This is an optimization exercise on Yosys and OpenROAD, whose aim is small area, a short achievable clock period and few clock cycles, not a production implementation.
Where RTL was checked, it was by simulation tests only, not by an equivalence proof against the original.
Some runs may be left out. An edit can pass the tests and still lose a function that they never use.
No functional check of the RTL was part of runs 2 to 11.

### Gate families picked out, run 1

Scale: 3 px per um.
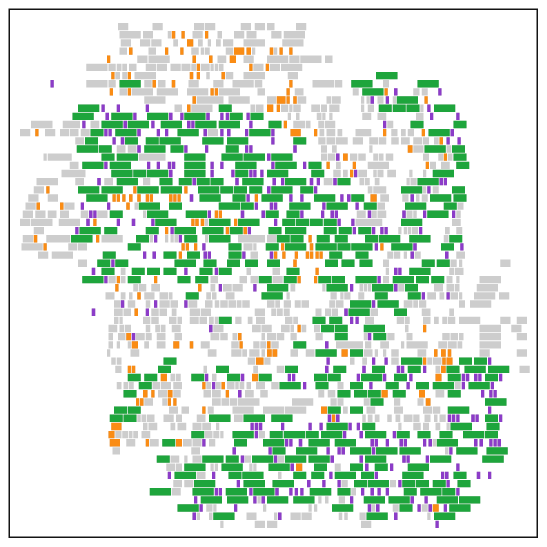
### Cell density map, run 1

Scale: 2 px per um. The die is cut into 18 by 18 equal tiles; dark purple is low, yellow is high, 0 to 100% covered.
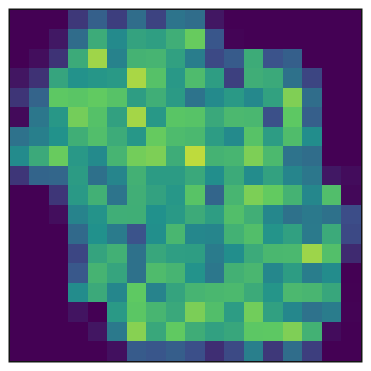
### Layout detail, run 1

Region (119, 31) to (144, 56) um. Cells in grey, sequential cells in the stronger grey; small squares are vias.
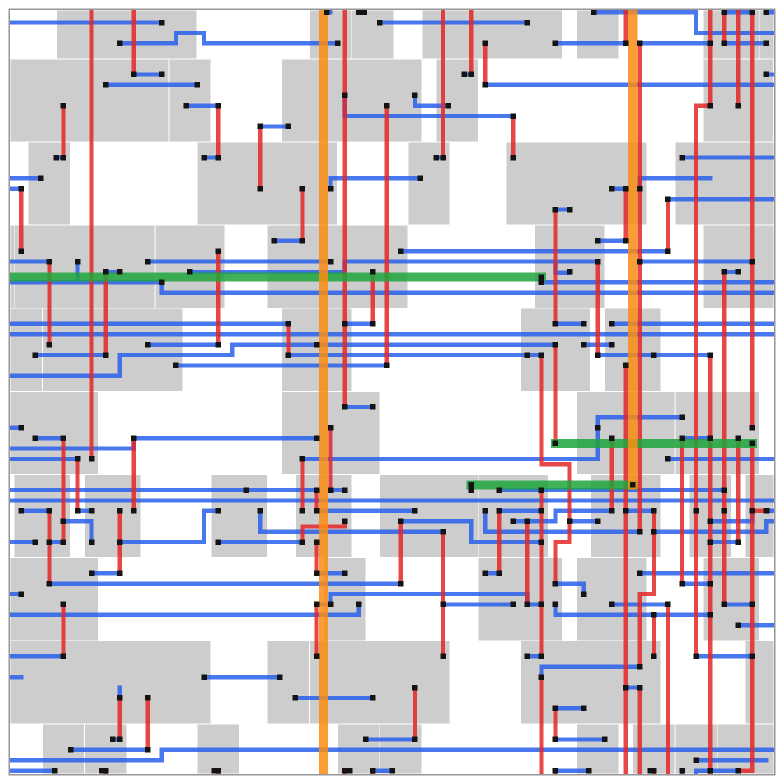
### Clock nets, run 1

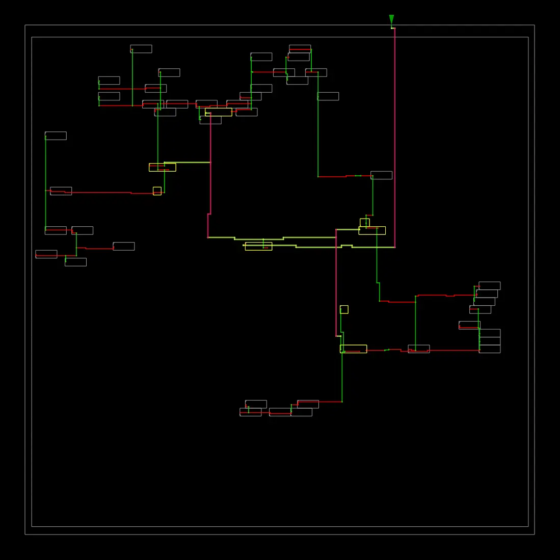
`flow/run.sh`:
```
#!/bin/bash
# synth_recipe.tcl (not shown) runs the flow's synth.tcl, then flattens the netlist and writes it again
# the make line also repeats each setting of config.mk as NAME=value (left out here)
make -C /OpenROAD-flow-scripts/flow DESIGN_CONFIG=/design/flow/config.mk WORK_HOME=/design/flow/orfs CLKGATE_MAP_FILE= SYNTH_SCRIPT=/design/flow/synth_recipe.tcl finish
```
`flow/config.mk`:
```
export PLATFORM = sky130hd
export DESIGN_NAME = DALU
export DESIGN_NICKNAME = DALU
export VERILOG_FILES = /design/flow/design.v
export SDC_FILE = /design/flow/constraint.sdc
export NUM_CORES = 4
export LEC_CHECK = 0
export CAP_MARGIN = 20
export CORE_MARGIN = 2
export CORE_UTILIZATION = 40
export SLEW_MARGIN = 20
```
`flow/constraint.sdc`:
```
create_clock -name core_clock -period 10.0 [get_ports {clk}]
set_input_delay 2.0000 -clock core_clock [delete_from_list [all_inputs] [get_ports {clk}]]
set_output_delay 2.0000 -clock core_clock [all_outputs]
set_load 0.01 [all_outputs]
```
`flow/design.v`:
```
`timescale 1ns / 1ps
module DALU(
	clk,
	rst,
	in_valid,
	instruction,
  out_valid,
  out
    );
input [18:0] instruction;
input clk,rst,in_valid;
output reg [15:0] out;
output reg out_valid;
reg signed [15:0] spart,tpart,lpart;   
reg [4:0] mode_tmp;
reg [1:0] current_state,next_state;
parameter idle=0,getinput=1,ex=2,sendout=3;
always@(posedge clk)
begin
	if(rst)current_state<=idle;
	else current_state<=next_state;
end
always@(*)
begin
	case(current_state)
		idle:next_state=getinput;		
		getinput:if(in_valid)next_state=sendout;
			else next_state=getinput;
		sendout:next_state=idle;
		default:next_state=idle;
	endcase
end
always@(posedge clk)
begin
	if(rst)
	begin
		spart<=0;
		tpart<=0;
		lpart<=0;
		mode_tmp<=0;
	end
	else if(current_state==getinput&&in_valid)
	begin
		case(instruction[18:16])
		0:
		begin
			case(instruction[3:0])
			0:begin mode_tmp<=1; spart<={{10{instruction[15]}},instruction[15:10]}; tpart<={{10{instruction[9]}},instruction[9:4]}; end
			1:begin mode_tmp<=2; spart<={{10{instruction[15]}},instruction[15:10]}; tpart<={{10{instruction[9]}},instruction[9:4]}; end
			2:begin mode_tmp<=3; spart<={{10{instruction[15]}},instruction[15:10]}; tpart<={{10{instruction[9]}},instruction[9:4]}; end
			3:begin mode_tmp<=4; spart<={{10{instruction[15]}},instruction[15:10]}; tpart<={{10{instruction[9]}},instruction[9:4]}; end
			4:begin mode_tmp<=5; spart<={{10{instruction[15]}},instruction[15:10]}; tpart<={{10{instruction[9]}},instruction[9:4]}; end
			default
			begin
				spart<=spart;
				tpart<=tpart;
				lpart<=lpart;
				mode_tmp<=mode_tmp;
			end
			endcase
		end
		1:
		begin 
			mode_tmp<=6; spart<={{10{instruction[15]}},instruction[15:10]}; tpart<={{10{instruction[9]}},instruction[9:4]};
			lpart<={{12{instruction[3]}},instruction[3:0]}; 
		end
		2:
		begin 
			mode_tmp<=7; spart<={{10{instruction[15]}},instruction[15:10]}; tpart<={{10{instruction[9]}},instruction[9:4]};
			lpart<={{12{instruction[3]}},instruction[3:0]}; 
		end
		3:begin mode_tmp<=8; spart<={{10{instruction[15]}},instruction[15:10]}; tpart<={{6{instruction[9]}},instruction[9:0]}; end
		4:begin mode_tmp<=9; spart<={{10{instruction[15]}},instruction[15:10]}; tpart<={{6{instruction[9]}},instruction[9:0]}; end
		default
		begin
			spart<=spart;
			tpart<=tpart;
			lpart<=lpart;
			mode_tmp<=mode_tmp;
		end
		endcase
	end
	else
	begin
		spart<=spart;
		tpart<=tpart;
		lpart<=lpart;
		mode_tmp<=mode_tmp;
	end
end
always@(posedge clk)
begin
	if(rst)
		out_valid<=0;
	else if(current_state==sendout)
		out_valid<=1;
	else
		out_valid<=0;
end
always@(posedge clk)
begin
	if(rst)
		out<=0;
	else if(current_state==sendout)
	begin
		case(mode_tmp)
		1: out<=spart&tpart;
		2: out<=spart|tpart;
		3: out<=spart^tpart;
		4: out<=spart+tpart;
		5: out<=spart-tpart;
		6: out<=spart*tpart*lpart;
		7: out<=(spart+tpart+lpart)*(spart+tpart+lpart);
		8: out<=spart+tpart;
	    9: out<=spart-tpart;
		default:out<=0;
		endcase
	end
	else
		out<=0;
end
endmodule
```
==> run notes, run 1 <==
clock latency on the worst-skew pair=0.31 ns; Resized Gates After CTS=0; drt total wl=28620 um; GRT met1 Usage=27.23%; Slew Limit Fails=0; CP endpoint kind=register; cell area after layout=12800 um^2; final hold vios=0; wire length of the first global-routing pass=47150 um; Netlist cell types=69; setup ws final=0.6287 ns; crit path max fanout=9; worst path buffer plus inverter count=3; Crit path depth=32; Hold WS=0.4851 ns; Slew headroom=31.64%; Clock Sinks=43; critical path type=reg2reg; hpwl dp=24330 um; Hold Path Cell Cnt=1; CP dominant cell by count=fa_1; fraction of registers with async set/reset=0%; Sum Neg Setup Slack=0 ns; Root Buffer Master=clkbuf_16; CTS tree=yes; Final period util=93.71%; GP Congestion=0.8997; total track usage=19.21%; die extent in x=175.5 um; top cell type's share of synthesized area=27.89%; row count=62; RSZ-0062 raised after global routing=false; DIE AREA=30810 um^2; Worst Hold End=current_state[0]; Worst-Margin Slew=1.016 ns; setup violators final=0; FF-to-FF End=out[15]; initial antenna violation count=0; cell taking the most area after synthesis=fa_1; critical path required time=10.22 ns; Syn Std Cell Area=11770 um^2; top_reg_cell synth=dfxtp_1; number of flops mapped to enable cells by yosys=0; grt total ovfl=0; routed len/inst=15.87 um; PortBufs=38; M2 GR Usage=30.61%; syn_nets=1758; CP arrival=9.59 ns; delay-heaviest family, CP=adder cells; drt pass-1 iters=5; M3 GR Usage=1.840%; largest net degree at the start of global routing=31; number of diodes=0; max-cap violation count=0; outcome=finished clean; RR Startpoint=spart[1]; Cells after Synth=1386; crit path to=out[15]; Yosys warnings=1; H-tree Lvls=2; Fillers=2893; post-layout min period=9.371 ns; CTS clock-pin slew for the worst setup and hold paths=0.07 ns; number of global-route vias before repair=9323; Critical Path Source=spart[1]; Area Overhead vs Synth=8.770%; dpl cell area=12650 um^2; hold-fix buffer count after cts=0; Starting DRT DRC Count=524; largest buffer count on any clock path=2; r2r setup slk=0.63 ns; Die Ht=175.5 um; Total Nets Final=1790; Critical Path Max Stage Delay=0.64 ns; IO Count=39; Worst Hold Launch=current_state[1]; via count=9166; syn avg cell area=8.492 um^2; FF+latch count, synth=43; CP Launch Type=register
Testbench counts for the RTL of run 1, summed over its fixed seeds: cycles 48,000.
Back to the opening pictures, 'Gate families picked out':
green -> adder and majority cells  # cells 350
purple -> inverters  # cells 291
orange -> NOR gates  # cells 159
commonest non-fill, non-tap cell in the layout: inv_1
Non-Filler Instances: 1803

Back to the opening pictures, 'Cell density map':
tiles over 75% full = 6.5%
mean over tiles = 40%
fullest tile = 90%
densest ninth of the die = centre
nearly empty tiles = 21%
Final Core Density: 44.36%
Core Area: 28860 um^2
Initial Utilization: 40.79%

Back to the opening pictures, 'Layout detail':
green -> met3
red -> met2
blue -> met1
orange -> met4
cells with their middle in the window = 53
sequential cells in the window = 0
most frequent = inv_1 (15), ha_1 (11)

Back to the opening pictures, 'Clock nets':
total CTS buffers: 5
clock skew: 0.008961 ns
clkbuf count: 5

-- run 1: cells by family (layout without fill, tap and decap cells) --
| family | count (synthesis) | count (layout) | share of synthesized area (%) |
|---|---|---|---|
| fa+ha+maj | 350 | 350 | 47.67 |
| simple gates | 348 | 348 | 13.84 |
| buf+inv | 323 | 356 | 10.34 |
| compound gates | 203 | 203 | 11.31 |
| xor+xnor | 95 | 95 | 7.484 |
| flops | 43 | 43 | 7.314 |
| mux | 24 | 24 | 2.041 |
-- run 1: metal layers --
| metal | up-vias | share of wire [%] |
|---|---|---|
| li1 | 4493 | - |
| met1 | 4427 | 48 |
| met2 | 205 | 45 |
| met3 | 41 | 4.6 |
| met4 | 0 | 3.1 |
| met5 | - | 0 |
-- run 1: placed cells by master, fill, tap and decap left out, drive strengths merged, types with 24 or more instances in the layout --
master	count
a21oi	55
and2	40
clkdlybuf4s50	38
dfxtp	43
fa	164
ha	186
inv	287
mux2i	24
nand2	98
nor2	124
o21ai	39
xnor2	73
-- run 1: flip-flops by register name (all words and copies together) (netlist names) --
signal and cells:
spart 6, lpart 4, out 16, out_valid 1, mode_tmp 4, current_state 2, tpart 10
-- run 1: cell usage after synthesis, types with 4 or more instances --
master	number
and2_1	40
mux2i_1	24
a21o_1	15
buf_1	4
fa_1	164
o21ai_0	25
o21bai_1	11
nor3_1	12
a21oi_1	55
o21a_1	4
clkinv_1	5
xor2_1	19
o211ai_1	8
nor2_1	124
xnor2_1	72
nand3_1	10
ha_1	186
nand2_1	98
a22oi_1	11
nand2b_1	18
or2_2	4
a31oi_1	13
clkbuf_1	26
dfxtp_1	43
nor2b_1	16
inv_1	286
and3_1	4
a211oi_1	11
o21ai_1	14
-- run 1: layout make-up --
class | count | area (um^2) | area share [%]
Timing Repair Buffer | 57 | 523.0 | 4.085
Tap cell | 384 | 480.5 | 3.753
Clock inverter | 3 | 23.77 | 0.1857
Clock buffer | 5 | 125.1 | 0.9773
Sequential cell | 43 | 860.8 | 6.724
Inverter | 291 | 1092 | 8.532
Multi-Input combinational cell | 1020 | 9697 | 75.74
### Port wiring, run 1

Scale: 3 px per um.
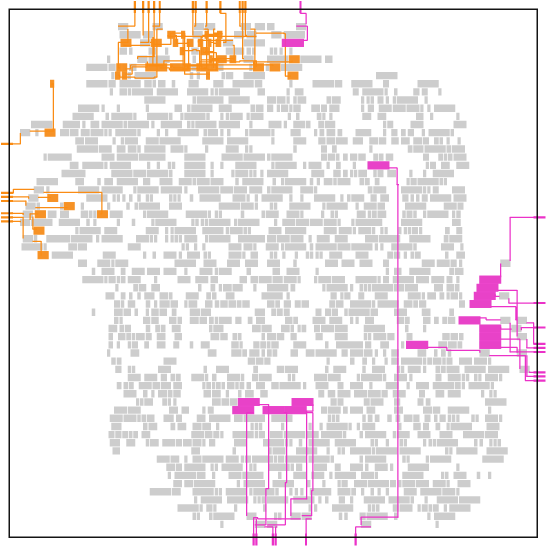

==> run 2, diff against run 1 <==
==> flow/design.v (replaced) <==
module DALU(
	clk,
	rst,
	in_valid,
	instruction,
	out_valid,
	out
);
input clk, rst, in_valid;
input [18:0] instruction;
output reg out_valid;
output [15:0] out;
wire [2:0] op_in = instruction[18:16];
wire defined = (op_in == 3'd0) ? (instruction[3:0] <= 4'd4) : (op_in <= 3'd4);
reg [18:0] ir;
always @(posedge clk) begin
	if (rst) begin
		out_valid <= 1'b0;
		ir <= 19'd0;
	end else begin
		out_valid <= in_valid;
		if (in_valid && defined)
			ir <= instruction;
	end
end
wire [2:0] op = ir[18:16];
wire [3:0] f = ir[3:0];
wire signed [15:0] s = {{10{ir[15]}}, ir[15:10]};
wire signed [15:0] t = {{10{ir[9]}}, ir[9:4]};
wire signed [15:0] l = {{12{ir[3]}}, ir[3:0]};
wire signed [15:0] T = {{6{ir[9]}}, ir[9:0]};
wire signed [15:0] u = s + t + l;
reg [15:0] r;
always @(*) begin
	case (op)
	3'd0:
		case (f)
		4'd0: r = s & t;
		4'd1: r = s | t;
		4'd2: r = s ^ t;
		4'd3: r = s + t;
		default: r = s - t;
		endcase
	3'd1: r = s * t * l;
	3'd2: r = u * u;
	3'd3: r = s + T;
	default: r = s - T;
	endcase
end
assign out = r;
endmodule
### Port wiring, run 2

Scale: 4 px per um.
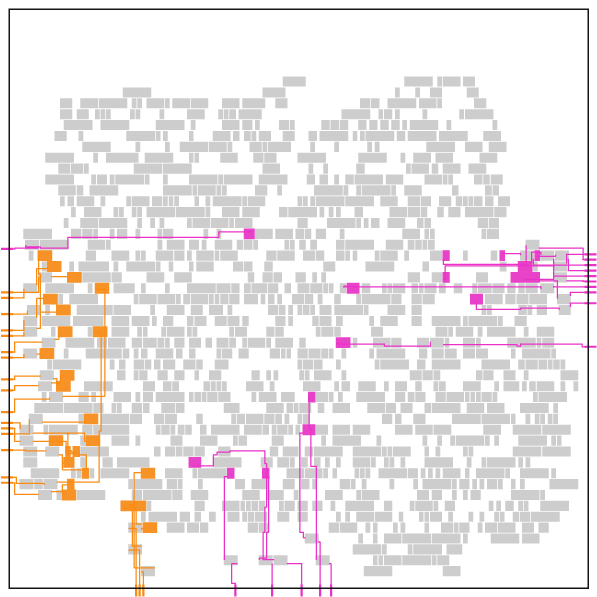
magenta -> out  # bits 16, direction output, end cells 16, buffers 16, wire 586 um
orange -> instruction  # bits 19, direction input, end cells 24, buffers 19, wire 418 um
IO Count: 39
PortBufs: 38

==> run 2 against run 1 <==
Against the previous run: routed wire length decreased by 31%; clock skew decreased by 0.0090 ns; design area decreased by 30%; register-to-register slack improved by 7.6 ns; synthesized cell count decreased by 30%; worst setup slack got worse by 0.23 ns; fmax decreased by 2.4%; die area decreased by 32%; core utilization increased by 1.5 points; clock-buffer cell count decreased by 2.
==> run notes, run 2 <==
Top Registers=ir: 19 flops, out_valid: 1 flops; top cell type's share of synthesized area=24.38%; Root Buffer Master=clkbuf_16; Area Overhead vs Synth=12.95%; worst path buffer plus inverter count=6; Cells after Synth=973; Core Area=19400 um^2; FF-to-FF End=ir[18]; post-synthesis sequential area ratio=5.080%; wire length of the first global-routing pass=32530 um; Synth area leaders=fa_1 24%, ha_1 20%, inv_1 8.5%; most flop-heavy register=ir; RR Startpoint=ir[18]; drt total wl=19630 um; Total Nets Final=1271; clock latency on the worst-skew pair=0.25 ns; setup violators final=0; r2r setup slk=8.21 ns; CP endpoint kind=primary output; most frequent cells in the layout=179 x inv_1, 124 x ha_1, 95 x fa_1, 88 x nor2_1, 87 x nand2_1; grt total ovfl=0; delay-heaviest family, CP=adder cells; Slew Limit Fails=0; post-layout min period=9.603 ns; routed len/inst=15.21 um; total CTS buffers=3; FF+latch count, synth=20; via count=6549; Slew headroom=45.60%; largest net degree at the start of global routing=32; critical path type=reg2out; Yosys warnings=1; Sum Neg Setup Slack=0 ns; number of flops mapped to enable cells by yosys=0; Clock Sinks=20; commonest non-fill, non-tap cell in the layout=inv_1; crit path max fanout=6; Critical Path Max Stage Delay=0.55 ns; Netlist cell types=64; Max Clk Rate=0.1041 GHz; fraction of registers with async set/reset=0%; Worst-Margin Slew=0.8149 ns; CP Launch Type=register; worst min-delay path category=reg2reg; CTS clock-pin slew for the worst setup and hold paths=0.05 ns; total track usage=19.40%; critical path required time=8.00 ns; RSZ-0062 raised after global routing=false; R2R cell count=4; max reg flops=19; max-cap violation count=0; DIE AREA=20840 um^2; drt pass-1 iters=8; die extent in x=144.4 um; post-route ant nets=0; Critical-path top delay cell=fa_1; initial antenna violation count=0; largest buffer count on any clock path=2; cell taking the most area after synthesis=fa_1; via density per instance=5.073; most numerous cell in the Yosys netlist=inv_1; Final Core Density=45.89%; hpwl dp=16910 um; outcome=finished clean; CP dominant cell by count=fa_1; share of cells above drive strength 1=6.433%; top_reg_cell synth=dfxtp_1; Worst Hold Launch=ir[3]; clock skew=0 ns; Die Ht=144.4 um; row count=51; Remaining DRCs=0; Syn Std Cell Area=7881 um^2; Crit path depth=27; Starting DRT DRC Count=398; syn_nets=1216; CTS tree=yes; Critical Path Source=ir[4]; Final period util=96.03%; GP Congestion=0.8984; syn avg cell area=8.100 um^2; crit path to=out[15]; Initial Utilization=40.63%; Synth top cells by count=179 x inv_1, 125 x ha_1, 96 x fa_1; number of global-route vias before repair=6614; H-tree Lvls=1; number of diodes=0; final hold vios=0; CP arrival=7.60 ns
### Gate families picked out, run 2

Scale: 3 px per um.
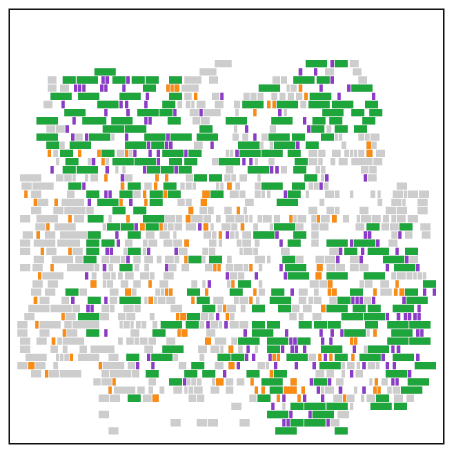
green -> adder and majority cells  # cells 221, where widely spread
purple -> inverters  # cells 181, where widely spread
orange -> NOR gates  # cells 119
Non-Filler Instances: 1291
fraction of area in multi-input gates: 75.90%

## run 2: final cells by class
type,count,area (um^2)
flip-flops and latches,20,402.9
multi-input cells,747,6756
fillers,1969,10500
well taps,265,331.6
clock buffers,3,75.07
inverters,181,679.4
repair buffers,75,656.9
## run 2: kinds of logic after synthesis
family | after synthesis | share of synthesized area [%]
and+or+nand+nor | 258 | 14.70
buffers and inverters | 206 | 9.922
AOI/OAI and AO/OA | 171 | 14.65
DFF | 20 | 5.080
xor gates and xnor gates | 70 | 7.779
muxes | 27 | 3.635
adders and majority gates | 221 | 44.23
## run 2: metrics by stage
stage	hold WS, ns	area (um^2)	setup slack [ns]	cells
final	0.5170	8902	0.3975	1291
after global routing	0.5576	8902	0.004690	1291
after CTS	0.5252	8843	0.2479	1291
after detailed placement	0.5101	8768	0.1669	1288
after global placement	0.4802	8768	0.2827	1288
after floorplan	0.5389	7881	0.7269	973
## run 2: worst min path at each step
stage / to / slack [ns] / depth (start not counted)
2_1_floorplan: ir[10] / 0.54 / 2
3_3_place_gp: ir[3] / 0.48 / 2
3_5_place_dp: ir[3] / 0.51 / 2
4_1_cts: ir[3] / 0.53 / 2
5_1_grt: ir[3] / 0.56 / 2
6_report: ir[3] / 0.52 / 2
## run 2: routing by layer
metal / part of all wire, % / up-vias / global-route usage, % / wire length [um]
met2: 46 / 157 / 32.63 / 9023
li1: - / 3258 / - / -
met3: 4.6 / 22 / 1.391 / 910
met4: 1.1 / 0 / 2.964 / 221
met5: 0 / - / 0 / 0
met1: 48 / 3112 / 27.88 / 9474
## run 2: timing repair
item	in CTS	in global routing
setup endpoints to repair	1	3
buffers inserted	0	0
resized for setup	2	14
hold buffers	0	0
## run 2: worst min-delay path, stage by stage, from the launching register on
cell and delay [ns]:
dfxtp_1 0.33, mux2i_1 0.07, nor2_1 0.08
### Cell density map, run 2

Scale: 2 px per um. The die is cut into 14 by 14 equal tiles; dark purple is low, yellow is high, 0 to 100% covered.
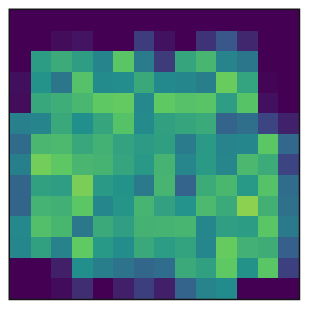

==> run 3, diff against run 2 <==
==> flow/design.v (replaced) <==
module DALU(
	clk,
	rst,
	in_valid,
	instruction,
	out_valid,
	out
);
input clk, rst, in_valid;
input [18:0] instruction;
output reg out_valid;
output reg [15:0] out;
wire [2:0] op = instruction[18:16];
wire [3:0] f = instruction[3:0];
wire defined = (op == 3'd0) ? (f <= 4'd4) : (op <= 3'd4);
wire signed [15:0] s = {{10{instruction[15]}}, instruction[15:10]};
wire signed [15:0] t = {{10{instruction[9]}}, instruction[9:4]};
wire signed [15:0] l = {{12{instruction[3]}}, instruction[3:0]};
wire signed [15:0] T = {{6{instruction[9]}}, instruction[9:0]};
wire signed [15:0] u = s + t + l;
reg [15:0] r;
always @(*) begin
	case (op)
	3'd0:
		case (f)
		4'd0: r = s & t;
		4'd1: r = s | t;
		4'd2: r = s ^ t;
		4'd3: r = s + t;
		default: r = s - t;
		endcase
	3'd1: r = s * t * l;
	3'd2: r = u * u;
	3'd3: r = s + T;
	default: r = s - T;
	endcase
end
always @(posedge clk) begin
	if (rst) begin
		out_valid <= 1'b0;
		out <= 16'd0;
	end else begin
		out_valid <= in_valid;
		if (in_valid && defined)
			out <= r;
	end
end
endmodule
### Cell density map, run 3

Scale: 2 px per um. The die is cut into 14 by 14 equal tiles; dark purple is low, yellow is high, 0 to 100% covered.
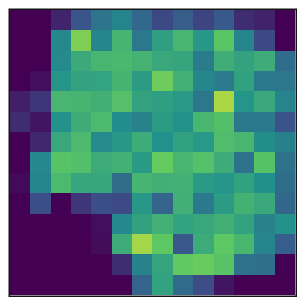
fullest tile = 87%
mean over tiles = 40%
tiles over 75% full = 3.6%
nearly empty tiles = 18%
emptiest ninth of the die = lower left
Initial Utilization: 41.03%
Final Core Density: 45.16%
Core Area: 18770 um^2

==> run 3 against run 2 <==
Against the previous run: routed wire length down 2.8%; core utilization shrank 0.73 points; final cell count decreased by 5.8%; non-clock buffer count is 19 lower; design area is 4.8% lower; clock-buffer cell count rose by 1; worst setup slack better by 0.43 ns; clock skew stayed put; global-route usage is 0.24 points higher.
==> run notes, run 3 <==
row count=50; max reg flops=16; drt pass-1 iters=4; GP Congestion=0.9368; post-synthesis sequential area ratio=4.420%; syn avg cell area=8.122 um^2; via density per instance=5.247; routed len/inst=15.69 um; total track usage=19.63%; M2 GR Usage=30.36%; number of global-route vias before repair=6263; via count=6380; Starting DRT DRC Count=377; post-CTS setup buffer count=0; most flop-heavy register=out; most numerous cell in the Yosys netlist=inv_1; drt total wl=19080 um; Syn Std Cell Area=7700 um^2; largest buffer count on any clock path=2; setup violators final=0; final hold vios=0; CTS tree=yes; Root Buffer Master=clkbuf_16; grt total ovfl=0; worst min-delay path category=reg2reg; post-layout min period=9.172 ns; commonest non-fill, non-tap cell in the layout=inv_1; Resized Gates After CTS=0; die extent in x=142.7 um; Max Clk Rate=0.1090 GHz; hpwl dp=16230 um; hold-fix buffer count after cts=0; Cells after Synth=948; Synth top cells by count=174 x inv_1, 125 x ha_1, 96 x fa_1; M3 GR Usage=1.643%; H-tree Lvls=1; critical path required time=10.16 ns; Slew headroom=38.07%; setup ws final=0.8276 ns; worst path buffer plus inverter count=8; Worst-Margin Slew=0.9260 ns; initial antenna violation count=0; Remaining DRCs=0; Netlist cell types=71; critical path type=in2reg; most used routing layer=met2; Slew Limit Fails=0; most frequent cells in the layout=174 x inv_1, 125 x ha_1, 96 x fa_1, 90 x nor2_1, 77 x nand2_1; Critical-path top delay cell=fa_1; Critical Path Max Stage Delay=0.62 ns; CP Launch Type=input port; CP arrival=9.33 ns; Final period util=91.72%; outcome=finished clean; FF+latch count, synth=17; syn_nets=1191; Clock Sinks=17; CTS clock-pin slew for the worst setup and hold paths=0.06 ns; IO Count=39; Die Ht=142.7 um; CP dominant cell by count=inv_1; delay-heaviest family, CP=adder cells; CP endpoint kind=register; fraction of registers with async set/reset=0%; Fillers=1934; GRT met1 Usage=29.95%; largest net degree at the start of global routing=34; wire length of the first global-routing pass=32180 um; RSZ-0062 raised after global routing=false; top_reg_cell synth=dfxtp_1; Sum Neg Setup Slack=0 ns; Area Overhead vs Synth=10.07%; Total Nets Final=1226; PortBufs=38; Top Registers=out: 16 flops, out_valid: 1 flops; number of flops mapped to enable cells by yosys=0; number of diodes=0; setup slack at placement=0.5154 ns; max-cap violation count=0; Synth area leaders=fa_1 25%, ha_1 20%, inv_1 8.5%; cell taking the most area after synthesis=fa_1; share of cells above drive strength 1=4.277%; DIE AREA=20380 um^2; post-route ant nets=0; top cell type's share of synthesized area=24.96%; crit path max fanout=11; Yosys warnings=1
### Clock nets, run 3

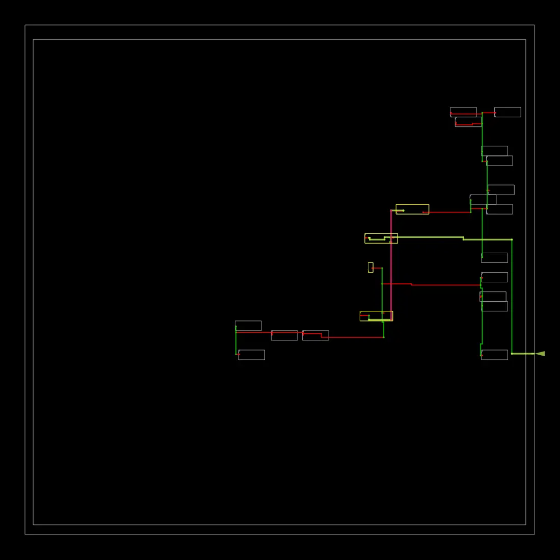
clock latency on the worst-skew pair: 0.25 ns
clkbuf count: 4
total CTS buffers: 3
clock skew: 0 ns

run 3: cell types whose count changed in the layout (fill, tap and decap cells not counted), sizes merged, moves of 4 or more:
cell | before | now
a21boi | 4 | 0
buf | 37 | 18
inv | 179 | 175
a22oi | 0 | 7
nor2b | 13 | 7
o21ai | 33 | 25
mux2i | 23 | 2
o22ai | 2 | 6
nand2 | 87 | 77
run 3: layout make-up:
class / count / area, um^2 / share of cell area [%]
multi-input cells: 729 / 6588 / 77.72
flip-flops and latches: 17 / 340.3 / 4.015
clock buffers: 4 / 78.83 / 0.9300
inverters: 176 / 660.6 / 7.795
repair buffers: 56 / 515.5 / 6.082
well taps: 234 / 292.8 / 3.454
run 3: through the flow:
stage                     cell area (um^2)  hold WS, ns  instances
after global placement                8392       0.4414       1212
after CTS                             8471       0.4516       1216
after global routing                  8476       0.4696       1216
after floorplan                       7700       0.4761        948
after detailed placement              8392       0.4447       1212
final                                 8476       0.4505       1216
run 3: metal layers:
| metal | part of all wire (%) | vias to the layer above |
|---|---|---|
| li1 | - | 3167 |
| met1 | 50 | 3046 |
| met2 | 44 | 152 |
| met3 | 4.1 | 15 |
| met4 | 1.3 | 0 |
| met5 | 0 | - |
run 3: cell families after synthesis:
family          after synthesis  share of synthesized area [%]
mux                           6                          1.154
buf+inv                     202                          10.09
compound gates              175                          15.79
simple gates                255                          15.08
xor+xnor                     72                          8.190
flops                        17                          4.420
fa+ha+maj                   221                          45.27
run 3: worst paths after layout:
kind              startpoint      end  slack [ns]  cells past startpoint
min                   out[0]   out[0]        0.45                      2
min reg2reg           out[0]   out[0]        0.45                      2
max reg2reg          out[15]  out[15]        9.09                      4
max          instruction[10]  out[14]        0.83                     31
run 3: worst register-to-register path, cell delays in order (launching register included):
cell       delay, ns
dfxtp_1         0.41
nor2_1          0.07
nor2_1          0.15
nand2_1         0.07
o2bb2ai_1       0.14
### Gate families picked out, run 3

Scale: 3 px per um.
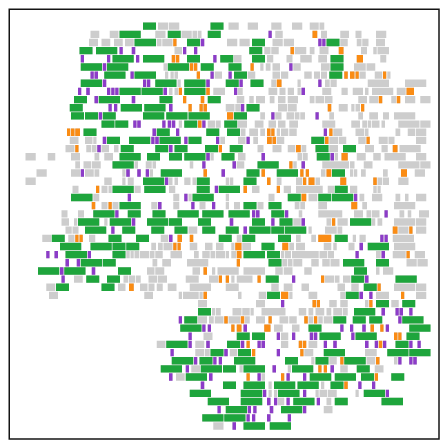

==> run 4: a larger rewrite; changed files in full <==
==> flow/design.v <==
module DALU(
	clk,
	rst,
	in_valid,
	instruction,
	out_valid,
	out
);
input clk, rst, in_valid;
input [18:0] instruction;
output reg out_valid;
output [15:0] out;
wire [2:0] op = instruction[18:16];
wire [3:0] f = instruction[3:0];
wire op0 = (op == 3'd0);
wire defined = op0 ? (f <= 4'd4) : (op <= 3'd4);
wire load = in_valid & defined;
wire [5:0] ti = instruction[9:4];
wire [3:0] li = instruction[3:0];
wire [5:0] si = instruction[15:10];
wire ld0n = li[1]; wire ld01 = li[0]; wire ld02 = li[1] & ~li[0];
wire ld1n = li[3]; wire ld11 = li[2] ^ li[1]; wire ld12 = (li[3] & ~li[2] & ~li[1]) | (~li[3] & li[2] & li[1]);
wire qr0_0 = ((ld01 & ti[0])) ^ ld0n;
wire qr0_1 = ((ld01 & ti[1]) | (ld02 & ti[0])) ^ ld0n;
wire qr0_2 = ((ld01 & ti[2]) | (ld02 & ti[1])) ^ ld0n;
wire qr0_3 = ((ld01 & ti[3]) | (ld02 & ti[2])) ^ ld0n;
wire qr0_4 = ((ld01 & ti[4]) | (ld02 & ti[3])) ^ ld0n;
wire qr0_5 = ((ld01 & ti[5]) | (ld02 & ti[4])) ^ ld0n;
wire qr0_6 = ~(((ld01 & ti[5]) | (ld02 & ti[5])) ^ ld0n);
wire qr1_0 = ((ld11 & ti[0])) ^ ld1n;
wire qr1_1 = ((ld11 & ti[1]) | (ld12 & ti[0])) ^ ld1n;
wire qr1_2 = ((ld11 & ti[2]) | (ld12 & ti[1])) ^ ld1n;
wire qr1_3 = ((ld11 & ti[3]) | (ld12 & ti[2])) ^ ld1n;
wire qr1_4 = ((ld11 & ti[4]) | (ld12 & ti[3])) ^ ld1n;
wire qr1_5 = ((ld11 & ti[5]) | (ld12 & ti[4])) ^ ld1n;
wire qr1_6 = ~(((ld11 & ti[5]) | (ld12 & ti[5])) ^ ld1n);
wire qc0 = ld1n ^ qr0_2;
wire qc1 = ld1n & qr0_2;
wire qc2 = qr0_3 ^ qr1_1;
wire qc3 = qr0_3 & qr1_1;
wire qc4 = qr0_4 ^ qr1_2;
wire qc5 = qr0_4 & qr1_2;
wire qc6 = qr0_5 ^ qr1_3;
wire qc7 = qr0_5 & qr1_3;
wire qc8 = ~(qr0_6 ^ qr1_4);
wire qc9 = qr0_6 | qr1_4;
wire qc10 = ~qr1_5;
wire [9:0] q = {1'b1, qr1_5, qc10, qc7, qc5, qc3, qc1, qr1_0, qr0_1, ld0n} + {1'b0, qr1_6, qc9, qc8, qc6, qc4, qc2, qc0, 1'b0, qr0_0};
wire [7:0] u = {{2{si[5]}}, si} + {{2{ti[5]}}, ti} + {{4{li[3]}}, li};
wire sub = op0 ? f[2] : op[2];
wire [10:0] bo = op0 ? {{5{ti[5]}}, ti} : {instruction[9], instruction[9:0]};
wire [10:0] as = {{5{si[5]}}, si} + (bo ^ {11{sub}}) + {10'd0, sub};
wire [5:0] lg = (f[1:0] == 2'd0) ? (si & ti) : (f[1:0] == 2'd1) ? (si | ti) : (si ^ ti);
reg [10:0] b_in;
reg [7:0] a_in;
always @(*) begin
	a_in = 8'd1;
	if (op == 3'd1) begin
		a_in = {{2{si[5]}}, si};
		b_in = {q[9], q};
	end else if (op == 3'd2) begin
		a_in = u;
		b_in = {{3{u[7]}}, u};
	end else if (op0 && (f[3:2] == 2'd0) && (f[1:0] != 2'd3)) begin
		b_in = {{5{lg[5]}}, lg};
	end else begin
		b_in = as;
	end
end
wire [3:0] an_in, a1_in, a2_in;
genvar g;
generate for (g = 0; g < 4; g = g + 1) begin : bd
	wire y1 = a_in[2*g+1];
	wire y0 = a_in[2*g];
	wire ym = (g == 0) ? 1'b0 : a_in[2*g-1];
	assign an_in[g] = y1 & ~(y0 & ym);
	assign a1_in[g] = y0 ^ ym;
	assign a2_in[g] = (y1 & ~y0 & ~ym) | (~y1 & y0 & ym);
end endgenerate
reg [3:0] an, a1, a2;    
reg [10:0] b;            
always @(posedge clk) begin
	if (rst)
		out_valid <= 1'b0;
	else
		out_valid <= in_valid;
end
always @(posedge clk) begin
	if (rst) begin
		an <= 4'd0;
		a1 <= 4'd0;
		a2 <= 4'd0;
	end else if (load) begin
		an <= an_in;
		a1 <= a1_in;
		a2 <= a2_in;
	end
end
always @(posedge clk) begin
	if (load)
		b <= b_in;
end
wire pr0_0 = ((a1[0] & b[0])) ^ an[0];
wire pr0_1 = ((a1[0] & b[1]) | (a2[0] & b[0])) ^ an[0];
wire pr0_2 = ((a1[0] & b[2]) | (a2[0] & b[1])) ^ an[0];
wire pr0_3 = ((a1[0] & b[3]) | (a2[0] & b[2])) ^ an[0];
wire pr0_4 = ((a1[0] & b[4]) | (a2[0] & b[3])) ^ an[0];
wire pr0_5 = ((a1[0] & b[5]) | (a2[0] & b[4])) ^ an[0];
wire pr0_6 = ((a1[0] & b[6]) | (a2[0] & b[5])) ^ an[0];
wire pr0_7 = ((a1[0] & b[7]) | (a2[0] & b[6])) ^ an[0];
wire pr0_8 = ((a1[0] & b[8]) | (a2[0] & b[7])) ^ an[0];
wire pr0_9 = ((a1[0] & b[9]) | (a2[0] & b[8])) ^ an[0];
wire pr0_10 = ((a1[0] & b[10]) | (a2[0] & b[9])) ^ an[0];
wire pr0_11 = ~(((a1[0] & b[10]) | (a2[0] & b[10])) ^ an[0]);
wire pr1_0 = ((a1[1] & b[0])) ^ an[1];
wire pr1_1 = ((a1[1] & b[1]) | (a2[1] & b[0])) ^ an[1];
wire pr1_2 = ((a1[1] & b[2]) | (a2[1] & b[1])) ^ an[1];
wire pr1_3 = ((a1[1] & b[3]) | (a2[1] & b[2])) ^ an[1];
wire pr1_4 = ((a1[1] & b[4]) | (a2[1] & b[3])) ^ an[1];
wire pr1_5 = ((a1[1] & b[5]) | (a2[1] & b[4])) ^ an[1];
wire pr1_6 = ((a1[1] & b[6]) | (a2[1] & b[5])) ^ an[1];
wire pr1_7 = ((a1[1] & b[7]) | (a2[1] & b[6])) ^ an[1];
wire pr1_8 = ((a1[1] & b[8]) | (a2[1] & b[7])) ^ an[1];
wire pr1_9 = ((a1[1] & b[9]) | (a2[1] & b[8])) ^ an[1];
wire pr1_10 = ((a1[1] & b[10]) | (a2[1] & b[9])) ^ an[1];
wire pr1_11 = ~(((a1[1] & b[10]) | (a2[1] & b[10])) ^ an[1]);
wire pr2_0 = ((a1[2] & b[0])) ^ an[2];
wire pr2_1 = ((a1[2] & b[1]) | (a2[2] & b[0])) ^ an[2];
wire pr2_2 = ((a1[2] & b[2]) | (a2[2] & b[1])) ^ an[2];
wire pr2_3 = ((a1[2] & b[3]) | (a2[2] & b[2])) ^ an[2];
wire pr2_4 = ((a1[2] & b[4]) | (a2[2] & b[3])) ^ an[2];
wire pr2_5 = ((a1[2] & b[5]) | (a2[2] & b[4])) ^ an[2];
wire pr2_6 = ((a1[2] & b[6]) | (a2[2] & b[5])) ^ an[2];
wire pr2_7 = ((a1[2] & b[7]) | (a2[2] & b[6])) ^ an[2];
wire pr2_8 = ((a1[2] & b[8]) | (a2[2] & b[7])) ^ an[2];
wire pr2_9 = ((a1[2] & b[9]) | (a2[2] & b[8])) ^ an[2];
wire pr2_10 = ((a1[2] & b[10]) | (a2[2] & b[9])) ^ an[2];
wire pr2_11 = ~(((a1[2] & b[10]) | (a2[2] & b[10])) ^ an[2]);
wire pr3_0 = ((a1[3] & b[0])) ^ an[3];
wire pr3_1 = ((a1[3] & b[1]) | (a2[3] & b[0])) ^ an[3];
wire pr3_2 = ((a1[3] & b[2]) | (a2[3] & b[1])) ^ an[3];
wire pr3_3 = ((a1[3] & b[3]) | (a2[3] & b[2])) ^ an[3];
wire pr3_4 = ((a1[3] & b[4]) | (a2[3] & b[3])) ^ an[3];
wire pr3_5 = ((a1[3] & b[5]) | (a2[3] & b[4])) ^ an[3];
wire pr3_6 = ((a1[3] & b[6]) | (a2[3] & b[5])) ^ an[3];
wire pr3_7 = ((a1[3] & b[7]) | (a2[3] & b[6])) ^ an[3];
wire pr3_8 = ((a1[3] & b[8]) | (a2[3] & b[7])) ^ an[3];
wire pr3_9 = ((a1[3] & b[9]) | (a2[3] & b[8])) ^ an[3];
wire pc0 = an[3] ^ pr0_6;
wire pc1 = an[3] & pr0_6;
wire pc2 = pr0_7 ^ pr1_5;
wire pc3 = pr0_7 & pr1_5;
wire pc4 = pr0_8 ^ pr1_6;
wire pc5 = pr0_8 & pr1_6;
wire pc6 = pr0_9 ^ pr1_7;
wire pc7 = pr0_9 & pr1_7;
wire pc8 = pr0_10 ^ pr1_8;
wire pc9 = pr0_10 & pr1_8;
wire pc10 = ~(pr0_11 ^ pr1_9);
wire pc11 = pr0_11 | pr1_9;
wire pc12 = ~pr1_10;
wire pc13 = an[2] ^ pr0_4;
wire pc14 = an[2] & pr0_4;
wire pc15 = pr0_5 ^ pr1_3;
wire pc16 = pr0_5 & pr1_3;
wire pc17 = pr1_4 ^ pr2_2 ^ pr3_0;
wire pc18 = (pr1_4 & pr2_2) | (pr1_4 & pr3_0) | (pr2_2 & pr3_0);
wire pc19 = pr2_3 ^ pr3_1 ^ pc1;
wire pc20 = (pr2_3 & pr3_1) | (pr2_3 & pc1) | (pr3_1 & pc1);
wire pc21 = pr2_4 ^ pr3_2 ^ pc3;
wire pc22 = (pr2_4 & pr3_2) | (pr2_4 & pc3) | (pr3_2 & pc3);
wire pc23 = pr2_5 ^ pr3_3 ^ pc5;
wire pc24 = (pr2_5 & pr3_3) | (pr2_5 & pc5) | (pr3_3 & pc5);
wire pc25 = pr2_6 ^ pr3_4 ^ pc7;
wire pc26 = (pr2_6 & pr3_4) | (pr2_6 & pc7) | (pr3_4 & pc7);
wire pc27 = pr2_7 ^ pr3_5 ^ pc9;
wire pc28 = (pr2_7 & pr3_5) | (pr2_7 & pc9) | (pr3_5 & pc9);
wire pc29 = pr2_8 ^ pr3_6 ^ pc12;
wire pc30 = (pr2_8 & pr3_6) | (pr2_8 & pc12) | (pr3_6 & pc12);
wire pc31 = pr1_10 ^ pr1_11 ^ pr2_9;
wire pc32 = (pr1_10 & pr1_11) | (pr1_10 & pr2_9) | (pr1_11 & pr2_9);
wire pc33 = ~pr2_10;
wire pc34 = an[1] ^ pr0_2;
wire pc35 = an[1] & pr0_2;
wire pc36 = pr0_3 ^ pr1_1;
wire pc37 = pr0_3 & pr1_1;
wire pc38 = pr1_2 ^ pr2_0 ^ pc13;
wire pc39 = (pr1_2 & pr2_0) | (pr1_2 & pc13) | (pr2_0 & pc13);
wire pc40 = pr2_1 ^ pc14 ^ pc15;
wire pc41 = (pr2_1 & pc14) | (pr2_1 & pc15) | (pc14 & pc15);
wire pc42 = pc16 ^ pc0 ^ pc17;
wire pc43 = (pc16 & pc0) | (pc16 & pc17) | (pc0 & pc17);
wire pc44 = pc2 ^ pc18 ^ pc19;
wire pc45 = (pc2 & pc18) | (pc2 & pc19) | (pc18 & pc19);
wire pc46 = pc4 ^ pc20 ^ pc21;
wire pc47 = (pc4 & pc20) | (pc4 & pc21) | (pc20 & pc21);
wire pc48 = pc6 ^ pc22 ^ pc23;
wire pc49 = (pc6 & pc22) | (pc6 & pc23) | (pc22 & pc23);
wire pc50 = pc8 ^ pc24 ^ pc25;
wire pc51 = (pc8 & pc24) | (pc8 & pc25) | (pc24 & pc25);
wire pc52 = pc10 ^ pc26 ^ pc27;
wire pc53 = (pc10 & pc26) | (pc10 & pc27) | (pc26 & pc27);
wire pc54 = pc11 ^ pc29 ^ pc28;
wire pc55 = (pc11 & pc29) | (pc11 & pc28) | (pc29 & pc28);
wire pc56 = pr3_7 ^ pc31 ^ pc30;
wire pc57 = (pr3_7 & pc31) | (pr3_7 & pc30) | (pc31 & pc30);
wire pc58 = pr3_8 ^ pc33 ^ pc32;
wire pc59 = (pr3_8 & pc33) | (pr3_8 & pc32) | (pc33 & pc32);
wire pc60 = pr2_10 ^ pr2_11 ^ pr3_9;
wire pc61 = (pr2_10 & pr2_11) | (pr2_10 & pr3_9) | (pr2_11 & pr3_9);
wire [15:0] prod_a = {pc60, pc58, pc56, pc53, pc51, pc49, pc47, pc45, pc43, pc41, pc39, pc37, pc35, pr1_0, pr0_1, an[0]};
wire [15:0] prod_b = {pc59, pc57, pc55, pc54, pc52, pc50, pc48, pc46, pc44, pc42, pc40, pc38, pc36, pc34, 1'b0, pr0_0};
assign out = prod_a + prod_b;
endmodule
### Gate families picked out, run 4

Scale: 4 px per um.
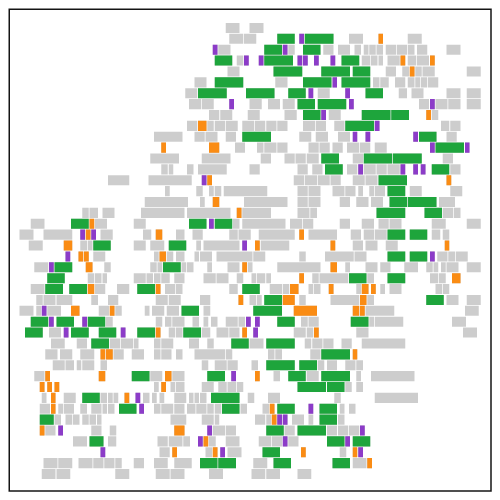
green -> adder and majority cells  # cells 99, where widely spread
orange -> NOR gates  # cells 69
purple -> inverters  # cells 57, where widely spread
Non-Filler Instances: 859
fraction of area in multi-input gates: 74.46%
commonest non-fill, non-tap cell in the layout: ha_1

==> run 4 against run 3 <==
Against the previous run: sequential share of layout area increased by 6.0 points; still clean; core utilization decreased by 0.44 points; clock skew unchanged; first-iteration DRC count increased by 24%.
==> run notes, run 4 <==
outcome=finished clean; worst min-delay path category=reg2reg; number of flops mapped to enable cells by yosys=11; hpwl dp=11220 um; post-synthesis sequential area ratio=10.96%; syn avg cell area=7.880 um^2; top cell type's share of synthesized area=16.25%; largest buffer count on any clock path=2; post-route ant nets=0; M2 GR Usage=35.51%; total track usage=19.92%; GRT met1 Usage=26.96%; via density per instance=5.782; most used routing layer=met2; Total Nets Final=803; wire length of the first global-routing pass=23760 um; Synth area leaders=ha_1 16%, fa_1 10%, xnor2_1 8.1%; Netlist cell types=59; Resized Gates After CTS=0; Clock Sinks=24; clock skew=0 ns; max reg flops=11; Remaining DRCs=0; Root Buffer Master=clkbuf_16; FF+latch count, synth=24; crit path max fanout=14; CP Launch Type=register; Worst-Margin Slew=0.7948 ns; Syn Std Cell Area=5390 um^2; share of cells above drive strength 1=2.196%; critical path type=reg2out; Yosys warnings=1; number of global-route vias before repair=4880; total CTS buffers=3; most frequent cells in the layout=70 x ha_1, 57 x inv_1, 50 x xnor2_1, 49 x nand2_1, 49 x a21oi_1; Starting DRT DRC Count=469; Sum Neg Setup Slack=0 ns; Cells after Synth=684; RSZ-0062 raised after global routing=false; Area Overhead vs Synth=9.424%; row count=42; post-layout min period=6.668 ns; H-tree Lvls=1; CTS clock-pin slew for the worst setup and hold paths=0.06 ns; syn_nets=803; PortBufs=38; Synth top cells by count=70 x ha_1, 57 x inv_1, 50 x xnor2_1; die extent in x=120.1 um; CTS tree=yes; Core Area=13190 um^2; post-CTS setup buffer count=0; Max Clk Rate=0.1500 GHz; DIE AREA=14420 um^2; Critical Path Max Stage Delay=0.76 ns; Slew headroom=46.85%; Initial Utilization=40.87%; Die Ht=120.1 um; Final period util=66.68%; final hold vios=0; CP endpoint kind=primary output; IO Count=39; drt pass-1 iters=5; routed len/inst=16.24 um; most numerous cell in the Yosys netlist=ha_1; clock latency on the worst-skew pair=0.25 ns; hold-fix buffer count after cts=0; grt total ovfl=0; CP arrival=4.67 ns; via count=4967; drt total wl=13950 um; max-cap violation count=0; most flop-heavy register=b; GP Congestion=0.8729; Hold WS=0.6264 ns; largest net degree at the start of global routing=40; M3 GR Usage=1.426%; top_reg_cell synth=dfxtp_1; fraction of registers with async set/reset=0%; number of diodes=0; cell taking the most area after synthesis=ha_1; initial antenna violation count=0; Slew Limit Fails=0; CP cell instances=xnor2_1 > ha_1 > inv_1 > fa_1 > inv_1 > fa_1 > ha_1 > or4_1 > o22ai_1 > o21ai_1 > a21o_1 > a21oi_1 > xnor2_1 > clkdlybuf4s50_1; Critical-path top delay cell=dfxtp_1; setup violators final=0; critical path required time=8.00 ns
### Clock nets, run 4

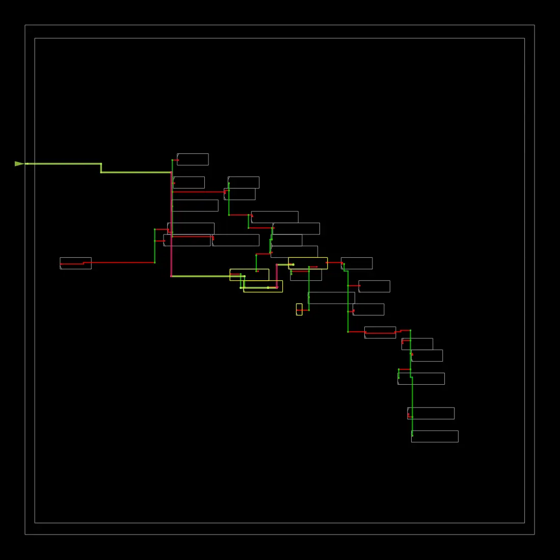
clkbuf count: 3
FFs & Latches: 24

==> run 4: changes by cell type after synthesis, moves of 14 or more <==
cell	before	now
inv_1	174	57
fa_1	96	27
ha_1	125	70
nor2_1	90	48
a22oi_1	7	40
nand2_1	77	49
o21ai_0	20	39
xor2_1	19	37
and2_1	20	5
nand2b_1	15	1
==> run 4: cell type report <==
type | instances | area [um^2]
repair buffers | 41 | 402.9
fillers | 1291 | 7292
multi-input cells | 557 | 4392
well taps | 176 | 220.2
inverters | 57 | 214.0
clock inverters | 1 | 3.754
clock buffers | 3 | 75.07
flip-flops and latches | 24 | 590.6
==> run 4: final timing paths <==
path,end,depth (start not counted),slack (ns),start
setup / recovery,out[14],14,3.33,an[0]
hold / removal,a2[0],2,0.63,a2[0]
hold reg to reg,a2[0],2,0.63,a2[0]
setup reg to reg,an[0],2,8.88,an[0]
==> run 4: cells by family (layout without fill, tap and decap cells) <==
group	after synthesis	after routing	synth area share, %
adders and majority gates	99	99	26.65
buffers and inverters	103	102	7.567
DFF	24	24	10.96
AOI/OAI and AO/OA	208	208	25.58
and+or+nand+nor	153	153	13.23
muxes	10	10	1.880
xor gates and xnor gates	87	87	14.14
==> run 4: critical path: cells and delay by family (launching register included) <==
kind                     cells  cell delay (ns)
adder cells (fa/ha/maj)      4             1.29
buffers and inverters        3             0.64
XOR/XNOR                     2             0.33
flip-flops                   1             0.76
AO/OA/AOI/OAI                4             0.87
AND/OR/NAND/NOR              1             0.51
==> run 4: metrics by stage <==
stage / area, um^2 / worst slack, ns / std cells / util, %
floorplan: 5390 / 4.190 / 684 / -
global placement: 5819 / 3.709 / 855 / 44.12
detailed placement: 5819 / 3.611 / 855 / 44.12
CTS: 5898 / 3.343 / 859 / 44.72
global route: 5898 / 3.039 / 859 / 44.72
finish: 5898 / 3.332 / 859 / 44.72
==> run 4: layer usage <==
metal  share of wire (%)  vias up
met3                 4.4       14
met5                   0        -
met1                  46     2390
met4                0.99        0
met2                  49      138
li1                    -     2425
### Port wiring, run 4

Scale: 4 px per um.
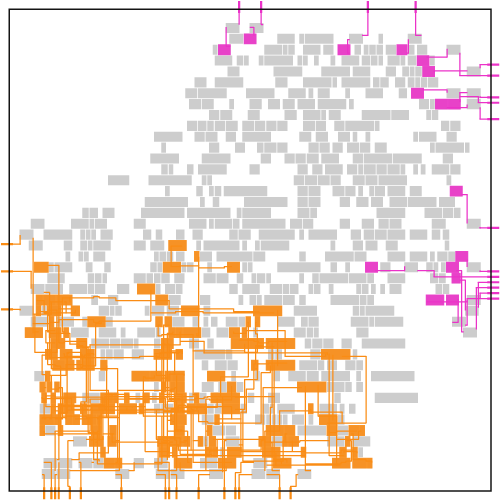

==> run 5, diff against run 4 <==
--- a/flow/design.v
+++ b/flow/design.v
@@ -18,55 +18,28 @@
 wire [5:0] ti = instruction[9:4];
 wire [3:0] li = instruction[3:0];
 wire [5:0] si = instruction[15:10];
-wire ld0n = li[1]; wire ld01 = li[0]; wire ld02 = li[1] & ~li[0];
-wire ld1n = li[3]; wire ld11 = li[2] ^ li[1]; wire ld12 = (li[3] & ~li[2] & ~li[1]) | (~li[3] & li[2] & li[1]);
-wire qr0_0 = ((ld01 & ti[0])) ^ ld0n;
-wire qr0_1 = ((ld01 & ti[1]) | (ld02 & ti[0])) ^ ld0n;
-wire qr0_2 = ((ld01 & ti[2]) | (ld02 & ti[1])) ^ ld0n;
-wire qr0_3 = ((ld01 & ti[3]) | (ld02 & ti[2])) ^ ld0n;
-wire qr0_4 = ((ld01 & ti[4]) | (ld02 & ti[3])) ^ ld0n;
-wire qr0_5 = ((ld01 & ti[5]) | (ld02 & ti[4])) ^ ld0n;
-wire qr0_6 = ~(((ld01 & ti[5]) | (ld02 & ti[5])) ^ ld0n);
-wire qr1_0 = ((ld11 & ti[0])) ^ ld1n;
-wire qr1_1 = ((ld11 & ti[1]) | (ld12 & ti[0])) ^ ld1n;
-wire qr1_2 = ((ld11 & ti[2]) | (ld12 & ti[1])) ^ ld1n;
-wire qr1_3 = ((ld11 & ti[3]) | (ld12 & ti[2])) ^ ld1n;
-wire qr1_4 = ((ld11 & ti[4]) | (ld12 & ti[3])) ^ ld1n;
-wire qr1_5 = ((ld11 & ti[5]) | (ld12 & ti[4])) ^ ld1n;
-wire qr1_6 = ~(((ld11 & ti[5]) | (ld12 & ti[5])) ^ ld1n);
-wire qc0 = ld1n ^ qr0_2;
-wire qc1 = ld1n & qr0_2;
-wire qc2 = qr0_3 ^ qr1_1;
-wire qc3 = qr0_3 & qr1_1;
-wire qc4 = qr0_4 ^ qr1_2;
-wire qc5 = qr0_4 & qr1_2;
-wire qc6 = qr0_5 ^ qr1_3;
-wire qc7 = qr0_5 & qr1_3;
-wire qc8 = ~(qr0_6 ^ qr1_4);
-wire qc9 = qr0_6 | qr1_4;
-wire qc10 = ~qr1_5;
-wire [9:0] q = {1'b1, qr1_5, qc10, qc7, qc5, qc3, qc1, qr1_0, qr0_1, ld0n} + {1'b0, qr1_6, qc9, qc8, qc6, qc4, qc2, qc0, 1'b0, qr0_0};
-wire [7:0] u = {{2{si[5]}}, si} + {{2{ti[5]}}, ti} + {{4{li[3]}}, li};
+wire isop1 = (op == 3'd1);
+wire isop2 = (op == 3'd2);
+wire islog = op0 & ~f[2] & ~(f[1] & f[0]);
 wire sub = op0 ? f[2] : op[2];
-wire [10:0] bo = op0 ? {{5{ti[5]}}, ti} : {instruction[9], instruction[9:0]};
-wire [10:0] as = {{5{si[5]}}, si} + (bo ^ {11{sub}}) + {10'd0, sub};
+wire d0n = li[1];
+wire d01 = li[0];
+wire d02 = li[1] & ~li[0];
+wire d1n = li[3] & ~(li[2] & li[1]);
+wire d11 = li[2] ^ li[1];
+wire d12 = (li[3] & ~li[2] & ~li[1]) | (~li[3] & li[2] & li[1]);
+wire [6:0] tx = {ti[5], ti};
+wire [6:0] p0 = ({7{d01}} & tx) | ({7{d02}} & {tx[5:0], 1'b0});
+wire [6:0] p1 = ({7{d11}} & tx) | ({7{d12}} & {tx[5:0], 1'b0});
+wire [10:0] m0 = {{4{p0[6]}}, p0} ^ {11{d0n}};
+wire [8:0] m1 = {{2{p1[6]}}, p1} ^ {9{d1n}};
 wire [5:0] lg = (f[1:0] == 2'd0) ? (si & ti) : (f[1:0] == 2'd1) ? (si | ti) : (si ^ ti);
-reg [10:0] b_in;
-reg [7:0] a_in;
-always @(*) begin
-	a_in = 8'd1;
-	if (op == 3'd1) begin
-		a_in = {{2{si[5]}}, si};
-		b_in = {q[9], q};
-	end else if (op == 3'd2) begin
-		a_in = u;
-		b_in = {{3{u[7]}}, u};
-	end else if (op0 && (f[3:2] == 2'd0) && (f[1:0] != 2'd3)) begin
-		b_in = {{5{lg[5]}}, lg};
-	end else begin
-		b_in = as;
-	end
-end
+wire [10:0] bo = (op0 | isop2) ? {{5{ti[5]}}, ti} : {instruction[9], instruction[9:0]};
+wire [10:0] r1 = isop1 ? m0 : islog ? {{5{lg[5]}}, lg} : {{5{si[5]}}, si};
+wire [10:0] r2 = isop1 ? {m1, 2'b00} : islog ? 11'd0 : (bo ^ {11{sub & ~isop2}});
+wire [10:0] r3 = isop1 ? {8'd0, d1n, 1'b0, d0n} : isop2 ? {{7{li[3]}}, li} : {10'd0, sub & ~islog};
+wire [10:0] b_in = r1 + r2 + r3;
+wire [7:0] a_in = isop1 ? {{2{si[5]}}, si} : isop2 ? b_in[7:0] : 8'd1;
 wire [3:0] an_in, a1_in, a2_in;
 genvar g;
 generate for (g = 0; g < 4; g = g + 1) begin : bd
### Port wiring, run 5

Scale: 4 px per um.
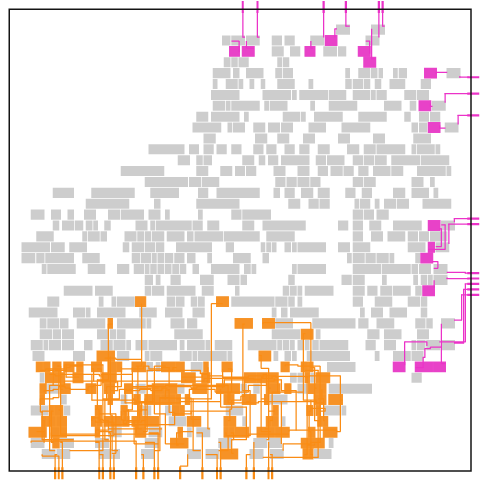
magenta -> out  # bits 16, direction output, end cells 16, buffers 16, wire 214 um
orange -> instruction  # bits 19, direction input, end cells 106, buffers 19, wire 1570 um

==> run 5 against run 4 <==
Against the previous run: final cell count shrank 14%; routed wire length shrank 19%; synthesized area is 8.4% lower; fmax grew 3.1%; largest cell class unchanged.
==> run notes, run 5 <==
H-tree Lvls=1; Synth top cells by count=57 x xnor2_1, 49 x ha_1, 47 x inv_1; top cell type's share of synthesized area=12.42%; number of flops mapped to enable cells by yosys=11; post-CTS setup buffer count=0; Root Buffer Master=clkbuf_16; RSZ-0062 raised after global routing=false; critical path type=reg2out; GP Congestion=0.8558; syn_nets=697; M3 GR Usage=1.265%; grt total ovfl=0; Clock Sinks=24; most flop-heavy register=b; via density per instance=5.819; Sum Neg Setup Slack=0 ns; number of diodes=0; initial antenna violation count=0; final hold vios=0; via count=4283; Slew headroom=40.04%; number of global-route vias before repair=4071; multiplexer share of the synthesized area=2.637%; critical path required time=8.00 ns; wire length of the first global-routing pass=19910 um; CTS tree=yes; Max Clk Rate=0.1546 GHz; Final period util=64.68%; die extent in x=115.1 um; total track usage=18.00%; hpwl dp=8969 um; top_reg_cell synth=dfxtp_1; Area Overhead vs Synth=9.305%; Post-Synth Simple-Gate Area=11.79%; Synth Area in XOR/XNOR=16.13%; Compound-Gate Fraction of Synth Area=24.90%; Worst-Margin Slew=0.8966 ns; worst min-delay path category=reg2reg; Total Nets Final=691; Synth area leaders=ha_1 12%, fa_1 12%, xnor2_1 10%; most frequent cells in the layout=57 x xnor2_1, 49 x ha_1, 47 x inv_1, 45 x a22oi_1, 38 x a21oi_1; setup slack at placement=3.007 ns; most used routing layer=met2; max reg flops=11; Syn Std Cell Area=4935 um^2; total CTS buffers=3; Yosys warnings=1; Resized Gates After CTS=0; share of cells above drive strength 1=4.414%; post-synthesis adder-cell area fraction=24.59%; clock latency on the worst-skew pair=0.26 ns; FF+latch count, synth=24; CP endpoint kind=primary output; cell taking the most area after synthesis=ha_1; crit path max fanout=14; setup violators final=0; Cells after Synth=596; drt total wl=11280 um; Die Ht=115.1 um; largest family of logic cells by synthesized area=compound AO/OA/AOI/OAI gates; Slew Limit Fails=0; Starting DRT DRC Count=226; Netlist cell types=68; routed len/inst=15.32 um; hold-fix buffer count after cts=0; post-route ant nets=0; M2 GR Usage=30.86%; drt pass-1 iters=5; syn avg cell area=8.280 um^2; CTS clock-pin slew for the worst setup and hold paths=0.06 ns; post-synthesis sequential area ratio=11.97%; row count=40; outcome=finished clean; fraction of registers with async set/reset=0%; largest net degree at the start of global routing=34; max-cap violation count=0; clock skew=0 ns; IO Count=39; commonest non-fill, non-tap cell in the layout=xnor2_1; GRT met1 Usage=25.64%; PortBufs=38; DIE AREA=13240 um^2; CP Launch Type=register; CP arrival=4.47 ns
### Cell density map, run 5

Scale: 3 px per um. The die is cut into 12 by 12 equal tiles; dark purple is low, yellow is high, 0 to 100% covered.
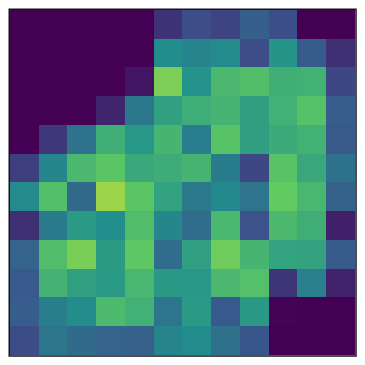
emptiest ninth of the die = upper left
densest ninth of the die = centre
mean over tiles = 39%
nearly empty tiles = 18%
Core Area: 12010 um^2
Final Core Density: 44.91%
Initial Utilization: 41.08%

## run 5: changes by cell type after synthesis, sizes merged, moves of 7 or more
| cell | before | now |
|---|---|---|
| ha | 70 | 49 |
| nor2 | 48 | 29 |
| nand2 | 49 | 32 |
| o21ai | 42 | 29 |
| a21oi | 51 | 41 |
| inv | 57 | 48 |
| xnor2 | 50 | 58 |
| a211oi | 17 | 10 |
| a22oi | 40 | 47 |
| nand3 | 13 | 6 |
## run 5: per-stage QoR
step,utilization (%),cell area (um^2),hold slack (ns),instances
4_1_cts,44.90,5393,0.6508,736
3_5_place_dp,44.06,5293,0.6419,732
6_report,44.91,5394,0.6505,736
3_3_place_gp,44.06,5293,0.6228,732
2_1_floorplan,-,4935,0.6229,596
5_1_grt,44.91,5394,0.6999,736
## run 5: area by class of cell
class	count	area, um^2
inverters	48	180.2
repair buffers	39	382.9
well taps	147	183.9
fillers	1196	6618
flip-flops and latches	24	590.6
multi-input cells	474	3956
clock buffers	4	100.1
## run 5: path summary, 6_finish.rpt
path,from,to,slack [ns],cells past startpoint
worst max-delay path,an[0],out[15],3.53,12
worst min-delay path,a2[0],a2[0],0.65,2
worst max register to register,an[0],an[0],8.80,2
worst min register to register,a2[0],a2[0],0.65,2
## run 5: worst max-delay path: stages, from the launching register on
cell and delay (ns):
dfxtp_1 0.81, xnor2_1 0.16, ha_1 0.24, fa_1 0.50
fa_1 0.41, ha_1 0.39, a2111o_1 0.45, o21ai_0 0.08
o21ai_0 0.11, a21oi_2 0.21, nor2_1 0.09, a211oi_1 0.17
clkdlybuf4s50_1 0.57
## run 5: metal layers
metal,up-vias,part of all wire [%]
li1,2093,-
met1,2080,48
met5,-,0
met3,8,2.5
met2,102,49
met4,0,0.54
## run 5: cells by family (layout without fill, tap and decap cells)
kind of cell | Yosys count | in the layout
AO/OA/AOI/OAI | 177 | 177
AND/OR/NAND/NOR | 115 | 115
buffers and inverters | 98 | 91
XOR/XNOR | 90 | 90
adder cells (fa/ha/maj) | 79 | 79
flip-flops | 24 | 24
multiplexers | 13 | 13
### Clock nets, run 5

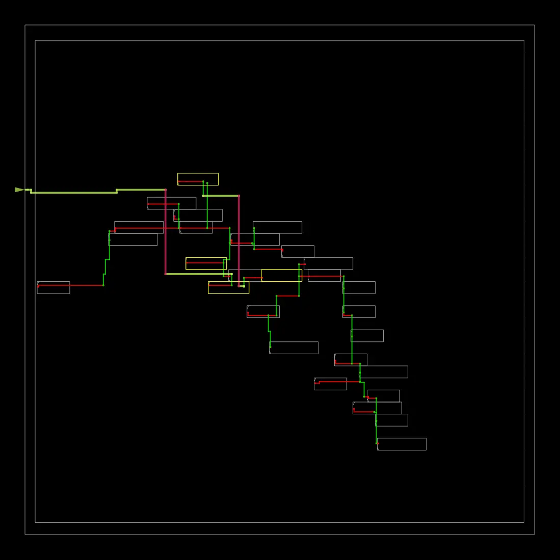

==> run 6, diff against run 5 <==
--- a/flow/config.mk
+++ b/flow/config.mk
@@ -8,4 +8,5 @@
 export CAP_MARGIN = 20
 export CORE_MARGIN = 2
 export CORE_UTILIZATION = 40
+export SETUP_SLACK_MARGIN = 4.5
 export SLEW_MARGIN = 20
### Clock nets, run 6

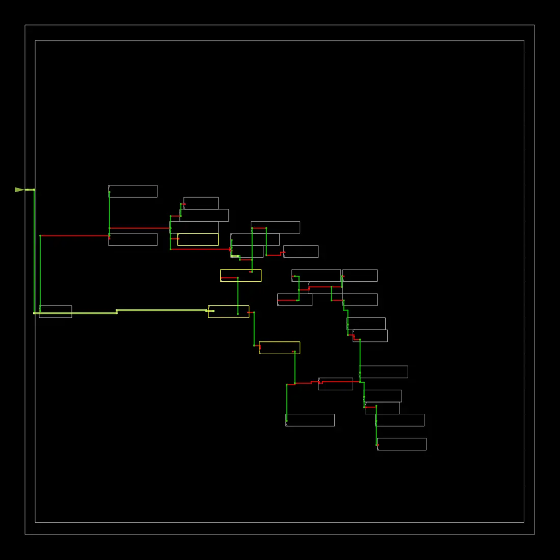
Clock Sinks: 24

### Gate families picked out, run 6

Scale: 4 px per um.
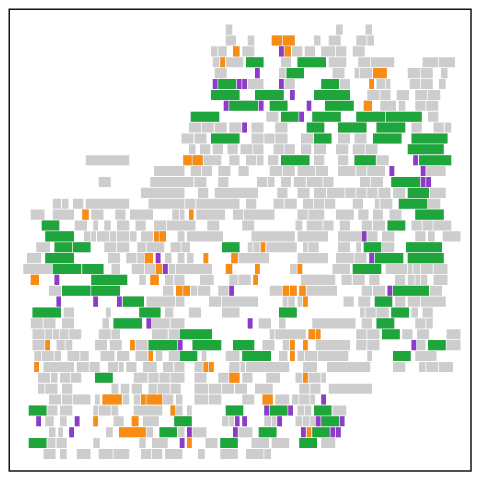
orange -> NOR gates  # cells 54
purple -> inverters  # cells 48, where widely spread
green -> adder and majority cells  # cells 79, where widely spread
Non-Filler Instances: 786
fraction of area in multi-input gates: 70.69%
commonest non-fill, non-tap cell in the layout: xnor2_1

==> run 6 against run 5 <==
Against the previous run: final cell count is 6.8% higher; design area is 13% higher; non-clock buffer count is 49 higher.
==> run notes, run 6 <==
outcome=finished clean; Root Buffer Master=clkbuf_16; Yosys warnings=1; setup ws final=4.205 ns; worst min-delay path category=reg2reg; crit path max fanout=6; hpwl dp=8929 um; Critical Path Max Stage Delay=0.54 ns; Total Nets Final=741; total track usage=19.10%; via count=4518; Initial Utilization=41.08%; CP cell instances=buf_4 > buf_6 > a22oi_2 > xnor2_1 > ha_2 > fa_1 > fa_1 > ha_4 > buf_4 > a21o_1 > a21oi_2 > o21ai_2 > a31oi_2 > buf_4 > o211ai_1 > buf_2; CP endpoint kind=primary output; post-synthesis sequential area ratio=11.97%; largest buffer count on any clock path=2; Syn Std Cell Area=4935 um^2; most flop-heavy register=b; top_reg_cell synth=dfxtp_1; Synth area leaders=ha_1 12%, fa_1 12%, xnor2_1 10%; Post-Synth Simple-Gate Area=11.79%; Synth Area in XOR/XNOR=16.13%; CP dominant cell by count=buf_4; drt pass-1 iters=7; die extent in x=115.1 um; setup slack at placement=3.055 ns; Worst Hold Launch=a1[1]; wire length of the first global-routing pass=21090 um; Max Clk Rate=0.1726 GHz; hold-fix buffer count after cts=0; Cells after Synth=596; worst path buffer plus inverter count=5; IO Count=39; top cell type's share of synthesized area=12.42%; Worst Hold End=a1[1]; max reg flops=11; critical path required time=8.00 ns; multiplexer share of the synthesized area=2.637%; largest net degree at the start of global routing=34; max-cap violation count=0; Slew Limit Fails=0; CTS clock-pin slew for the worst setup and hold paths=0.06 ns; share of cells above drive strength 1=25.35%; dpl cell area=5298 um^2; grt total ovfl=0; setup violators final=0; cell area after layout=6088 um^2; delay-heaviest family, CP=adder cells; syn avg cell area=8.280 um^2; cell taking the most area after synthesis=ha_1; total CTS buffers=3
run 6: timing repair:
action                     4_1_cts  5_1_grt
setup endpoints to repair       29       20
buffers inserted                35       14
gates resized for setup        111       73
pin swaps                       32       39
cloned                           1        0
run 6: how the worst max path moves through the flow:
| stage | start | endpoint | slack, ns | depth (start not counted) |
|---|---|---|---|---|
| after global placement | instruction[1] | a2[2] | 3.19 | 13 |
| after floorplan | a1[1] | out[15] | 4.53 | 14 |
| after detailed placement | instruction[1] | a2[2] | 3.06 | 13 |
| final | b[5] | out[14] | 4.21 | 16 |
| after global routing | b[5] | out[14] | 4.02 | 17 |
| after CTS | b[5] | out[14] | 4.23 | 17 |
run 6: logic make-up after synthesis:
kind of cell / Yosys count
DFF: 24
buffers and inverters: 98
muxes: 13
AOI/OAI and AO/OA: 177
xor gates and xnor gates: 90
and+or+nand+nor: 115
adders and majority gates: 79
run 6: stage by stage:
stage          util [%]  hold WS, ns  std cells
6_report          50.69       0.5695        786
5_1_grt           50.69       0.5994        786
4_1_cts           48.19       0.5615        772
3_5_place_dp      44.10       0.6365        732
3_3_place_gp      44.10       0.6225        732
2_1_floorplan         -       0.6245        596
run 6: worst reg2reg max path: stages (launching register included):
cell     delay [ns]
dfxtp_2        0.59
nor2_1         0.09
nor3_1         0.18
run 6: routing by layer:
layer	wire (um)	GRT usage, %	vias to the layer above
li1	-	-	2191
met4	64	3.052	0
met5	0	0	-
met1	5708	26.29	2201
met3	421	1.529	8
met2	6233	33.37	118
run 6: layout make-up:
cell class / count / area [um^2]
clock buffer: 4 / 100.1
fill: 1118 / 5923
inverter: 48 / 180.2
multi-input combinational: 475 / 4304
sequential: 24 / 609.3
tap: 147 / 183.9
timing repair buffer: 88 / 710.7
### Cell density map, run 6

Scale: 3 px per um. The die is cut into 12 by 12 equal tiles; dark purple is low, yellow is high, 0 to 100% covered.
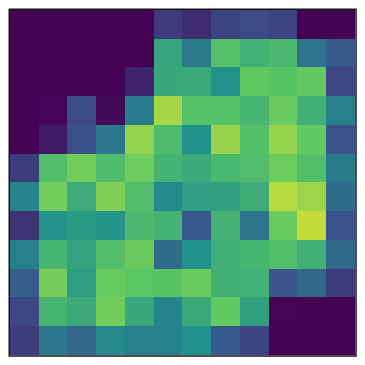

==> run 7: a larger rewrite; changed files in full <==
==> flow/design.v <==
module DALU(
	clk,
	rst,
	in_valid,
	instruction,
	out_valid,
	out
);
input clk, rst, in_valid;
input [18:0] instruction;
output reg out_valid;
output [15:0] out;
wire [2:0] op = instruction[18:16];
wire [3:0] f = instruction[3:0];
wire op0 = (op == 3'd0);
wire defined = op0 ? (f <= 4'd4) : (op <= 3'd4);
wire load = in_valid & defined;
wire [5:0] ti = instruction[9:4];
wire [3:0] li = instruction[3:0];
wire [5:0] si = instruction[15:10];
wire isop1 = (op == 3'd1);
wire isop2 = (op == 3'd2);
wire islog = op0 & ~f[2] & ~(f[1] & f[0]);
wire sub = op0 ? f[2] : op[2];
wire d0n = li[1];
wire d01 = li[0];
wire d02 = li[1] & ~li[0];
wire d1n = li[3] & ~(li[2] & li[1]);
wire d11 = li[2] ^ li[1];
wire d12 = (li[3] & ~li[2] & ~li[1]) | (~li[3] & li[2] & li[1]);
wire [6:0] tx = {ti[5], ti};
wire [6:0] p0 = ({7{d01}} & tx) | ({7{d02}} & {tx[5:0], 1'b0});
wire [6:0] p1 = ({7{d11}} & tx) | ({7{d12}} & {tx[5:0], 1'b0});
wire [10:0] m0 = {{4{p0[6]}}, p0} ^ {11{d0n}};
wire [8:0] m1 = {{2{p1[6]}}, p1} ^ {9{d1n}};
wire [5:0] lg = (f[1:0] == 2'd0) ? (si & ti) : (f[1:0] == 2'd1) ? (si | ti) : (si ^ ti);
wire [10:0] bo = (op0 | isop2) ? {{5{ti[5]}}, ti} : {instruction[9], instruction[9:0]};
wire [10:0] r1 = isop1 ? m0 : islog ? {{5{lg[5]}}, lg} : {{5{si[5]}}, si};
wire [10:0] r2 = isop1 ? {m1, 2'b00} : islog ? 11'd0 : (bo ^ {11{sub & ~isop2}});
wire [10:0] r3 = isop1 ? {8'd0, d1n, 1'b0, d0n} : isop2 ? {{7{li[3]}}, li} : {10'd0, sub & ~islog};
wire [10:0] b_in = r1 + r2 + r3;
wire [7:0] a_in = isop1 ? {{2{si[5]}}, si} : isop2 ? b_in[7:0] : 8'd1;
wire [3:0] an_in, a1_in, a2_in;
genvar g;
generate for (g = 0; g < 4; g = g + 1) begin : bd
	wire y1 = a_in[2*g+1];
	wire y0 = a_in[2*g];
	wire ym = (g == 0) ? 1'b0 : a_in[2*g-1];
	assign an_in[g] = y1 & ~(y0 & ym);
	assign a1_in[g] = y0 ^ ym;
	assign a2_in[g] = (y1 & ~y0 & ~ym) | (~y1 & y0 & ym);
end endgenerate
reg [3:0] an, a1, a2;    
reg [10:0] b;            
always @(posedge clk) begin
	if (rst)
		out_valid <= 1'b0;
	else
		out_valid <= in_valid;
end
always @(posedge clk) begin
	if (rst) begin
		an <= 4'd0;
		a1 <= 4'd0;
		a2 <= 4'd0;
	end else if (load) begin
		an <= an_in;
		a1 <= a1_in;
		a2 <= a2_in;
	end
end
always @(posedge clk) begin
	if (load)
		b <= b_in;
end
wire pr0_0 = ((a1[0] & b[0])) ^ an[0];
wire pr0_1 = ((a1[0] & b[1]) | (a2[0] & b[0])) ^ an[0];
wire pr0_2 = ((a1[0] & b[2]) | (a2[0] & b[1])) ^ an[0];
wire pr0_3 = ((a1[0] & b[3]) | (a2[0] & b[2])) ^ an[0];
wire pr0_4 = ((a1[0] & b[4]) | (a2[0] & b[3])) ^ an[0];
wire pr0_5 = ((a1[0] & b[5]) | (a2[0] & b[4])) ^ an[0];
wire pr0_6 = ((a1[0] & b[6]) | (a2[0] & b[5])) ^ an[0];
wire pr0_7 = ((a1[0] & b[7]) | (a2[0] & b[6])) ^ an[0];
wire pr0_8 = ((a1[0] & b[8]) | (a2[0] & b[7])) ^ an[0];
wire pr0_9 = ((a1[0] & b[9]) | (a2[0] & b[8])) ^ an[0];
wire pr0_10 = ((a1[0] & b[10]) | (a2[0] & b[9])) ^ an[0];
wire pr0_11 = ~(((a1[0] & b[10]) | (a2[0] & b[10])) ^ an[0]);
wire pr1_0 = ((a1[1] & b[0])) ^ an[1];
wire pr1_1 = ((a1[1] & b[1]) | (a2[1] & b[0])) ^ an[1];
wire pr1_2 = ((a1[1] & b[2]) | (a2[1] & b[1])) ^ an[1];
wire pr1_3 = ((a1[1] & b[3]) | (a2[1] & b[2])) ^ an[1];
wire pr1_4 = ((a1[1] & b[4]) | (a2[1] & b[3])) ^ an[1];
wire pr1_5 = ((a1[1] & b[5]) | (a2[1] & b[4])) ^ an[1];
wire pr1_6 = ((a1[1] & b[6]) | (a2[1] & b[5])) ^ an[1];
wire pr1_7 = ((a1[1] & b[7]) | (a2[1] & b[6])) ^ an[1];
wire pr1_8 = ((a1[1] & b[8]) | (a2[1] & b[7])) ^ an[1];
wire pr1_9 = ((a1[1] & b[9]) | (a2[1] & b[8])) ^ an[1];
wire pr1_10 = ~(((a1[1] & b[9]) | (a2[1] & b[9])) ^ an[1]);
wire pr2_0 = ((a1[2] & b[0])) ^ an[2];
wire pr2_1 = ((a1[2] & b[1]) | (a2[2] & b[0])) ^ an[2];
wire pr2_2 = ((a1[2] & b[2]) | (a2[2] & b[1])) ^ an[2];
wire pr2_3 = ((a1[2] & b[3]) | (a2[2] & b[2])) ^ an[2];
wire pr2_4 = ((a1[2] & b[4]) | (a2[2] & b[3])) ^ an[2];
wire pr2_5 = ((a1[2] & b[5]) | (a2[2] & b[4])) ^ an[2];
wire pr2_6 = ((a1[2] & b[6]) | (a2[2] & b[5])) ^ an[2];
wire pr2_7 = ((a1[2] & b[7]) | (a2[2] & b[6])) ^ an[2];
wire pr2_8 = ((a1[2] & b[8]) | (a2[2] & b[7])) ^ an[2];
wire pr2_9 = ((a1[2] & b[9]) | (a2[2] & b[8])) ^ an[2];
wire pr2_10 = ~(((a1[2] & b[9]) | (a2[2] & b[9])) ^ an[2]);
wire pr3_0 = ((a1[3] & b[0])) ^ an[3];
wire pr3_1 = ((a1[3] & b[1]) | (a2[3] & b[0])) ^ an[3];
wire pr3_2 = ((a1[3] & b[2]) | (a2[3] & b[1])) ^ an[3];
wire pr3_3 = ((a1[3] & b[3]) | (a2[3] & b[2])) ^ an[3];
wire pr3_4 = ((a1[3] & b[4]) | (a2[3] & b[3])) ^ an[3];
wire pr3_5 = ((a1[3] & b[5]) | (a2[3] & b[4])) ^ an[3];
wire pr3_6 = ((a1[3] & b[6]) | (a2[3] & b[5])) ^ an[3];
wire pr3_7 = ((a1[3] & b[7]) | (a2[3] & b[6])) ^ an[3];
wire pr3_8 = ~(((a1[3] & b[7]) | (a2[3] & b[7])) ^ an[3]);
wire pc0 = an[3] ^ pr0_6;
wire pc1 = an[3] & pr0_6;
wire pc2 = pr0_7 ^ pr1_5;
wire pc3 = pr0_7 & pr1_5;
wire pc4 = pr0_8 ^ pr1_6;
wire pc5 = pr0_8 & pr1_6;
wire pc6 = pr0_9 ^ pr1_7;
wire pc7 = pr0_9 & pr1_7;
wire pc8 = pr0_10 ^ pr1_8;
wire pc9 = pr0_10 & pr1_8;
wire pc10 = ~(pr0_11 ^ pr1_9);
wire pc11 = pr0_11 | pr1_9;
wire pc12 = an[2] ^ pr0_4;
wire pc13 = an[2] & pr0_4;
wire pc14 = pr0_5 ^ pr1_3;
wire pc15 = pr0_5 & pr1_3;
wire pc16 = pr1_4 ^ pr2_2 ^ pr3_0;
wire pc17 = (pr1_4 & pr2_2) | (pr1_4 & pr3_0) | (pr2_2 & pr3_0);
wire pc18 = pr2_3 ^ pr3_1 ^ pc1;
wire pc19 = (pr2_3 & pr3_1) | (pr2_3 & pc1) | (pr3_1 & pc1);
wire pc20 = pr2_4 ^ pr3_2 ^ pc3;
wire pc21 = (pr2_4 & pr3_2) | (pr2_4 & pc3) | (pr3_2 & pc3);
wire pc22 = pr2_5 ^ pr3_3 ^ pc5;
wire pc23 = (pr2_5 & pr3_3) | (pr2_5 & pc5) | (pr3_3 & pc5);
wire pc24 = pr2_6 ^ pr3_4 ^ pc7;
wire pc25 = (pr2_6 & pr3_4) | (pr2_6 & pc7) | (pr3_4 & pc7);
wire pc26 = pr2_7 ^ pr3_5 ^ pc9;
wire pc27 = (pr2_7 & pr3_5) | (pr2_7 & pc9) | (pr3_5 & pc9);
wire pc28 = pr1_10 ^ pr2_8 ^ pr3_6;
wire pc29 = (pr1_10 & pr2_8) | (pr1_10 & pr3_6) | (pr2_8 & pr3_6);
wire pc30 = ~pr2_9;
wire pc31 = ~pr2_10;
wire pc32 = an[1] ^ pr0_2;
wire pc33 = an[1] & pr0_2;
wire pc34 = pr0_3 ^ pr1_1;
wire pc35 = pr0_3 & pr1_1;
wire pc36 = pr1_2 ^ pr2_0 ^ pc12;
wire pc37 = (pr1_2 & pr2_0) | (pr1_2 & pc12) | (pr2_0 & pc12);
wire pc38 = pr2_1 ^ pc13 ^ pc14;
wire pc39 = (pr2_1 & pc13) | (pr2_1 & pc14) | (pc13 & pc14);
wire pc40 = pc15 ^ pc0 ^ pc16;
wire pc41 = (pc15 & pc0) | (pc15 & pc16) | (pc0 & pc16);
wire pc42 = pc2 ^ pc17 ^ pc18;
wire pc43 = (pc2 & pc17) | (pc2 & pc18) | (pc17 & pc18);
wire pc44 = pc4 ^ pc19 ^ pc20;
wire pc45 = (pc4 & pc19) | (pc4 & pc20) | (pc19 & pc20);
wire pc46 = pc6 ^ pc21 ^ pc22;
wire pc47 = (pc6 & pc21) | (pc6 & pc22) | (pc21 & pc22);
wire pc48 = pc8 ^ pc23 ^ pc24;
wire pc49 = (pc8 & pc23) | (pc8 & pc24) | (pc23 & pc24);
wire pc50 = pc10 ^ pc25 ^ pc26;
wire pc51 = (pc10 & pc25) | (pc10 & pc26) | (pc25 & pc26);
wire pc52 = pc11 ^ pc28 ^ pc27;
wire pc53 = (pc11 & pc28) | (pc11 & pc27) | (pc28 & pc27);
wire pc54 = pr3_7 ^ pc30 ^ pc29;
wire pc55 = (pr3_7 & pc30) | (pr3_7 & pc29) | (pc30 & pc29);
wire pc56 = pr2_9 ^ pr3_8 ^ pc31;
wire pc57 = (pr2_9 & pr3_8) | (pr2_9 & pc31) | (pr3_8 & pc31);
wire [15:0] prod_a = {pr2_10, pc56, pc54, pc51, pc49, pc47, pc45, pc43, pc41, pc39, pc37, pc35, pc33, pr1_0, pr0_1, an[0]};
wire [15:0] prod_b = {pc57, pc55, pc53, pc52, pc50, pc48, pc46, pc44, pc42, pc40, pc38, pc36, pc34, pc32, 1'b0, pr0_0};
assign out = prod_a + prod_b;
endmodule
==> flow/config.mk <==
export PLATFORM = sky130hd
export DESIGN_NAME = DALU
export DESIGN_NICKNAME = DALU
export VERILOG_FILES = /design/flow/design.v
export SDC_FILE = /design/flow/constraint.sdc
export NUM_CORES = 4
export LEC_CHECK = 0
export CAP_MARGIN = 20
export CORE_MARGIN = 2
export CORE_UTILIZATION = 40
export SLEW_MARGIN = 20
### Cell density map, run 7

Scale: 3 px per um. The die is cut into 11 by 11 equal tiles; dark purple is low, yellow is high, 0 to 100% covered.
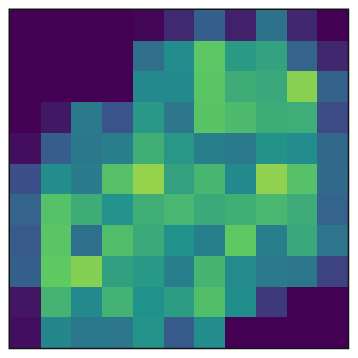
fullest tile = 84%
emptiest ninth of the die = upper left
nearly empty tiles = 17%
Core Area: 11470 um^2
Final Core Density: 45.29%
Initial Utilization: 41.10%

==> run 7 against run 6 <==
Against the previous run: design area is 15% lower; flip-flop and latch count stayed put; synthesized cell count is 4.9% lower; synthesized area is 4.5% lower; die area is 4.3% lower; register-to-register slack worse by 0.25 ns; core utilization is 5.4 points lower; worst setup slack worse by 0.86 ns; fmax is 13% lower; clock-buffer cell count stayed put.
==> run notes, run 7 <==
outcome=finished clean; commonest non-fill, non-tap cell in the layout=xnor2_1; Sum Neg Setup Slack=0 ns; worst min-delay path category=reg2reg; wire length of the first global-routing pass=19130 um; syn avg cell area=8.313 um^2; CTS tree=yes; DIE AREA=12670 um^2; crit path max fanout=16; max reg flops=11; post-CTS setup buffer count=0; total track usage=17.83%; die extent in x=112.6 um; most flop-heavy register=b; Final period util=66.59%; share of cells above drive strength 1=2.636%; total CTS buffers=3; GP Congestion=0.8986; number of global-route vias before repair=3971; Slew Limit Fails=0; Non-Filler Instances=712; CTS clock-pin slew for the worst setup and hold paths=0.06 ns; setup violators final=0; Yosys warnings=1; fraction of registers with async set/reset=0%; most frequent cells in the layout=56 x xnor2_1, 49 x ha_1, 43 x inv_1, 42 x a22oi_1, 37 x clkdlybuf4s50_1; RSZ-0062 raised after global routing=false; initial antenna violation count=0; critical path type=reg2out; Synth area leaders=ha_1 13%, fa_1 12%, xnor2_1 10%; post-route ant nets=0; post-layout min period=6.659 ns; post-synthesis sequential area ratio=12.53%; hpwl dp=8671 um; row count=39; Clock Sinks=24; cell area after layout=5194 um^2; Hold Path Cell Cnt=2; FF+latch count, synth=24; Starting DRT DRC Count=258; top cell type's share of synthesized area=13.01%; H-tree Lvls=1; Resized Gates After CTS=0; top_reg_cell synth=dfxtp_1; Die Ht=112.6 um; drt total wl=10750 um; syn_nets=667; Total Nets Final=670; critical path required time=8.00 ns; Area Overhead vs Synth=10.19%; Cells after Synth=567; drt pass-1 iters=4; most numerous cell in the Yosys netlist=xnor2_1; Syn Std Cell Area=4713 um^2; number of diodes=0; Worst Hold Launch=a2[0]; largest buffer count on any clock path=2; max-cap violation count=0; CP Launch Type=register; via density per instance=5.677; Slew headroom=38.17%; FF-to-FF End=an[0]; final hold vios=0; PortBufs=38; Worst Hold End=a2[0]; Fillers=1122; CP arrival=4.66 ns; Synth top cells by count=56 x xnor2_1, 49 x ha_1, 43 x inv_1; largest net degree at the start of global routing=34; number of flops mapped to enable cells by yosys=11; clock skew=0 ns; Worst-Margin Slew=0.9245 ns; Remaining DRCs=0; r2r setup slk=8.80 ns; R2R cell count=2; cell taking the most area after synthesis=ha_1; Root Buffer Master=clkbuf_16; Netlist cell types=60; hold-fix buffer count after cts=0; CP endpoint kind=primary output; Max Clk Rate=0.1502 GHz; grt total ovfl=0; routed len/inst=15.10 um; via count=4042; dpl cell area=5099 um^2
### Clock nets, run 7

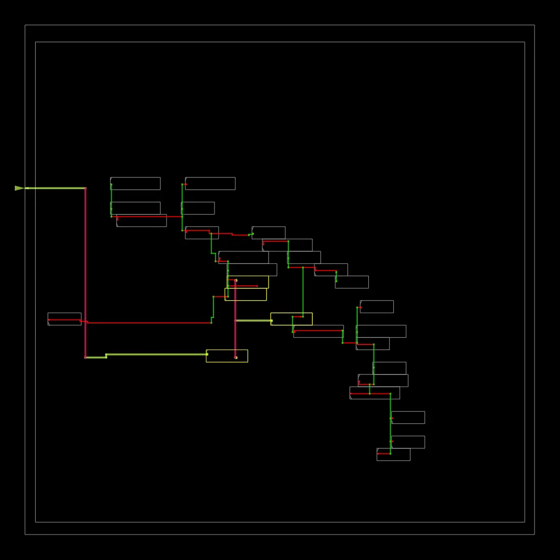
clock latency on the worst-skew pair: 0.26 ns
clkbuf count: 4

[run 7: cell count changes in the layout (fill, tap and decap cells not counted), moves of 8 or more]
cell / change
buf_4: -44
clkdlybuf4s50_1: +27
ha_1: +14
dfxtp_1: +11
o21ai_0: +11
dfxtp_2: -9
a21oi_2: -8
a22oi_2: -8
buf_2: -8
ha_4: -8
[run 7: final cells by class]
class	instances	area, um^2	area share, %
Clock buffer	4	100.1	1.927
Sequential cell	24	590.6	11.37
Multi-Input combinational cell	458	3776	72.71
Inverter	44	165.2	3.180
Timing Repair Buffer	39	382.9	7.372
Tap cell	143	178.9	3.445
[run 7: worst max-delay path, stage by stage, from the launching register on]
cell and delay, ns:
dfxtp_1 0.84, xnor2_1 0.17, ha_1 0.26, fa_1 0.51, fa_1 0.42, ha_1 0.40, a211oi_1 0.37, o21ai_0 0.18
a31oi_1 0.19, o311ai_1 0.17, a21oi_1 0.21, xnor2_1 0.13, clkdlybuf4s50_1 0.55
[run 7: how the worst max path moves through the flow]
stage	startpoint	to	slack, ns	cells after the start
after floorplan	an[0]	out[14]	4.22	15
after global placement	instruction[1]	a2[3]	3.06	14
after detailed placement	instruction[1]	a2[3]	2.97	14
after CTS	instruction[1]	a2[3]	3.23	14
after global routing	an[0]	out[15]	3.01	12
final	an[0]	out[15]	3.34	12
[run 7: cell families after synthesis]
group	Yosys count	synth area share, %
xor gates and xnor gates	84	15.61
DFF	24	12.53
buffers and inverters	85	7.353
muxes	15	3.185
adders and majority gates	78	25.33
AOI/OAI and AO/OA	158	22.96
and+or+nand+nor	123	13.03
[run 7: routing by layer]
metal  wire length, um  up-vias  track usage [%]
met1              4971     1927            24.95
met5                 0        -                0
met3               480        9            1.026
met2              5216      103            31.02
met4                85        0            2.683
li1                  -     2003                -
[run 7: per-stage QoR]
step	setup slack (ns)	hold slack [ns]	util [%]
floorplan	4.216	0.6463	-
global placement	3.059	0.6306	44.46
detailed placement	2.967	0.6372	44.46
CTS	3.235	0.6461	45.34
global route	3.009	0.6900	45.29
finish	3.341	0.6438	45.29
### Port wiring, run 7

Scale: 4 px per um.
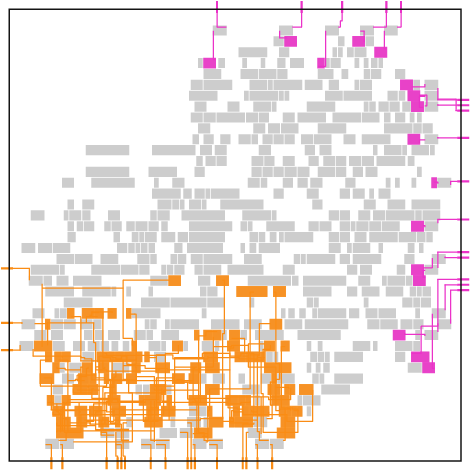

==> run 8, diff against run 7 <==
==> flow/flow/run.sh (new file) <==
#!/bin/bash
# The standard layout, with the input and output ports buffered by buf_2
# cells instead of the default buffer cell.
set -euo pipefail
bash standard.sh "BUFFER_PORTS_ARGS=-buffer_cell sky130_fd_sc_hd__buf_2" finish > standard_flow.log 2>&1
==> flow/standard.sh (new file) <==
#!/bin/bash
# synth_recipe.tcl (not shown) runs the flow's synth.tcl, then flattens the netlist and writes it again
# the make line also repeats each setting of config.mk as NAME=value (left out here)
make -C /OpenROAD-flow-scripts/flow DESIGN_CONFIG=/design/flow/config.mk WORK_HOME=/design/flow/orfs CLKGATE_MAP_FILE= SYNTH_SCRIPT=/design/flow/synth_recipe.tcl "${@:-finish}"
removed: flow/run.sh
### Port wiring, run 8

Scale: 4 px per um.
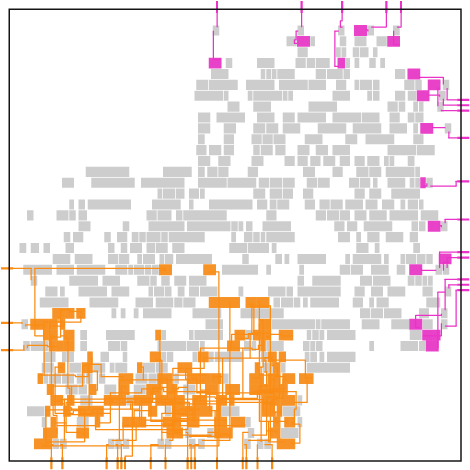
magenta -> out  # bits 16, direction output, end cells 16, buffers 16, wire 188 um
orange -> instruction  # bits 19, direction input, end cells 107, buffers 19, wire 1580 um

==> run 8 against run 7 <==
Against the previous run: core utilization down 1.6 points; still clean; first-iteration DRC count down 16%; die area unchanged; hold slack better by 0.0035 ns; synthesized area unchanged.
==> run notes, run 8 <==
CTS clock-pin slew for the worst setup and hold paths=0.06 ns; RR Startpoint=an[0]; crit path max fanout=16; Root Buffer Master=clkbuf_16; Clock Sinks=24; IO Count=39; grt total ovfl=0; Netlist cell types=60; Die Ht=112.6 um; via count=4020; fraction of registers with async set/reset=0%; Critical Path Source=an[0]; critical path required time=8.00 ns; Final Core Density=43.64%; Synth area leaders=ha_1 13%, fa_1 12%, xnor2_1 10%; Syn Std Cell Area=4713 um^2; hold-fix buffer count after cts=0; CTS tree=yes; most flop-heavy register=b; Initial Utilization=41.10%; DIE AREA=12670 um^2; commonest non-fill, non-tap cell in the layout=xnor2_1; most frequent cells in the layout=56 x xnor2_1, 49 x ha_1, 43 x inv_1, 42 x a22oi_1, 38 x buf_2; final hold vios=0; Remaining DRCs=0; Starting DRT DRC Count=216; number of diodes=0; row count=39; setup violators final=0; share of cells above drive strength 1=9.155%; Yosys warnings=1; Cells after Synth=567; Sum Neg Setup Slack=0 ns; max-cap violation count=0; initial antenna violation count=0; syn avg cell area=8.313 um^2; largest buffer count on any clock path=2; total track usage=17.20%; Final period util=62.86%; H-tree Lvls=1; Max Clk Rate=0.1591 GHz; number of global-route vias before repair=3832; clock skew=0 ns; hpwl dp=8362 um; Synth top cells by count=56 x xnor2_1, 49 x ha_1, 43 x inv_1; worst min-delay path category=reg2reg; CP endpoint kind=primary output; RSZ-0062 raised after global routing=false; wire length of the first global-routing pass=18490 um; outcome=finished clean; drt pass-1 iters=5; routed len/inst=14.65 um; drt total wl=10420 um; top cell type's share of synthesized area=13.01%; max reg flops=11; Slew headroom=44.01%; post-CTS setup buffer count=0; FF+latch count, synth=24; cell taking the most area after synthesis=ha_1; post-route ant nets=0; Worst-Margin Slew=0.8381 ns; GP Congestion=0.8787; Hold WS=0.6472 ns; total CTS buffers=3; post-synthesis sequential area ratio=12.53%; syn_nets=667; largest net degree at the start of global routing=34; Total Nets Final=669; clock latency on the worst-skew pair=0.25 ns; number of flops mapped to enable cells by yosys=11; die extent in x=112.6 um; CP arrival=4.29 ns; CP Launch Type=register; Resized Gates After CTS=0; top_reg_cell synth=dfxtp_1; Area Overhead vs Synth=6.185%; Slew Limit Fails=0; via density per instance=5.654; most numerous cell in the Yosys netlist=xnor2_1; post-layout min period=6.286 ns; Worst Hold Launch=a2[0]; PortBufs=38; critical path type=reg2out; Core Area=11470 um^2
### Gate families picked out, run 8

Scale: 4 px per um.
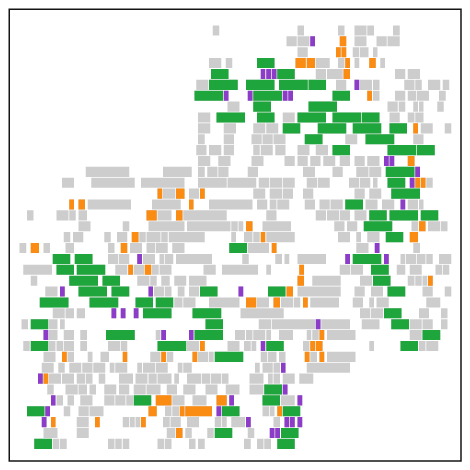
purple -> inverters  # cells 44, where widely spread
green -> adder and majority cells  # cells 78, where widely spread
orange -> NOR gates  # cells 59, where widely spread
fraction of area in multi-input gates: 75.53%
Non-Filler Instances: 711

## run 8: cell counts after synthesis
No cell type changed its count.
## run 8: cell type report
cell class,instances,area [um^2]
flip-flops and latches,24,590.6
multi-input cells,458,3780
repair buffers,38,190.2
clock buffers,4,100.1
fillers,1154,6462
inverters,44,165.2
well taps,143,178.9
## run 8: cell families after synthesis
| kind of cell | synth area share (%) |
|---|---|
| fa+ha+maj | 25.33 |
| flops | 12.53 |
| mux | 3.185 |
| buf+inv | 7.353 |
| compound gates | 22.96 |
| xor+xnor | 15.61 |
| simple gates | 13.03 |
## run 8: through the flow
step / worst slack [ns] / instance area [um^2] / cells
after CTS: 3.705 / 5005 / 711
after floorplan: 4.216 / 4713 / 567
final: 3.714 / 5005 / 711
after global placement: 3.914 / 4901 / 707
after detailed placement: 3.834 / 4905 / 707
after global routing: 3.358 / 5005 / 711
## run 8: path summary, 6_finish.rpt
path / depth (start not counted) / to / slack [ns]
worst max-delay path: 11 / out[14] / 3.71
worst min-delay path: 2 / a2[0] / 0.65
worst max register to register: 2 / an[0] / 8.80
worst min register to register: 2 / a2[0] / 0.65
## run 8: per-layer routing
metal	part of all wire, %	wire length (um)	track usage [%]	up-vias
li1	-	-	-	2008
met1	47	4942	24.01	1914
met2	48	5024	29.70	92
met3	3.9	404	1.890	6
met4	0.40	42	1.870	0
met5	0	0	0	-
## run 8: critical path, cell delays in order, from the launching register on
cell	delay, ns
dfxtp_1	0.83
xnor2_1	0.21
ha_1	0.26
fa_1	0.49
fa_1	0.41
ha_1	0.43
nand4_1	0.28
nor3_1	0.41
o41a_1	0.23
mux2i_1	0.20
o2111ai_1	0.12
buf_2	0.15
### Clock nets, run 8

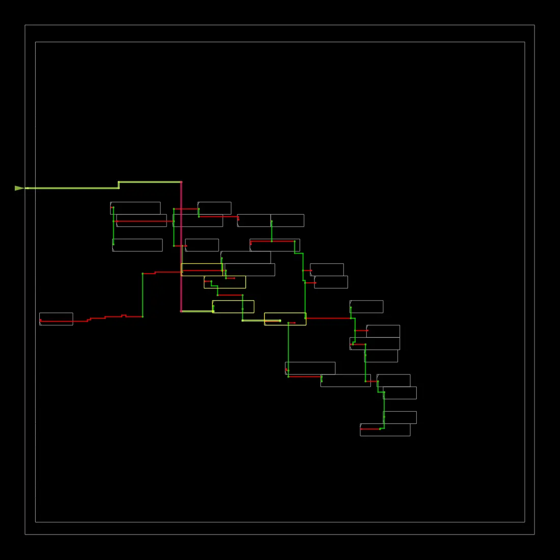

==> run 9, diff against run 8 <==
--- a/flow/config.mk
+++ b/flow/config.mk
@@ -5,6 +5,7 @@
 export SDC_FILE = /design/flow/constraint.sdc
 export NUM_CORES = 4
 export LEC_CHECK = 0
+export ABC_AREA = 1
 export CAP_MARGIN = 20
 export CORE_MARGIN = 2
 export CORE_UTILIZATION = 40
### Clock nets, run 9

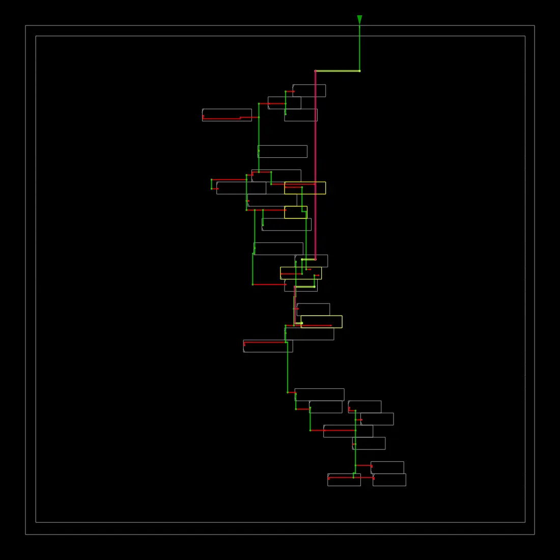

==> run 9 against run 8 <==
Against the previous run: still clean; core utilization barely moved; synthesized cell count is 19% higher; worst setup slack improved by 0.46 ns; final cell count increased by 19%; design area up 3.8%; fmax grew 8.0%; die area grew 2.4%; clock-buffer cell count unchanged; non-clock buffer count unchanged; critical path type unchanged; highest routed layer unchanged.
==> run notes, run 9 <==
critical path type=reg2out; Starting DRT DRC Count=143; Slew Limit Fails=0; post-route ant nets=0; multi-input gate area in the final layout=3707 um^2; hpwl dp=10270 um; GP Congestion=0.8902; Remaining DRCs=0; Yosys warnings=1; cell taking the most area after synthesis=ha_1; critical path required time=8.00 ns; Synth top cells by count=131 x nand2_1, 95 x inv_1, 59 x xor2_1; outcome=finished clean; clock latency on the worst-skew pair=0.26 ns; Worst-Margin Slew=0.7294 ns; R2R cell count=2; row count=40; DIE AREA=12970 um^2; Fillers=1253; post-CTS setup buffer count=0; setup violators final=0; delay-heaviest family, CP=adder cells; Synth area leaders=ha_1 13%, fa_1 12%, xor2_1 11%; commonest non-fill, non-tap cell in the layout=nand2_1; CP arrival=3.82 ns; largest net degree at the start of global routing=26; number of global-route vias before repair=4456; crit path max fanout=8; number of diodes=0; IO Count=39; post-layout min period=5.821 ns; Resized Gates After CTS=0; drt total wl=12180 um; Final period util=58.21%; most flop-heavy register=b; grt total ovfl=0; fraction of registers with async set/reset=0%; most frequent cells in the layout=131 x nand2_1, 95 x inv_1, 59 x xor2_1, 49 x ha_1, 39 x o21ai_0; syn avg cell area=7.176 um^2; Critical Path Source=a1[0]; die extent in x=113.9 um; CP dominant cell by count=nand2_1; worst min-delay path category=reg2reg
### Cell density map, run 9

Scale: 3 px per um. The die is cut into 11 by 11 equal tiles; dark purple is low, yellow is high, 0 to 100% covered.
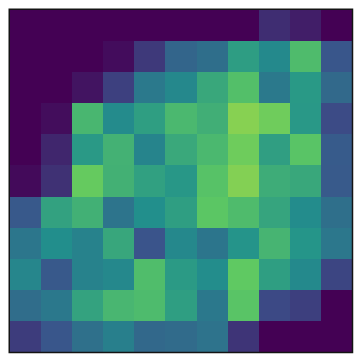
nearly empty tiles = 17%
fullest tile = 82%
tiles over 75% full = 5.0%
Initial Utilization: 40.55%
Final Core Density: 43.60%
Core Area: 11910 um^2

## run 9: changes by cell type in the layout (fill, tap and decap cells not counted), moves of 31 or more
cell / previous run / this run
inv_1: 43 / 95
xor2_1: 28 / 59
a22oi_1: 42 / 2
xnor2_1: 56 / 11
nand2_1: 34 / 131
o22ai_1: 5 / 38
## run 9: worst min path at each step
| stage | from | end | slack, ns |
|---|---|---|---|
| floorplan | a2[0] | a2[0] | 0.46 |
| global placement | a2[0] | a2[0] | 0.49 |
| detailed placement | a2[0] | a2[0] | 0.50 |
| CTS | a2[0] | a2[0] | 0.51 |
| global route | a2[0] | a2[0] | 0.53 |
| finish | a2[0] | a2[0] | 0.51 |
## run 9: logic make-up after synthesis
kind of cell | synth area share (%)
XOR/XNOR | 13.03
flip-flops | 12.23
adder cells (fa/ha/maj) | 24.72
AND/OR/NAND/NOR | 20.10
AO/OA/AOI/OAI | 18.91
buffers and inverters | 11.01
## run 9: worst register-to-register path, stage by stage (launching register included)
cell and delay [ns]:
dfxtp_1 0.79, nand2_1 0.11, a21oi_1 0.15
## run 9: area by class of cell
cell class | instances | area share, %
inverters | 113 | 8.335
flip-flops and latches | 24 | 11.37
multi-input cells | 520 | 71.38
repair buffers | 38 | 3.662
well taps | 147 | 3.541
clock buffers | 4 | 1.710
## run 9: metrics by stage
stage,area (um^2),cells
2_1_floorplan,4830,673
3_5_place_dp,5105,842
6_report,5194,846
5_1_grt,5194,846
3_3_place_gp,5105,842
4_1_cts,5194,846
## run 9: layer usage
| layer | wire, um | GRT usage (%) | part of all wire (%) |
|---|---|---|---|
| met1 | 5200 | 23.26 | 43 |
| met2 | 6281 | 37.49 | 52 |
| met3 | 313 | 0.7439 | 2.6 |
| met4 | 384 | 7.073 | 3.2 |
| met5 | 0 | 0 | 0 |
### Port wiring, run 9

Scale: 4 px per um.
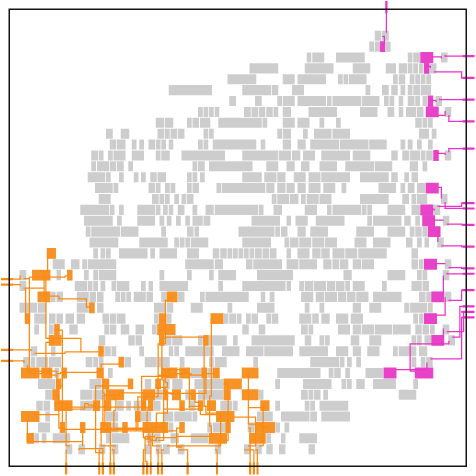

==> run 10, diff against run 9 <==
--- a/flow/config.mk
+++ b/flow/config.mk
@@ -5,8 +5,7 @@
 export SDC_FILE = /design/flow/constraint.sdc
 export NUM_CORES = 4
 export LEC_CHECK = 0
-export ABC_AREA = 1
 export CAP_MARGIN = 20
 export CORE_MARGIN = 2
-export CORE_UTILIZATION = 40
+export CORE_UTILIZATION = 70
 export SLEW_MARGIN = 20
### Port wiring, run 10

Scale: 6 px per um.
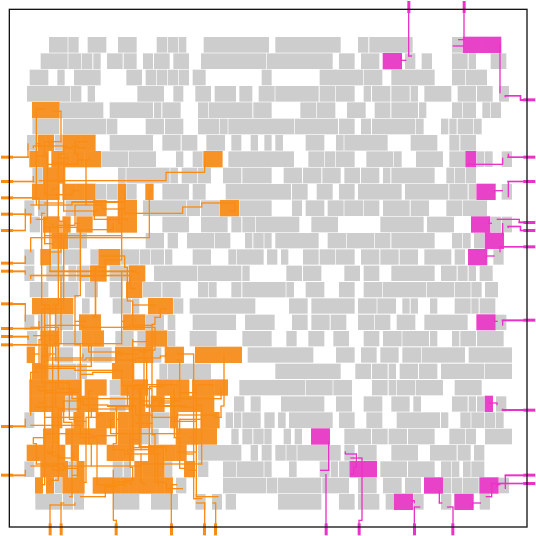
magenta -> out  # bits 16, direction output, end cells 16, buffers 16, wire 137 um
orange -> instruction  # bits 19, direction input, end cells 107, buffers 19, wire 1450 um

==> run 10 against run 9 <==
Against the previous run: still clean; register-to-register slack worse by 0.09 ns; first-iteration DRC count is 15% higher; routed wire length is 15% lower; critical path depth is 3 lower; final cell count is 24% lower; synthesized area is 2.4% lower; via count is 8.7% lower; global-route usage is 9.1 points higher; largest cell class unchanged.
==> run notes, run 10 <==
Slew Limit Fails=0; Remaining DRCs=0; Starting DRT DRC Count=165; Final period util=63.08%; FF+latch count, synth=24; Non-Filler Instances=645; drt pass-1 iters=5; Resized Gates After CTS=0; cell taking the most area after synthesis=ha_1; via count=4120; largest net degree at the start of global routing=34; Syn Std Cell Area=4713 um^2; Sum Neg Setup Slack=0 ns; Max Clk Rate=0.1585 GHz; H-tree Lvls=1; dpl cell area=4818 um^2; Hold Path Cell Cnt=2; critical path type=reg2out; number of flops mapped to enable cells by yosys=11; critical path required time=8.00 ns; Area Overhead vs Synth=3.265%; routed len/inst=16.08 um; total track usage=28.68%; Synth top cells by count=56 x xnor2_1, 49 x ha_1, 43 x inv_1; cell area after layout=4867 um^2; PortBufs=38; top_reg_cell synth=dfxtp_1; number of global-route vias before repair=3942; Crit path depth=14; Worst Hold Launch=a2[1]; largest buffer count on any clock path=2; via density per instance=6.388; Critical-path top delay cell=dfxtp_1; commonest non-fill, non-tap cell in the layout=xnor2_1; CP endpoint kind=primary output; initial antenna violation count=0; worst path buffer plus inverter count=3; max reg flops=11; Yosys warnings=1; post-route ant nets=0; Clock Sinks=24; Netlist cell types=60; post-synthesis sequential area ratio=12.53%; setup violators final=0; grt total ovfl=0; Root Buffer Master=clkbuf_8; Total Nets Final=669; hpwl dp=8356 um; die extent in x=86.06 um; CTS tree=yes; CP arrival=4.31 ns; CP cell instances=xnor2_1 > ha_1 > inv_1 > fa_1 > inv_1 > fa_1 > ha_1 > a21o_1 > a211oi_1 > nor2_1 > o41a_1 > mux2i_1 > o2111ai_1 > buf_2; number of diodes=0; most frequent cells in the layout=56 x xnor2_1, 49 x ha_1, 43 x inv_1, 42 x a22oi_1, 38 x buf_2; R2R cell count=2; DIE AREA=7405 um^2; Placed Cells incl. Taps=641; clock latency on the worst-skew pair=0.26 ns; total CTS buffers=3; syn_nets=667; hold-fix buffer count after cts=0; Worst-Margin Slew=0.8212 ns; Cells after Synth=567; setup ws final=3.692 ns; row count=29; setup slack at placement=3.816 ns; outcome=finished clean; post-layout min period=6.308 ns; max-cap violation count=0; final hold vios=0; Synth area leaders=ha_1 13%, fa_1 12%, xnor2_1 10%; RR Startpoint=an[0]; worst min-delay path category=reg2reg; delay-heaviest family, CP=adder cells; clock skew=0 ns; Critical Path Source=an[0]; most flop-heavy register=b; Critical Path Max Stage Delay=0.83 ns; Die Ht=86.06 um; share of cells above drive strength 1=8.979%; Slew headroom=45.14%; IO Count=39; CP Launch Type=register
### Cell density map, run 10

Scale: 4 px per um. The die is cut into 9 by 9 equal tiles; dark purple is low, yellow is high, 0 to 100% covered.
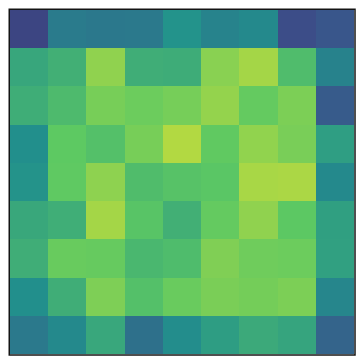
fullest tile = 88%
tiles over 75% full = 38%
mean over tiles = 64%
Core Area: 6422 um^2
Initial Utilization: 73.39%
Final Core Density: 75.78%

==> run 10: changes by cell type in the layout (fill, tap and decap cells not counted), sizes merged, moves of 15 or more <==
cell	before	now
o21ai	48	28
nand3	30	6
nand2	138	34
xor2	60	28
a22oi	2	44
mux2i	0	15
xnor2	11	56
inv	103	43
o22ai	40	5
==> run 10: metal layers <==
| layer | wire, um | global-route usage [%] | vias to the layer above |
|---|---|---|---|
| met5 | 0 | 0 | - |
| met4 | 238 | 9.957 | 0 |
| met3 | 313 | 1.540 | 25 |
| met2 | 5508 | 54.97 | 122 |
| met1 | 4309 | 33.54 | 1972 |
| li1 | - | - | 2001 |
==> run 10: cell families after synthesis <==
kind of cell / Yosys count / synth area share [%]
adder cells (fa/ha/maj): 78 / 25.33
AO/OA/AOI/OAI: 158 / 22.96
buffers and inverters: 85 / 7.353
XOR/XNOR: 84 / 15.61
flip-flops: 24 / 12.53
AND/OR/NAND/NOR: 123 / 13.03
multiplexers: 15 / 3.185
==> run 10: worst register-to-register path: cells and delay by family (launching register included) <==
family	cells	cell delay (ns)
flops	1	0.83
simple gates	2	0.30
==> run 10: worst paths after layout <==
kind | end | slack [ns]
max | out[14] | 3.69
min reg2reg | a2[1] | 0.68
max reg2reg | an[0] | 8.79
min | a2[1] | 0.68
==> run 10: final cells by class <==
class,instances,area (um^2)
repair buffers,38,190.2
flip-flops and latches,24,590.6
multi-input cells,458,3780
clock buffers,4,45.04
fillers,512,1555
inverters,44,165.2
well taps,77,96.34
==> run 10: stage by stage <==
step | hold WS [ns]
3_3_place_gp | 0.6164
5_1_grt | 0.6857
6_report | 0.6800
3_5_place_dp | 0.6549
2_1_floorplan | 0.6463
4_1_cts | 0.6656
### Clock nets, run 10

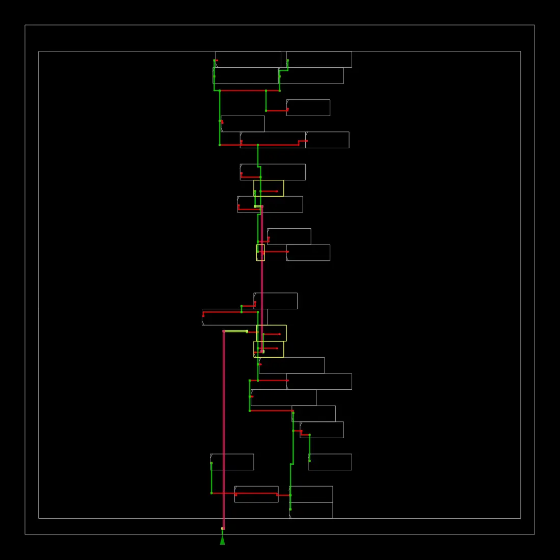

==> run 11, diff against run 10 <==
==> flow/flow/run.sh (replaced) <==
#!/bin/bash
# The standard layout, with the ports buffered by buf_2 cells and timing
# repair aiming for setup slack beyond the requirement.
set -euo pipefail
bash standard.sh "BUFFER_PORTS_ARGS=-buffer_cell sky130_fd_sc_hd__buf_2" \
	SETUP_SLACK_MARGIN=4.5 finish > standard_flow.log 2>&1
--- a/flow/config.mk
+++ b/flow/config.mk
@@ -7,5 +7,5 @@
 export LEC_CHECK = 0
 export CAP_MARGIN = 20
 export CORE_MARGIN = 2
-export CORE_UTILIZATION = 70
+export CORE_UTILIZATION = 40
 export SLEW_MARGIN = 20
### Clock nets, run 11

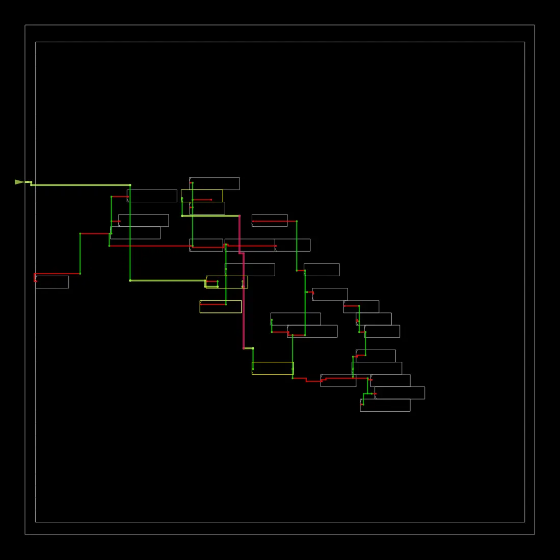

==> run 11 against run 10 <==
Against the previous run: still clean; register-to-register slack better by 0.32 ns; first-iteration DRC count rose by 45%; fmax grew 6.1%; core utilization is 26 points lower; critical path depth unchanged.
==> run notes, run 11 <==
most flop-heavy register=b; Detail Route met2 WL=5855 um; drt total wl=11820 um; post-layout min period=5.943 ns; crit path max fanout=5; DIE AREA=12670 um^2; Yosys warnings=1; Synth top cells by count=56 x xnor2_1, 49 x ha_1, 43 x inv_1; critical path required time=8.00 ns; wire length of the first global-routing pass=19340 um; DR WL met3=298 um; row count=39; max-cap violation count=0; Area Overhead vs Synth=20.44%; initial antenna violation count=0; hold-fix buffer count after cts=0; routed len/inst=15.82 um; Clock Sinks=24; Worst-Margin Slew=0.6735 ns; fraction of registers with async set/reset=0%; Max Used Layer=met4; Final period util=59.43%; r2r setup slk=9.11 ns; largest net degree at the start of global routing=34; largest buffer count on any clock path=2; PortBufs=38; top_reg_cell synth=dfxtp_1; syn_nets=667; cell taking the most area after synthesis=ha_1; total CTS buffers=3; worst min-delay path category=reg2reg; CP arrival=3.94 ns; clock skew=0 ns; setup violators final=0; via density per instance=5.679; FF+latch count, synth=24; CP endpoint kind=primary output; post-route ant nets=0; Core Area=11470 um^2; hpwl dp=8457 um; Root Buffer Master=clkbuf_16; critical path type=reg2out; top cell type's share of synthesized area=13.01%; Remaining DRCs=0; CTS clock-pin slew for the worst setup and hold paths=0.06 ns; syn avg cell area=8.313 um^2; RSZ-0062 raised after global routing=true; total track usage=18.09%; Synth area leaders=ha_1 13%, fa_1 12%, xnor2_1 10%; Initial Utilization=41.10%; CTS tree=yes; GP Congestion=0.8634; die extent in x=112.6 um; Starting DRT DRC Count=240; final hold vios=0; Total Nets Final=705; H-tree Lvls=1; clock latency on the worst-skew pair=0.26 ns; Slew Limit Fails=0; Sum Neg Setup Slack=0 ns; most frequent cells in the layout=56 x xnor2_1, 41 x inv_1, 36 x a22oi_1, 36 x ha_1, 35 x buf_2; CP Launch Type=register; Die Ht=112.6 um; number of flops mapped to enable cells by yosys=11; Placed Cells incl. Taps=707; met1 wire length=5529 um; Slew headroom=54.98%; outcome=finished clean; number of diodes=0; grt total ovfl=0; Max Clk Rate=0.1683 GHz; via count=4242; share of cells above drive strength 1=25.83%; post-synthesis sequential area ratio=12.53%; most numerous cell in the Yosys netlist=xnor2_1; number of global-route vias before repair=4077; IO Count=39; Netlist cell types=60; commonest non-fill, non-tap cell in the layout=xnor2_1; drt pass-1 iters=4; Cells after Synth=567; max reg flops=11; Syn Std Cell Area=4713 um^2
### Gate families picked out, run 11

Scale: 4 px per um.
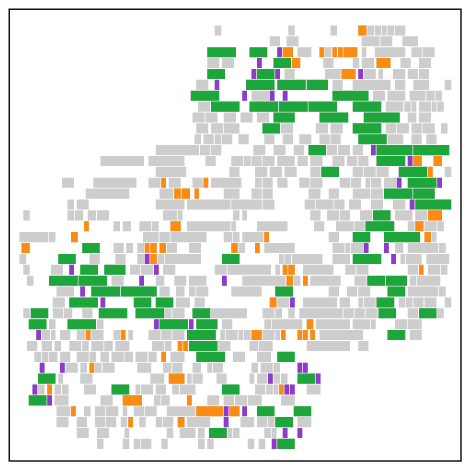
green -> adder and majority cells  # cells 78, where widely spread
orange -> NOR gates  # cells 59, where widely spread
purple -> inverters  # cells 44, where widely spread
fraction of area in multi-input gates: 72.93%
Non-Filler Instances: 747

run 11: kinds of logic (layout without fill, tap and decap cells):
logic type	count (synthesis)	after routing	share of synthesized area [%]
simple gates	123	124	13.03
mux	15	15	3.185
flops	24	24	12.53
buf+inv	85	121	7.353
compound gates	158	158	22.96
fa+ha+maj	78	78	25.33
xor+xnor	84	84	15.61
run 11: worst max-delay path: stages (launching register included):
cell,delay [ns]
edfxtp_1,0.45
buf_6,0.16
buf_6,0.12
a22oi_2,0.15
xnor2_1,0.15
ha_2,0.20
fa_1,0.42
fa_1,0.49
ha_4,0.31
nand4_1,0.17
nor3_2,0.35
o41a_1,0.25
mux2i_1,0.20
o2111ai_1,0.12
buf_2,0.15
run 11: through the flow:
step	hold WS (ns)	area, um^2	util (%)	setup slack, ns
6_report	0.5733	5677	49.50	4.057
5_1_grt	0.6087	5677	49.50	3.895
4_1_cts	0.5614	5423	47.29	4.183
3_5_place_dp	0.6341	4912	42.84	3.825
3_3_place_gp	0.6332	4912	42.84	4.019
2_1_floorplan	0.6584	4740	-	4.505
run 11: layer usage:
| metal | vias to the layer above | GRT usage, % |
|---|---|---|
| li1 | 2082 | - |
| met1 | 2067 | 24.67 |
| met2 | 82 | 31.70 |
| met4 | 0 | 3.577 |
| met5 | - | 0 |
| met3 | 11 | 1.188 |
run 11: final cells by class:
class	instances	area, um^2
Multi-Input combinational cell	459	4140
Tap cell	143	178.9
Timing Repair Buffer	73	483.0
Clock buffer	4	100.1
Inverter	44	165.2
Fill cell	1053	5791
Sequential cell	24	609.3
run 11: what timing repair did:
item                       4_1_cts  5_1_grt
resized for setup               55       43
cloned                           0        1
buffers inserted                28        7
setup endpoints to repair       18       13
pin swaps                       19       23
run 11: final timing paths:
check | start | end | depth (start not counted)
setup / recovery | b[6] | out[14] | 14
hold / removal | a2[0] | a2[0] | 2
setup reg to reg | a2[3] | a2[3] | 2
hold reg to reg | a2[0] | a2[0] | 2

==> gallery <==
Gate families picked out.
shot_01.png
Scale: 4 px per um.
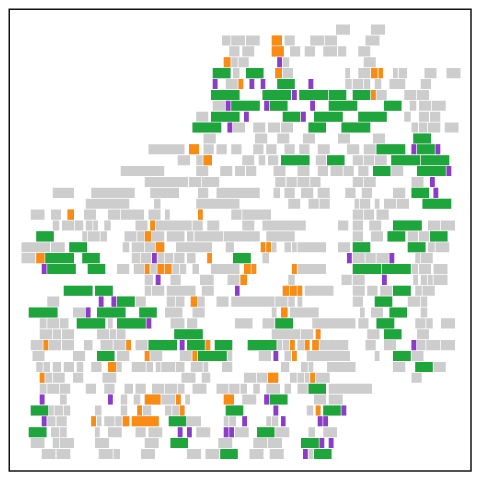
shot_02.png
Scale: 6 px per um.
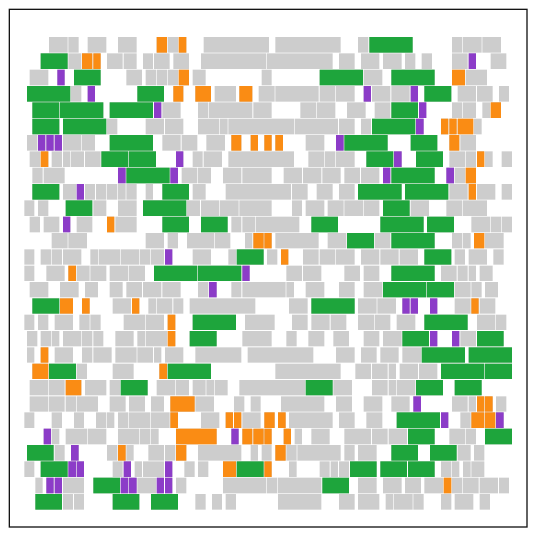
shot_03.png
Scale: 4 px per um.
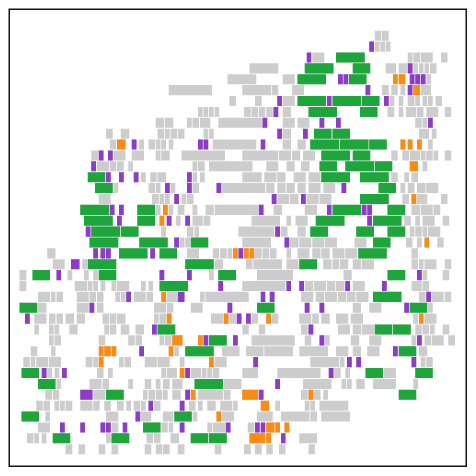
shot_03.png -> run 9
shot_01.png -> run 5
shot_02.png -> run 10
- smallest die: shot_02.png


==> gallery <==
Port wiring.
Scale: 4 px per um.
image #1
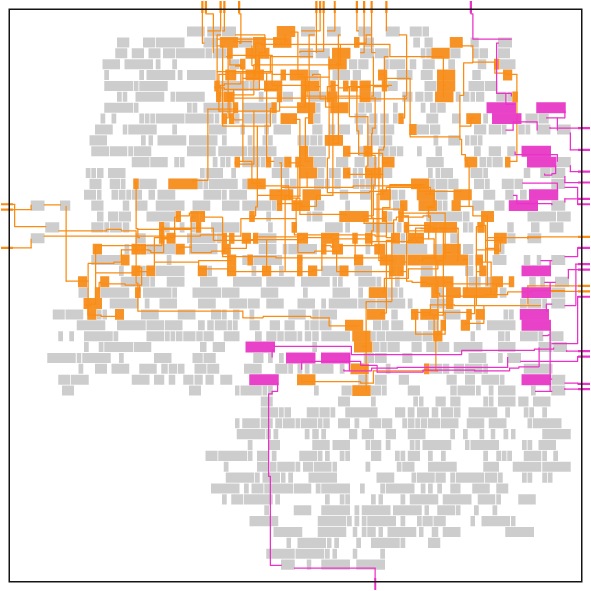
image #2
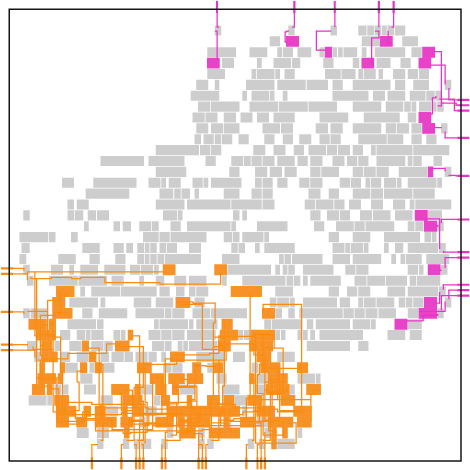
| picture | from |
|---|---|
| image #2 | run 11 |
| image #1 | run 3 |

-- static timing again, ports no longer ideal --
In the flow no input, the clock included, has a driving cell. The finished layouts below were timed again as built, in two steps. Step 1, drivers: a clkbuf_16 drives clk and a buf_2 each remaining input, both assumed. Step 2, shift: input delay + t, output delay - t, t = (earliest + latest rising clock arrival at the registers) / 2. This alone moves slack from input paths to output paths. Slacks: ideal ports / drivers / drivers and shift; pairs: ideal ports / drivers.
| run | t (ns) | setup slack, ns | worst register clock-pin slew, ns |
|---|---|---|---|
| run 1 | 0.350 | 0.629 / 0.629 / 0.629 | 0.08 / 0.08 |
| run 2 | 0.274 | 0.397 / 0.371 / 0.645 | 0.05 / 0.05 |
| run 3 | 0.287 | 0.828 / 0.837 / 0.549 | 0.06 / 0.06 |
| run 4 | 0.288 | 3.332 / 3.297 / 3.585 | 0.06 / 0.06 |
| run 5 | 0.291 | 3.532 / 3.499 / 3.357 | 0.06 / 0.06 |
| run 6 | 0.285 | 4.205 / 4.174 / 4.374 | 0.06 / 0.06 |
| run 7 | 0.289 | 3.341 / 3.308 / 3.089 | 0.07 / 0.07 |
| run 8 | 0.286 | 3.714 / 3.681 / 3.788 | 0.06 / 0.06 |
| run 9 | 0.288 | 4.179 / 4.146 / 4.388 | 0.06 / 0.06 |
| run 10 | 0.285 | 3.692 / 3.668 / 3.766 | 0.08 / 0.08 |
| run 11 | 0.290 | 4.057 / 4.025 / 4.316 | 0.06 / 0.06 |
After both steps every run listed still meets setup and hold. The setup slack of run 3, which loses most, moves by +0.009 ns with the drivers and by -0.279 ns with both steps.
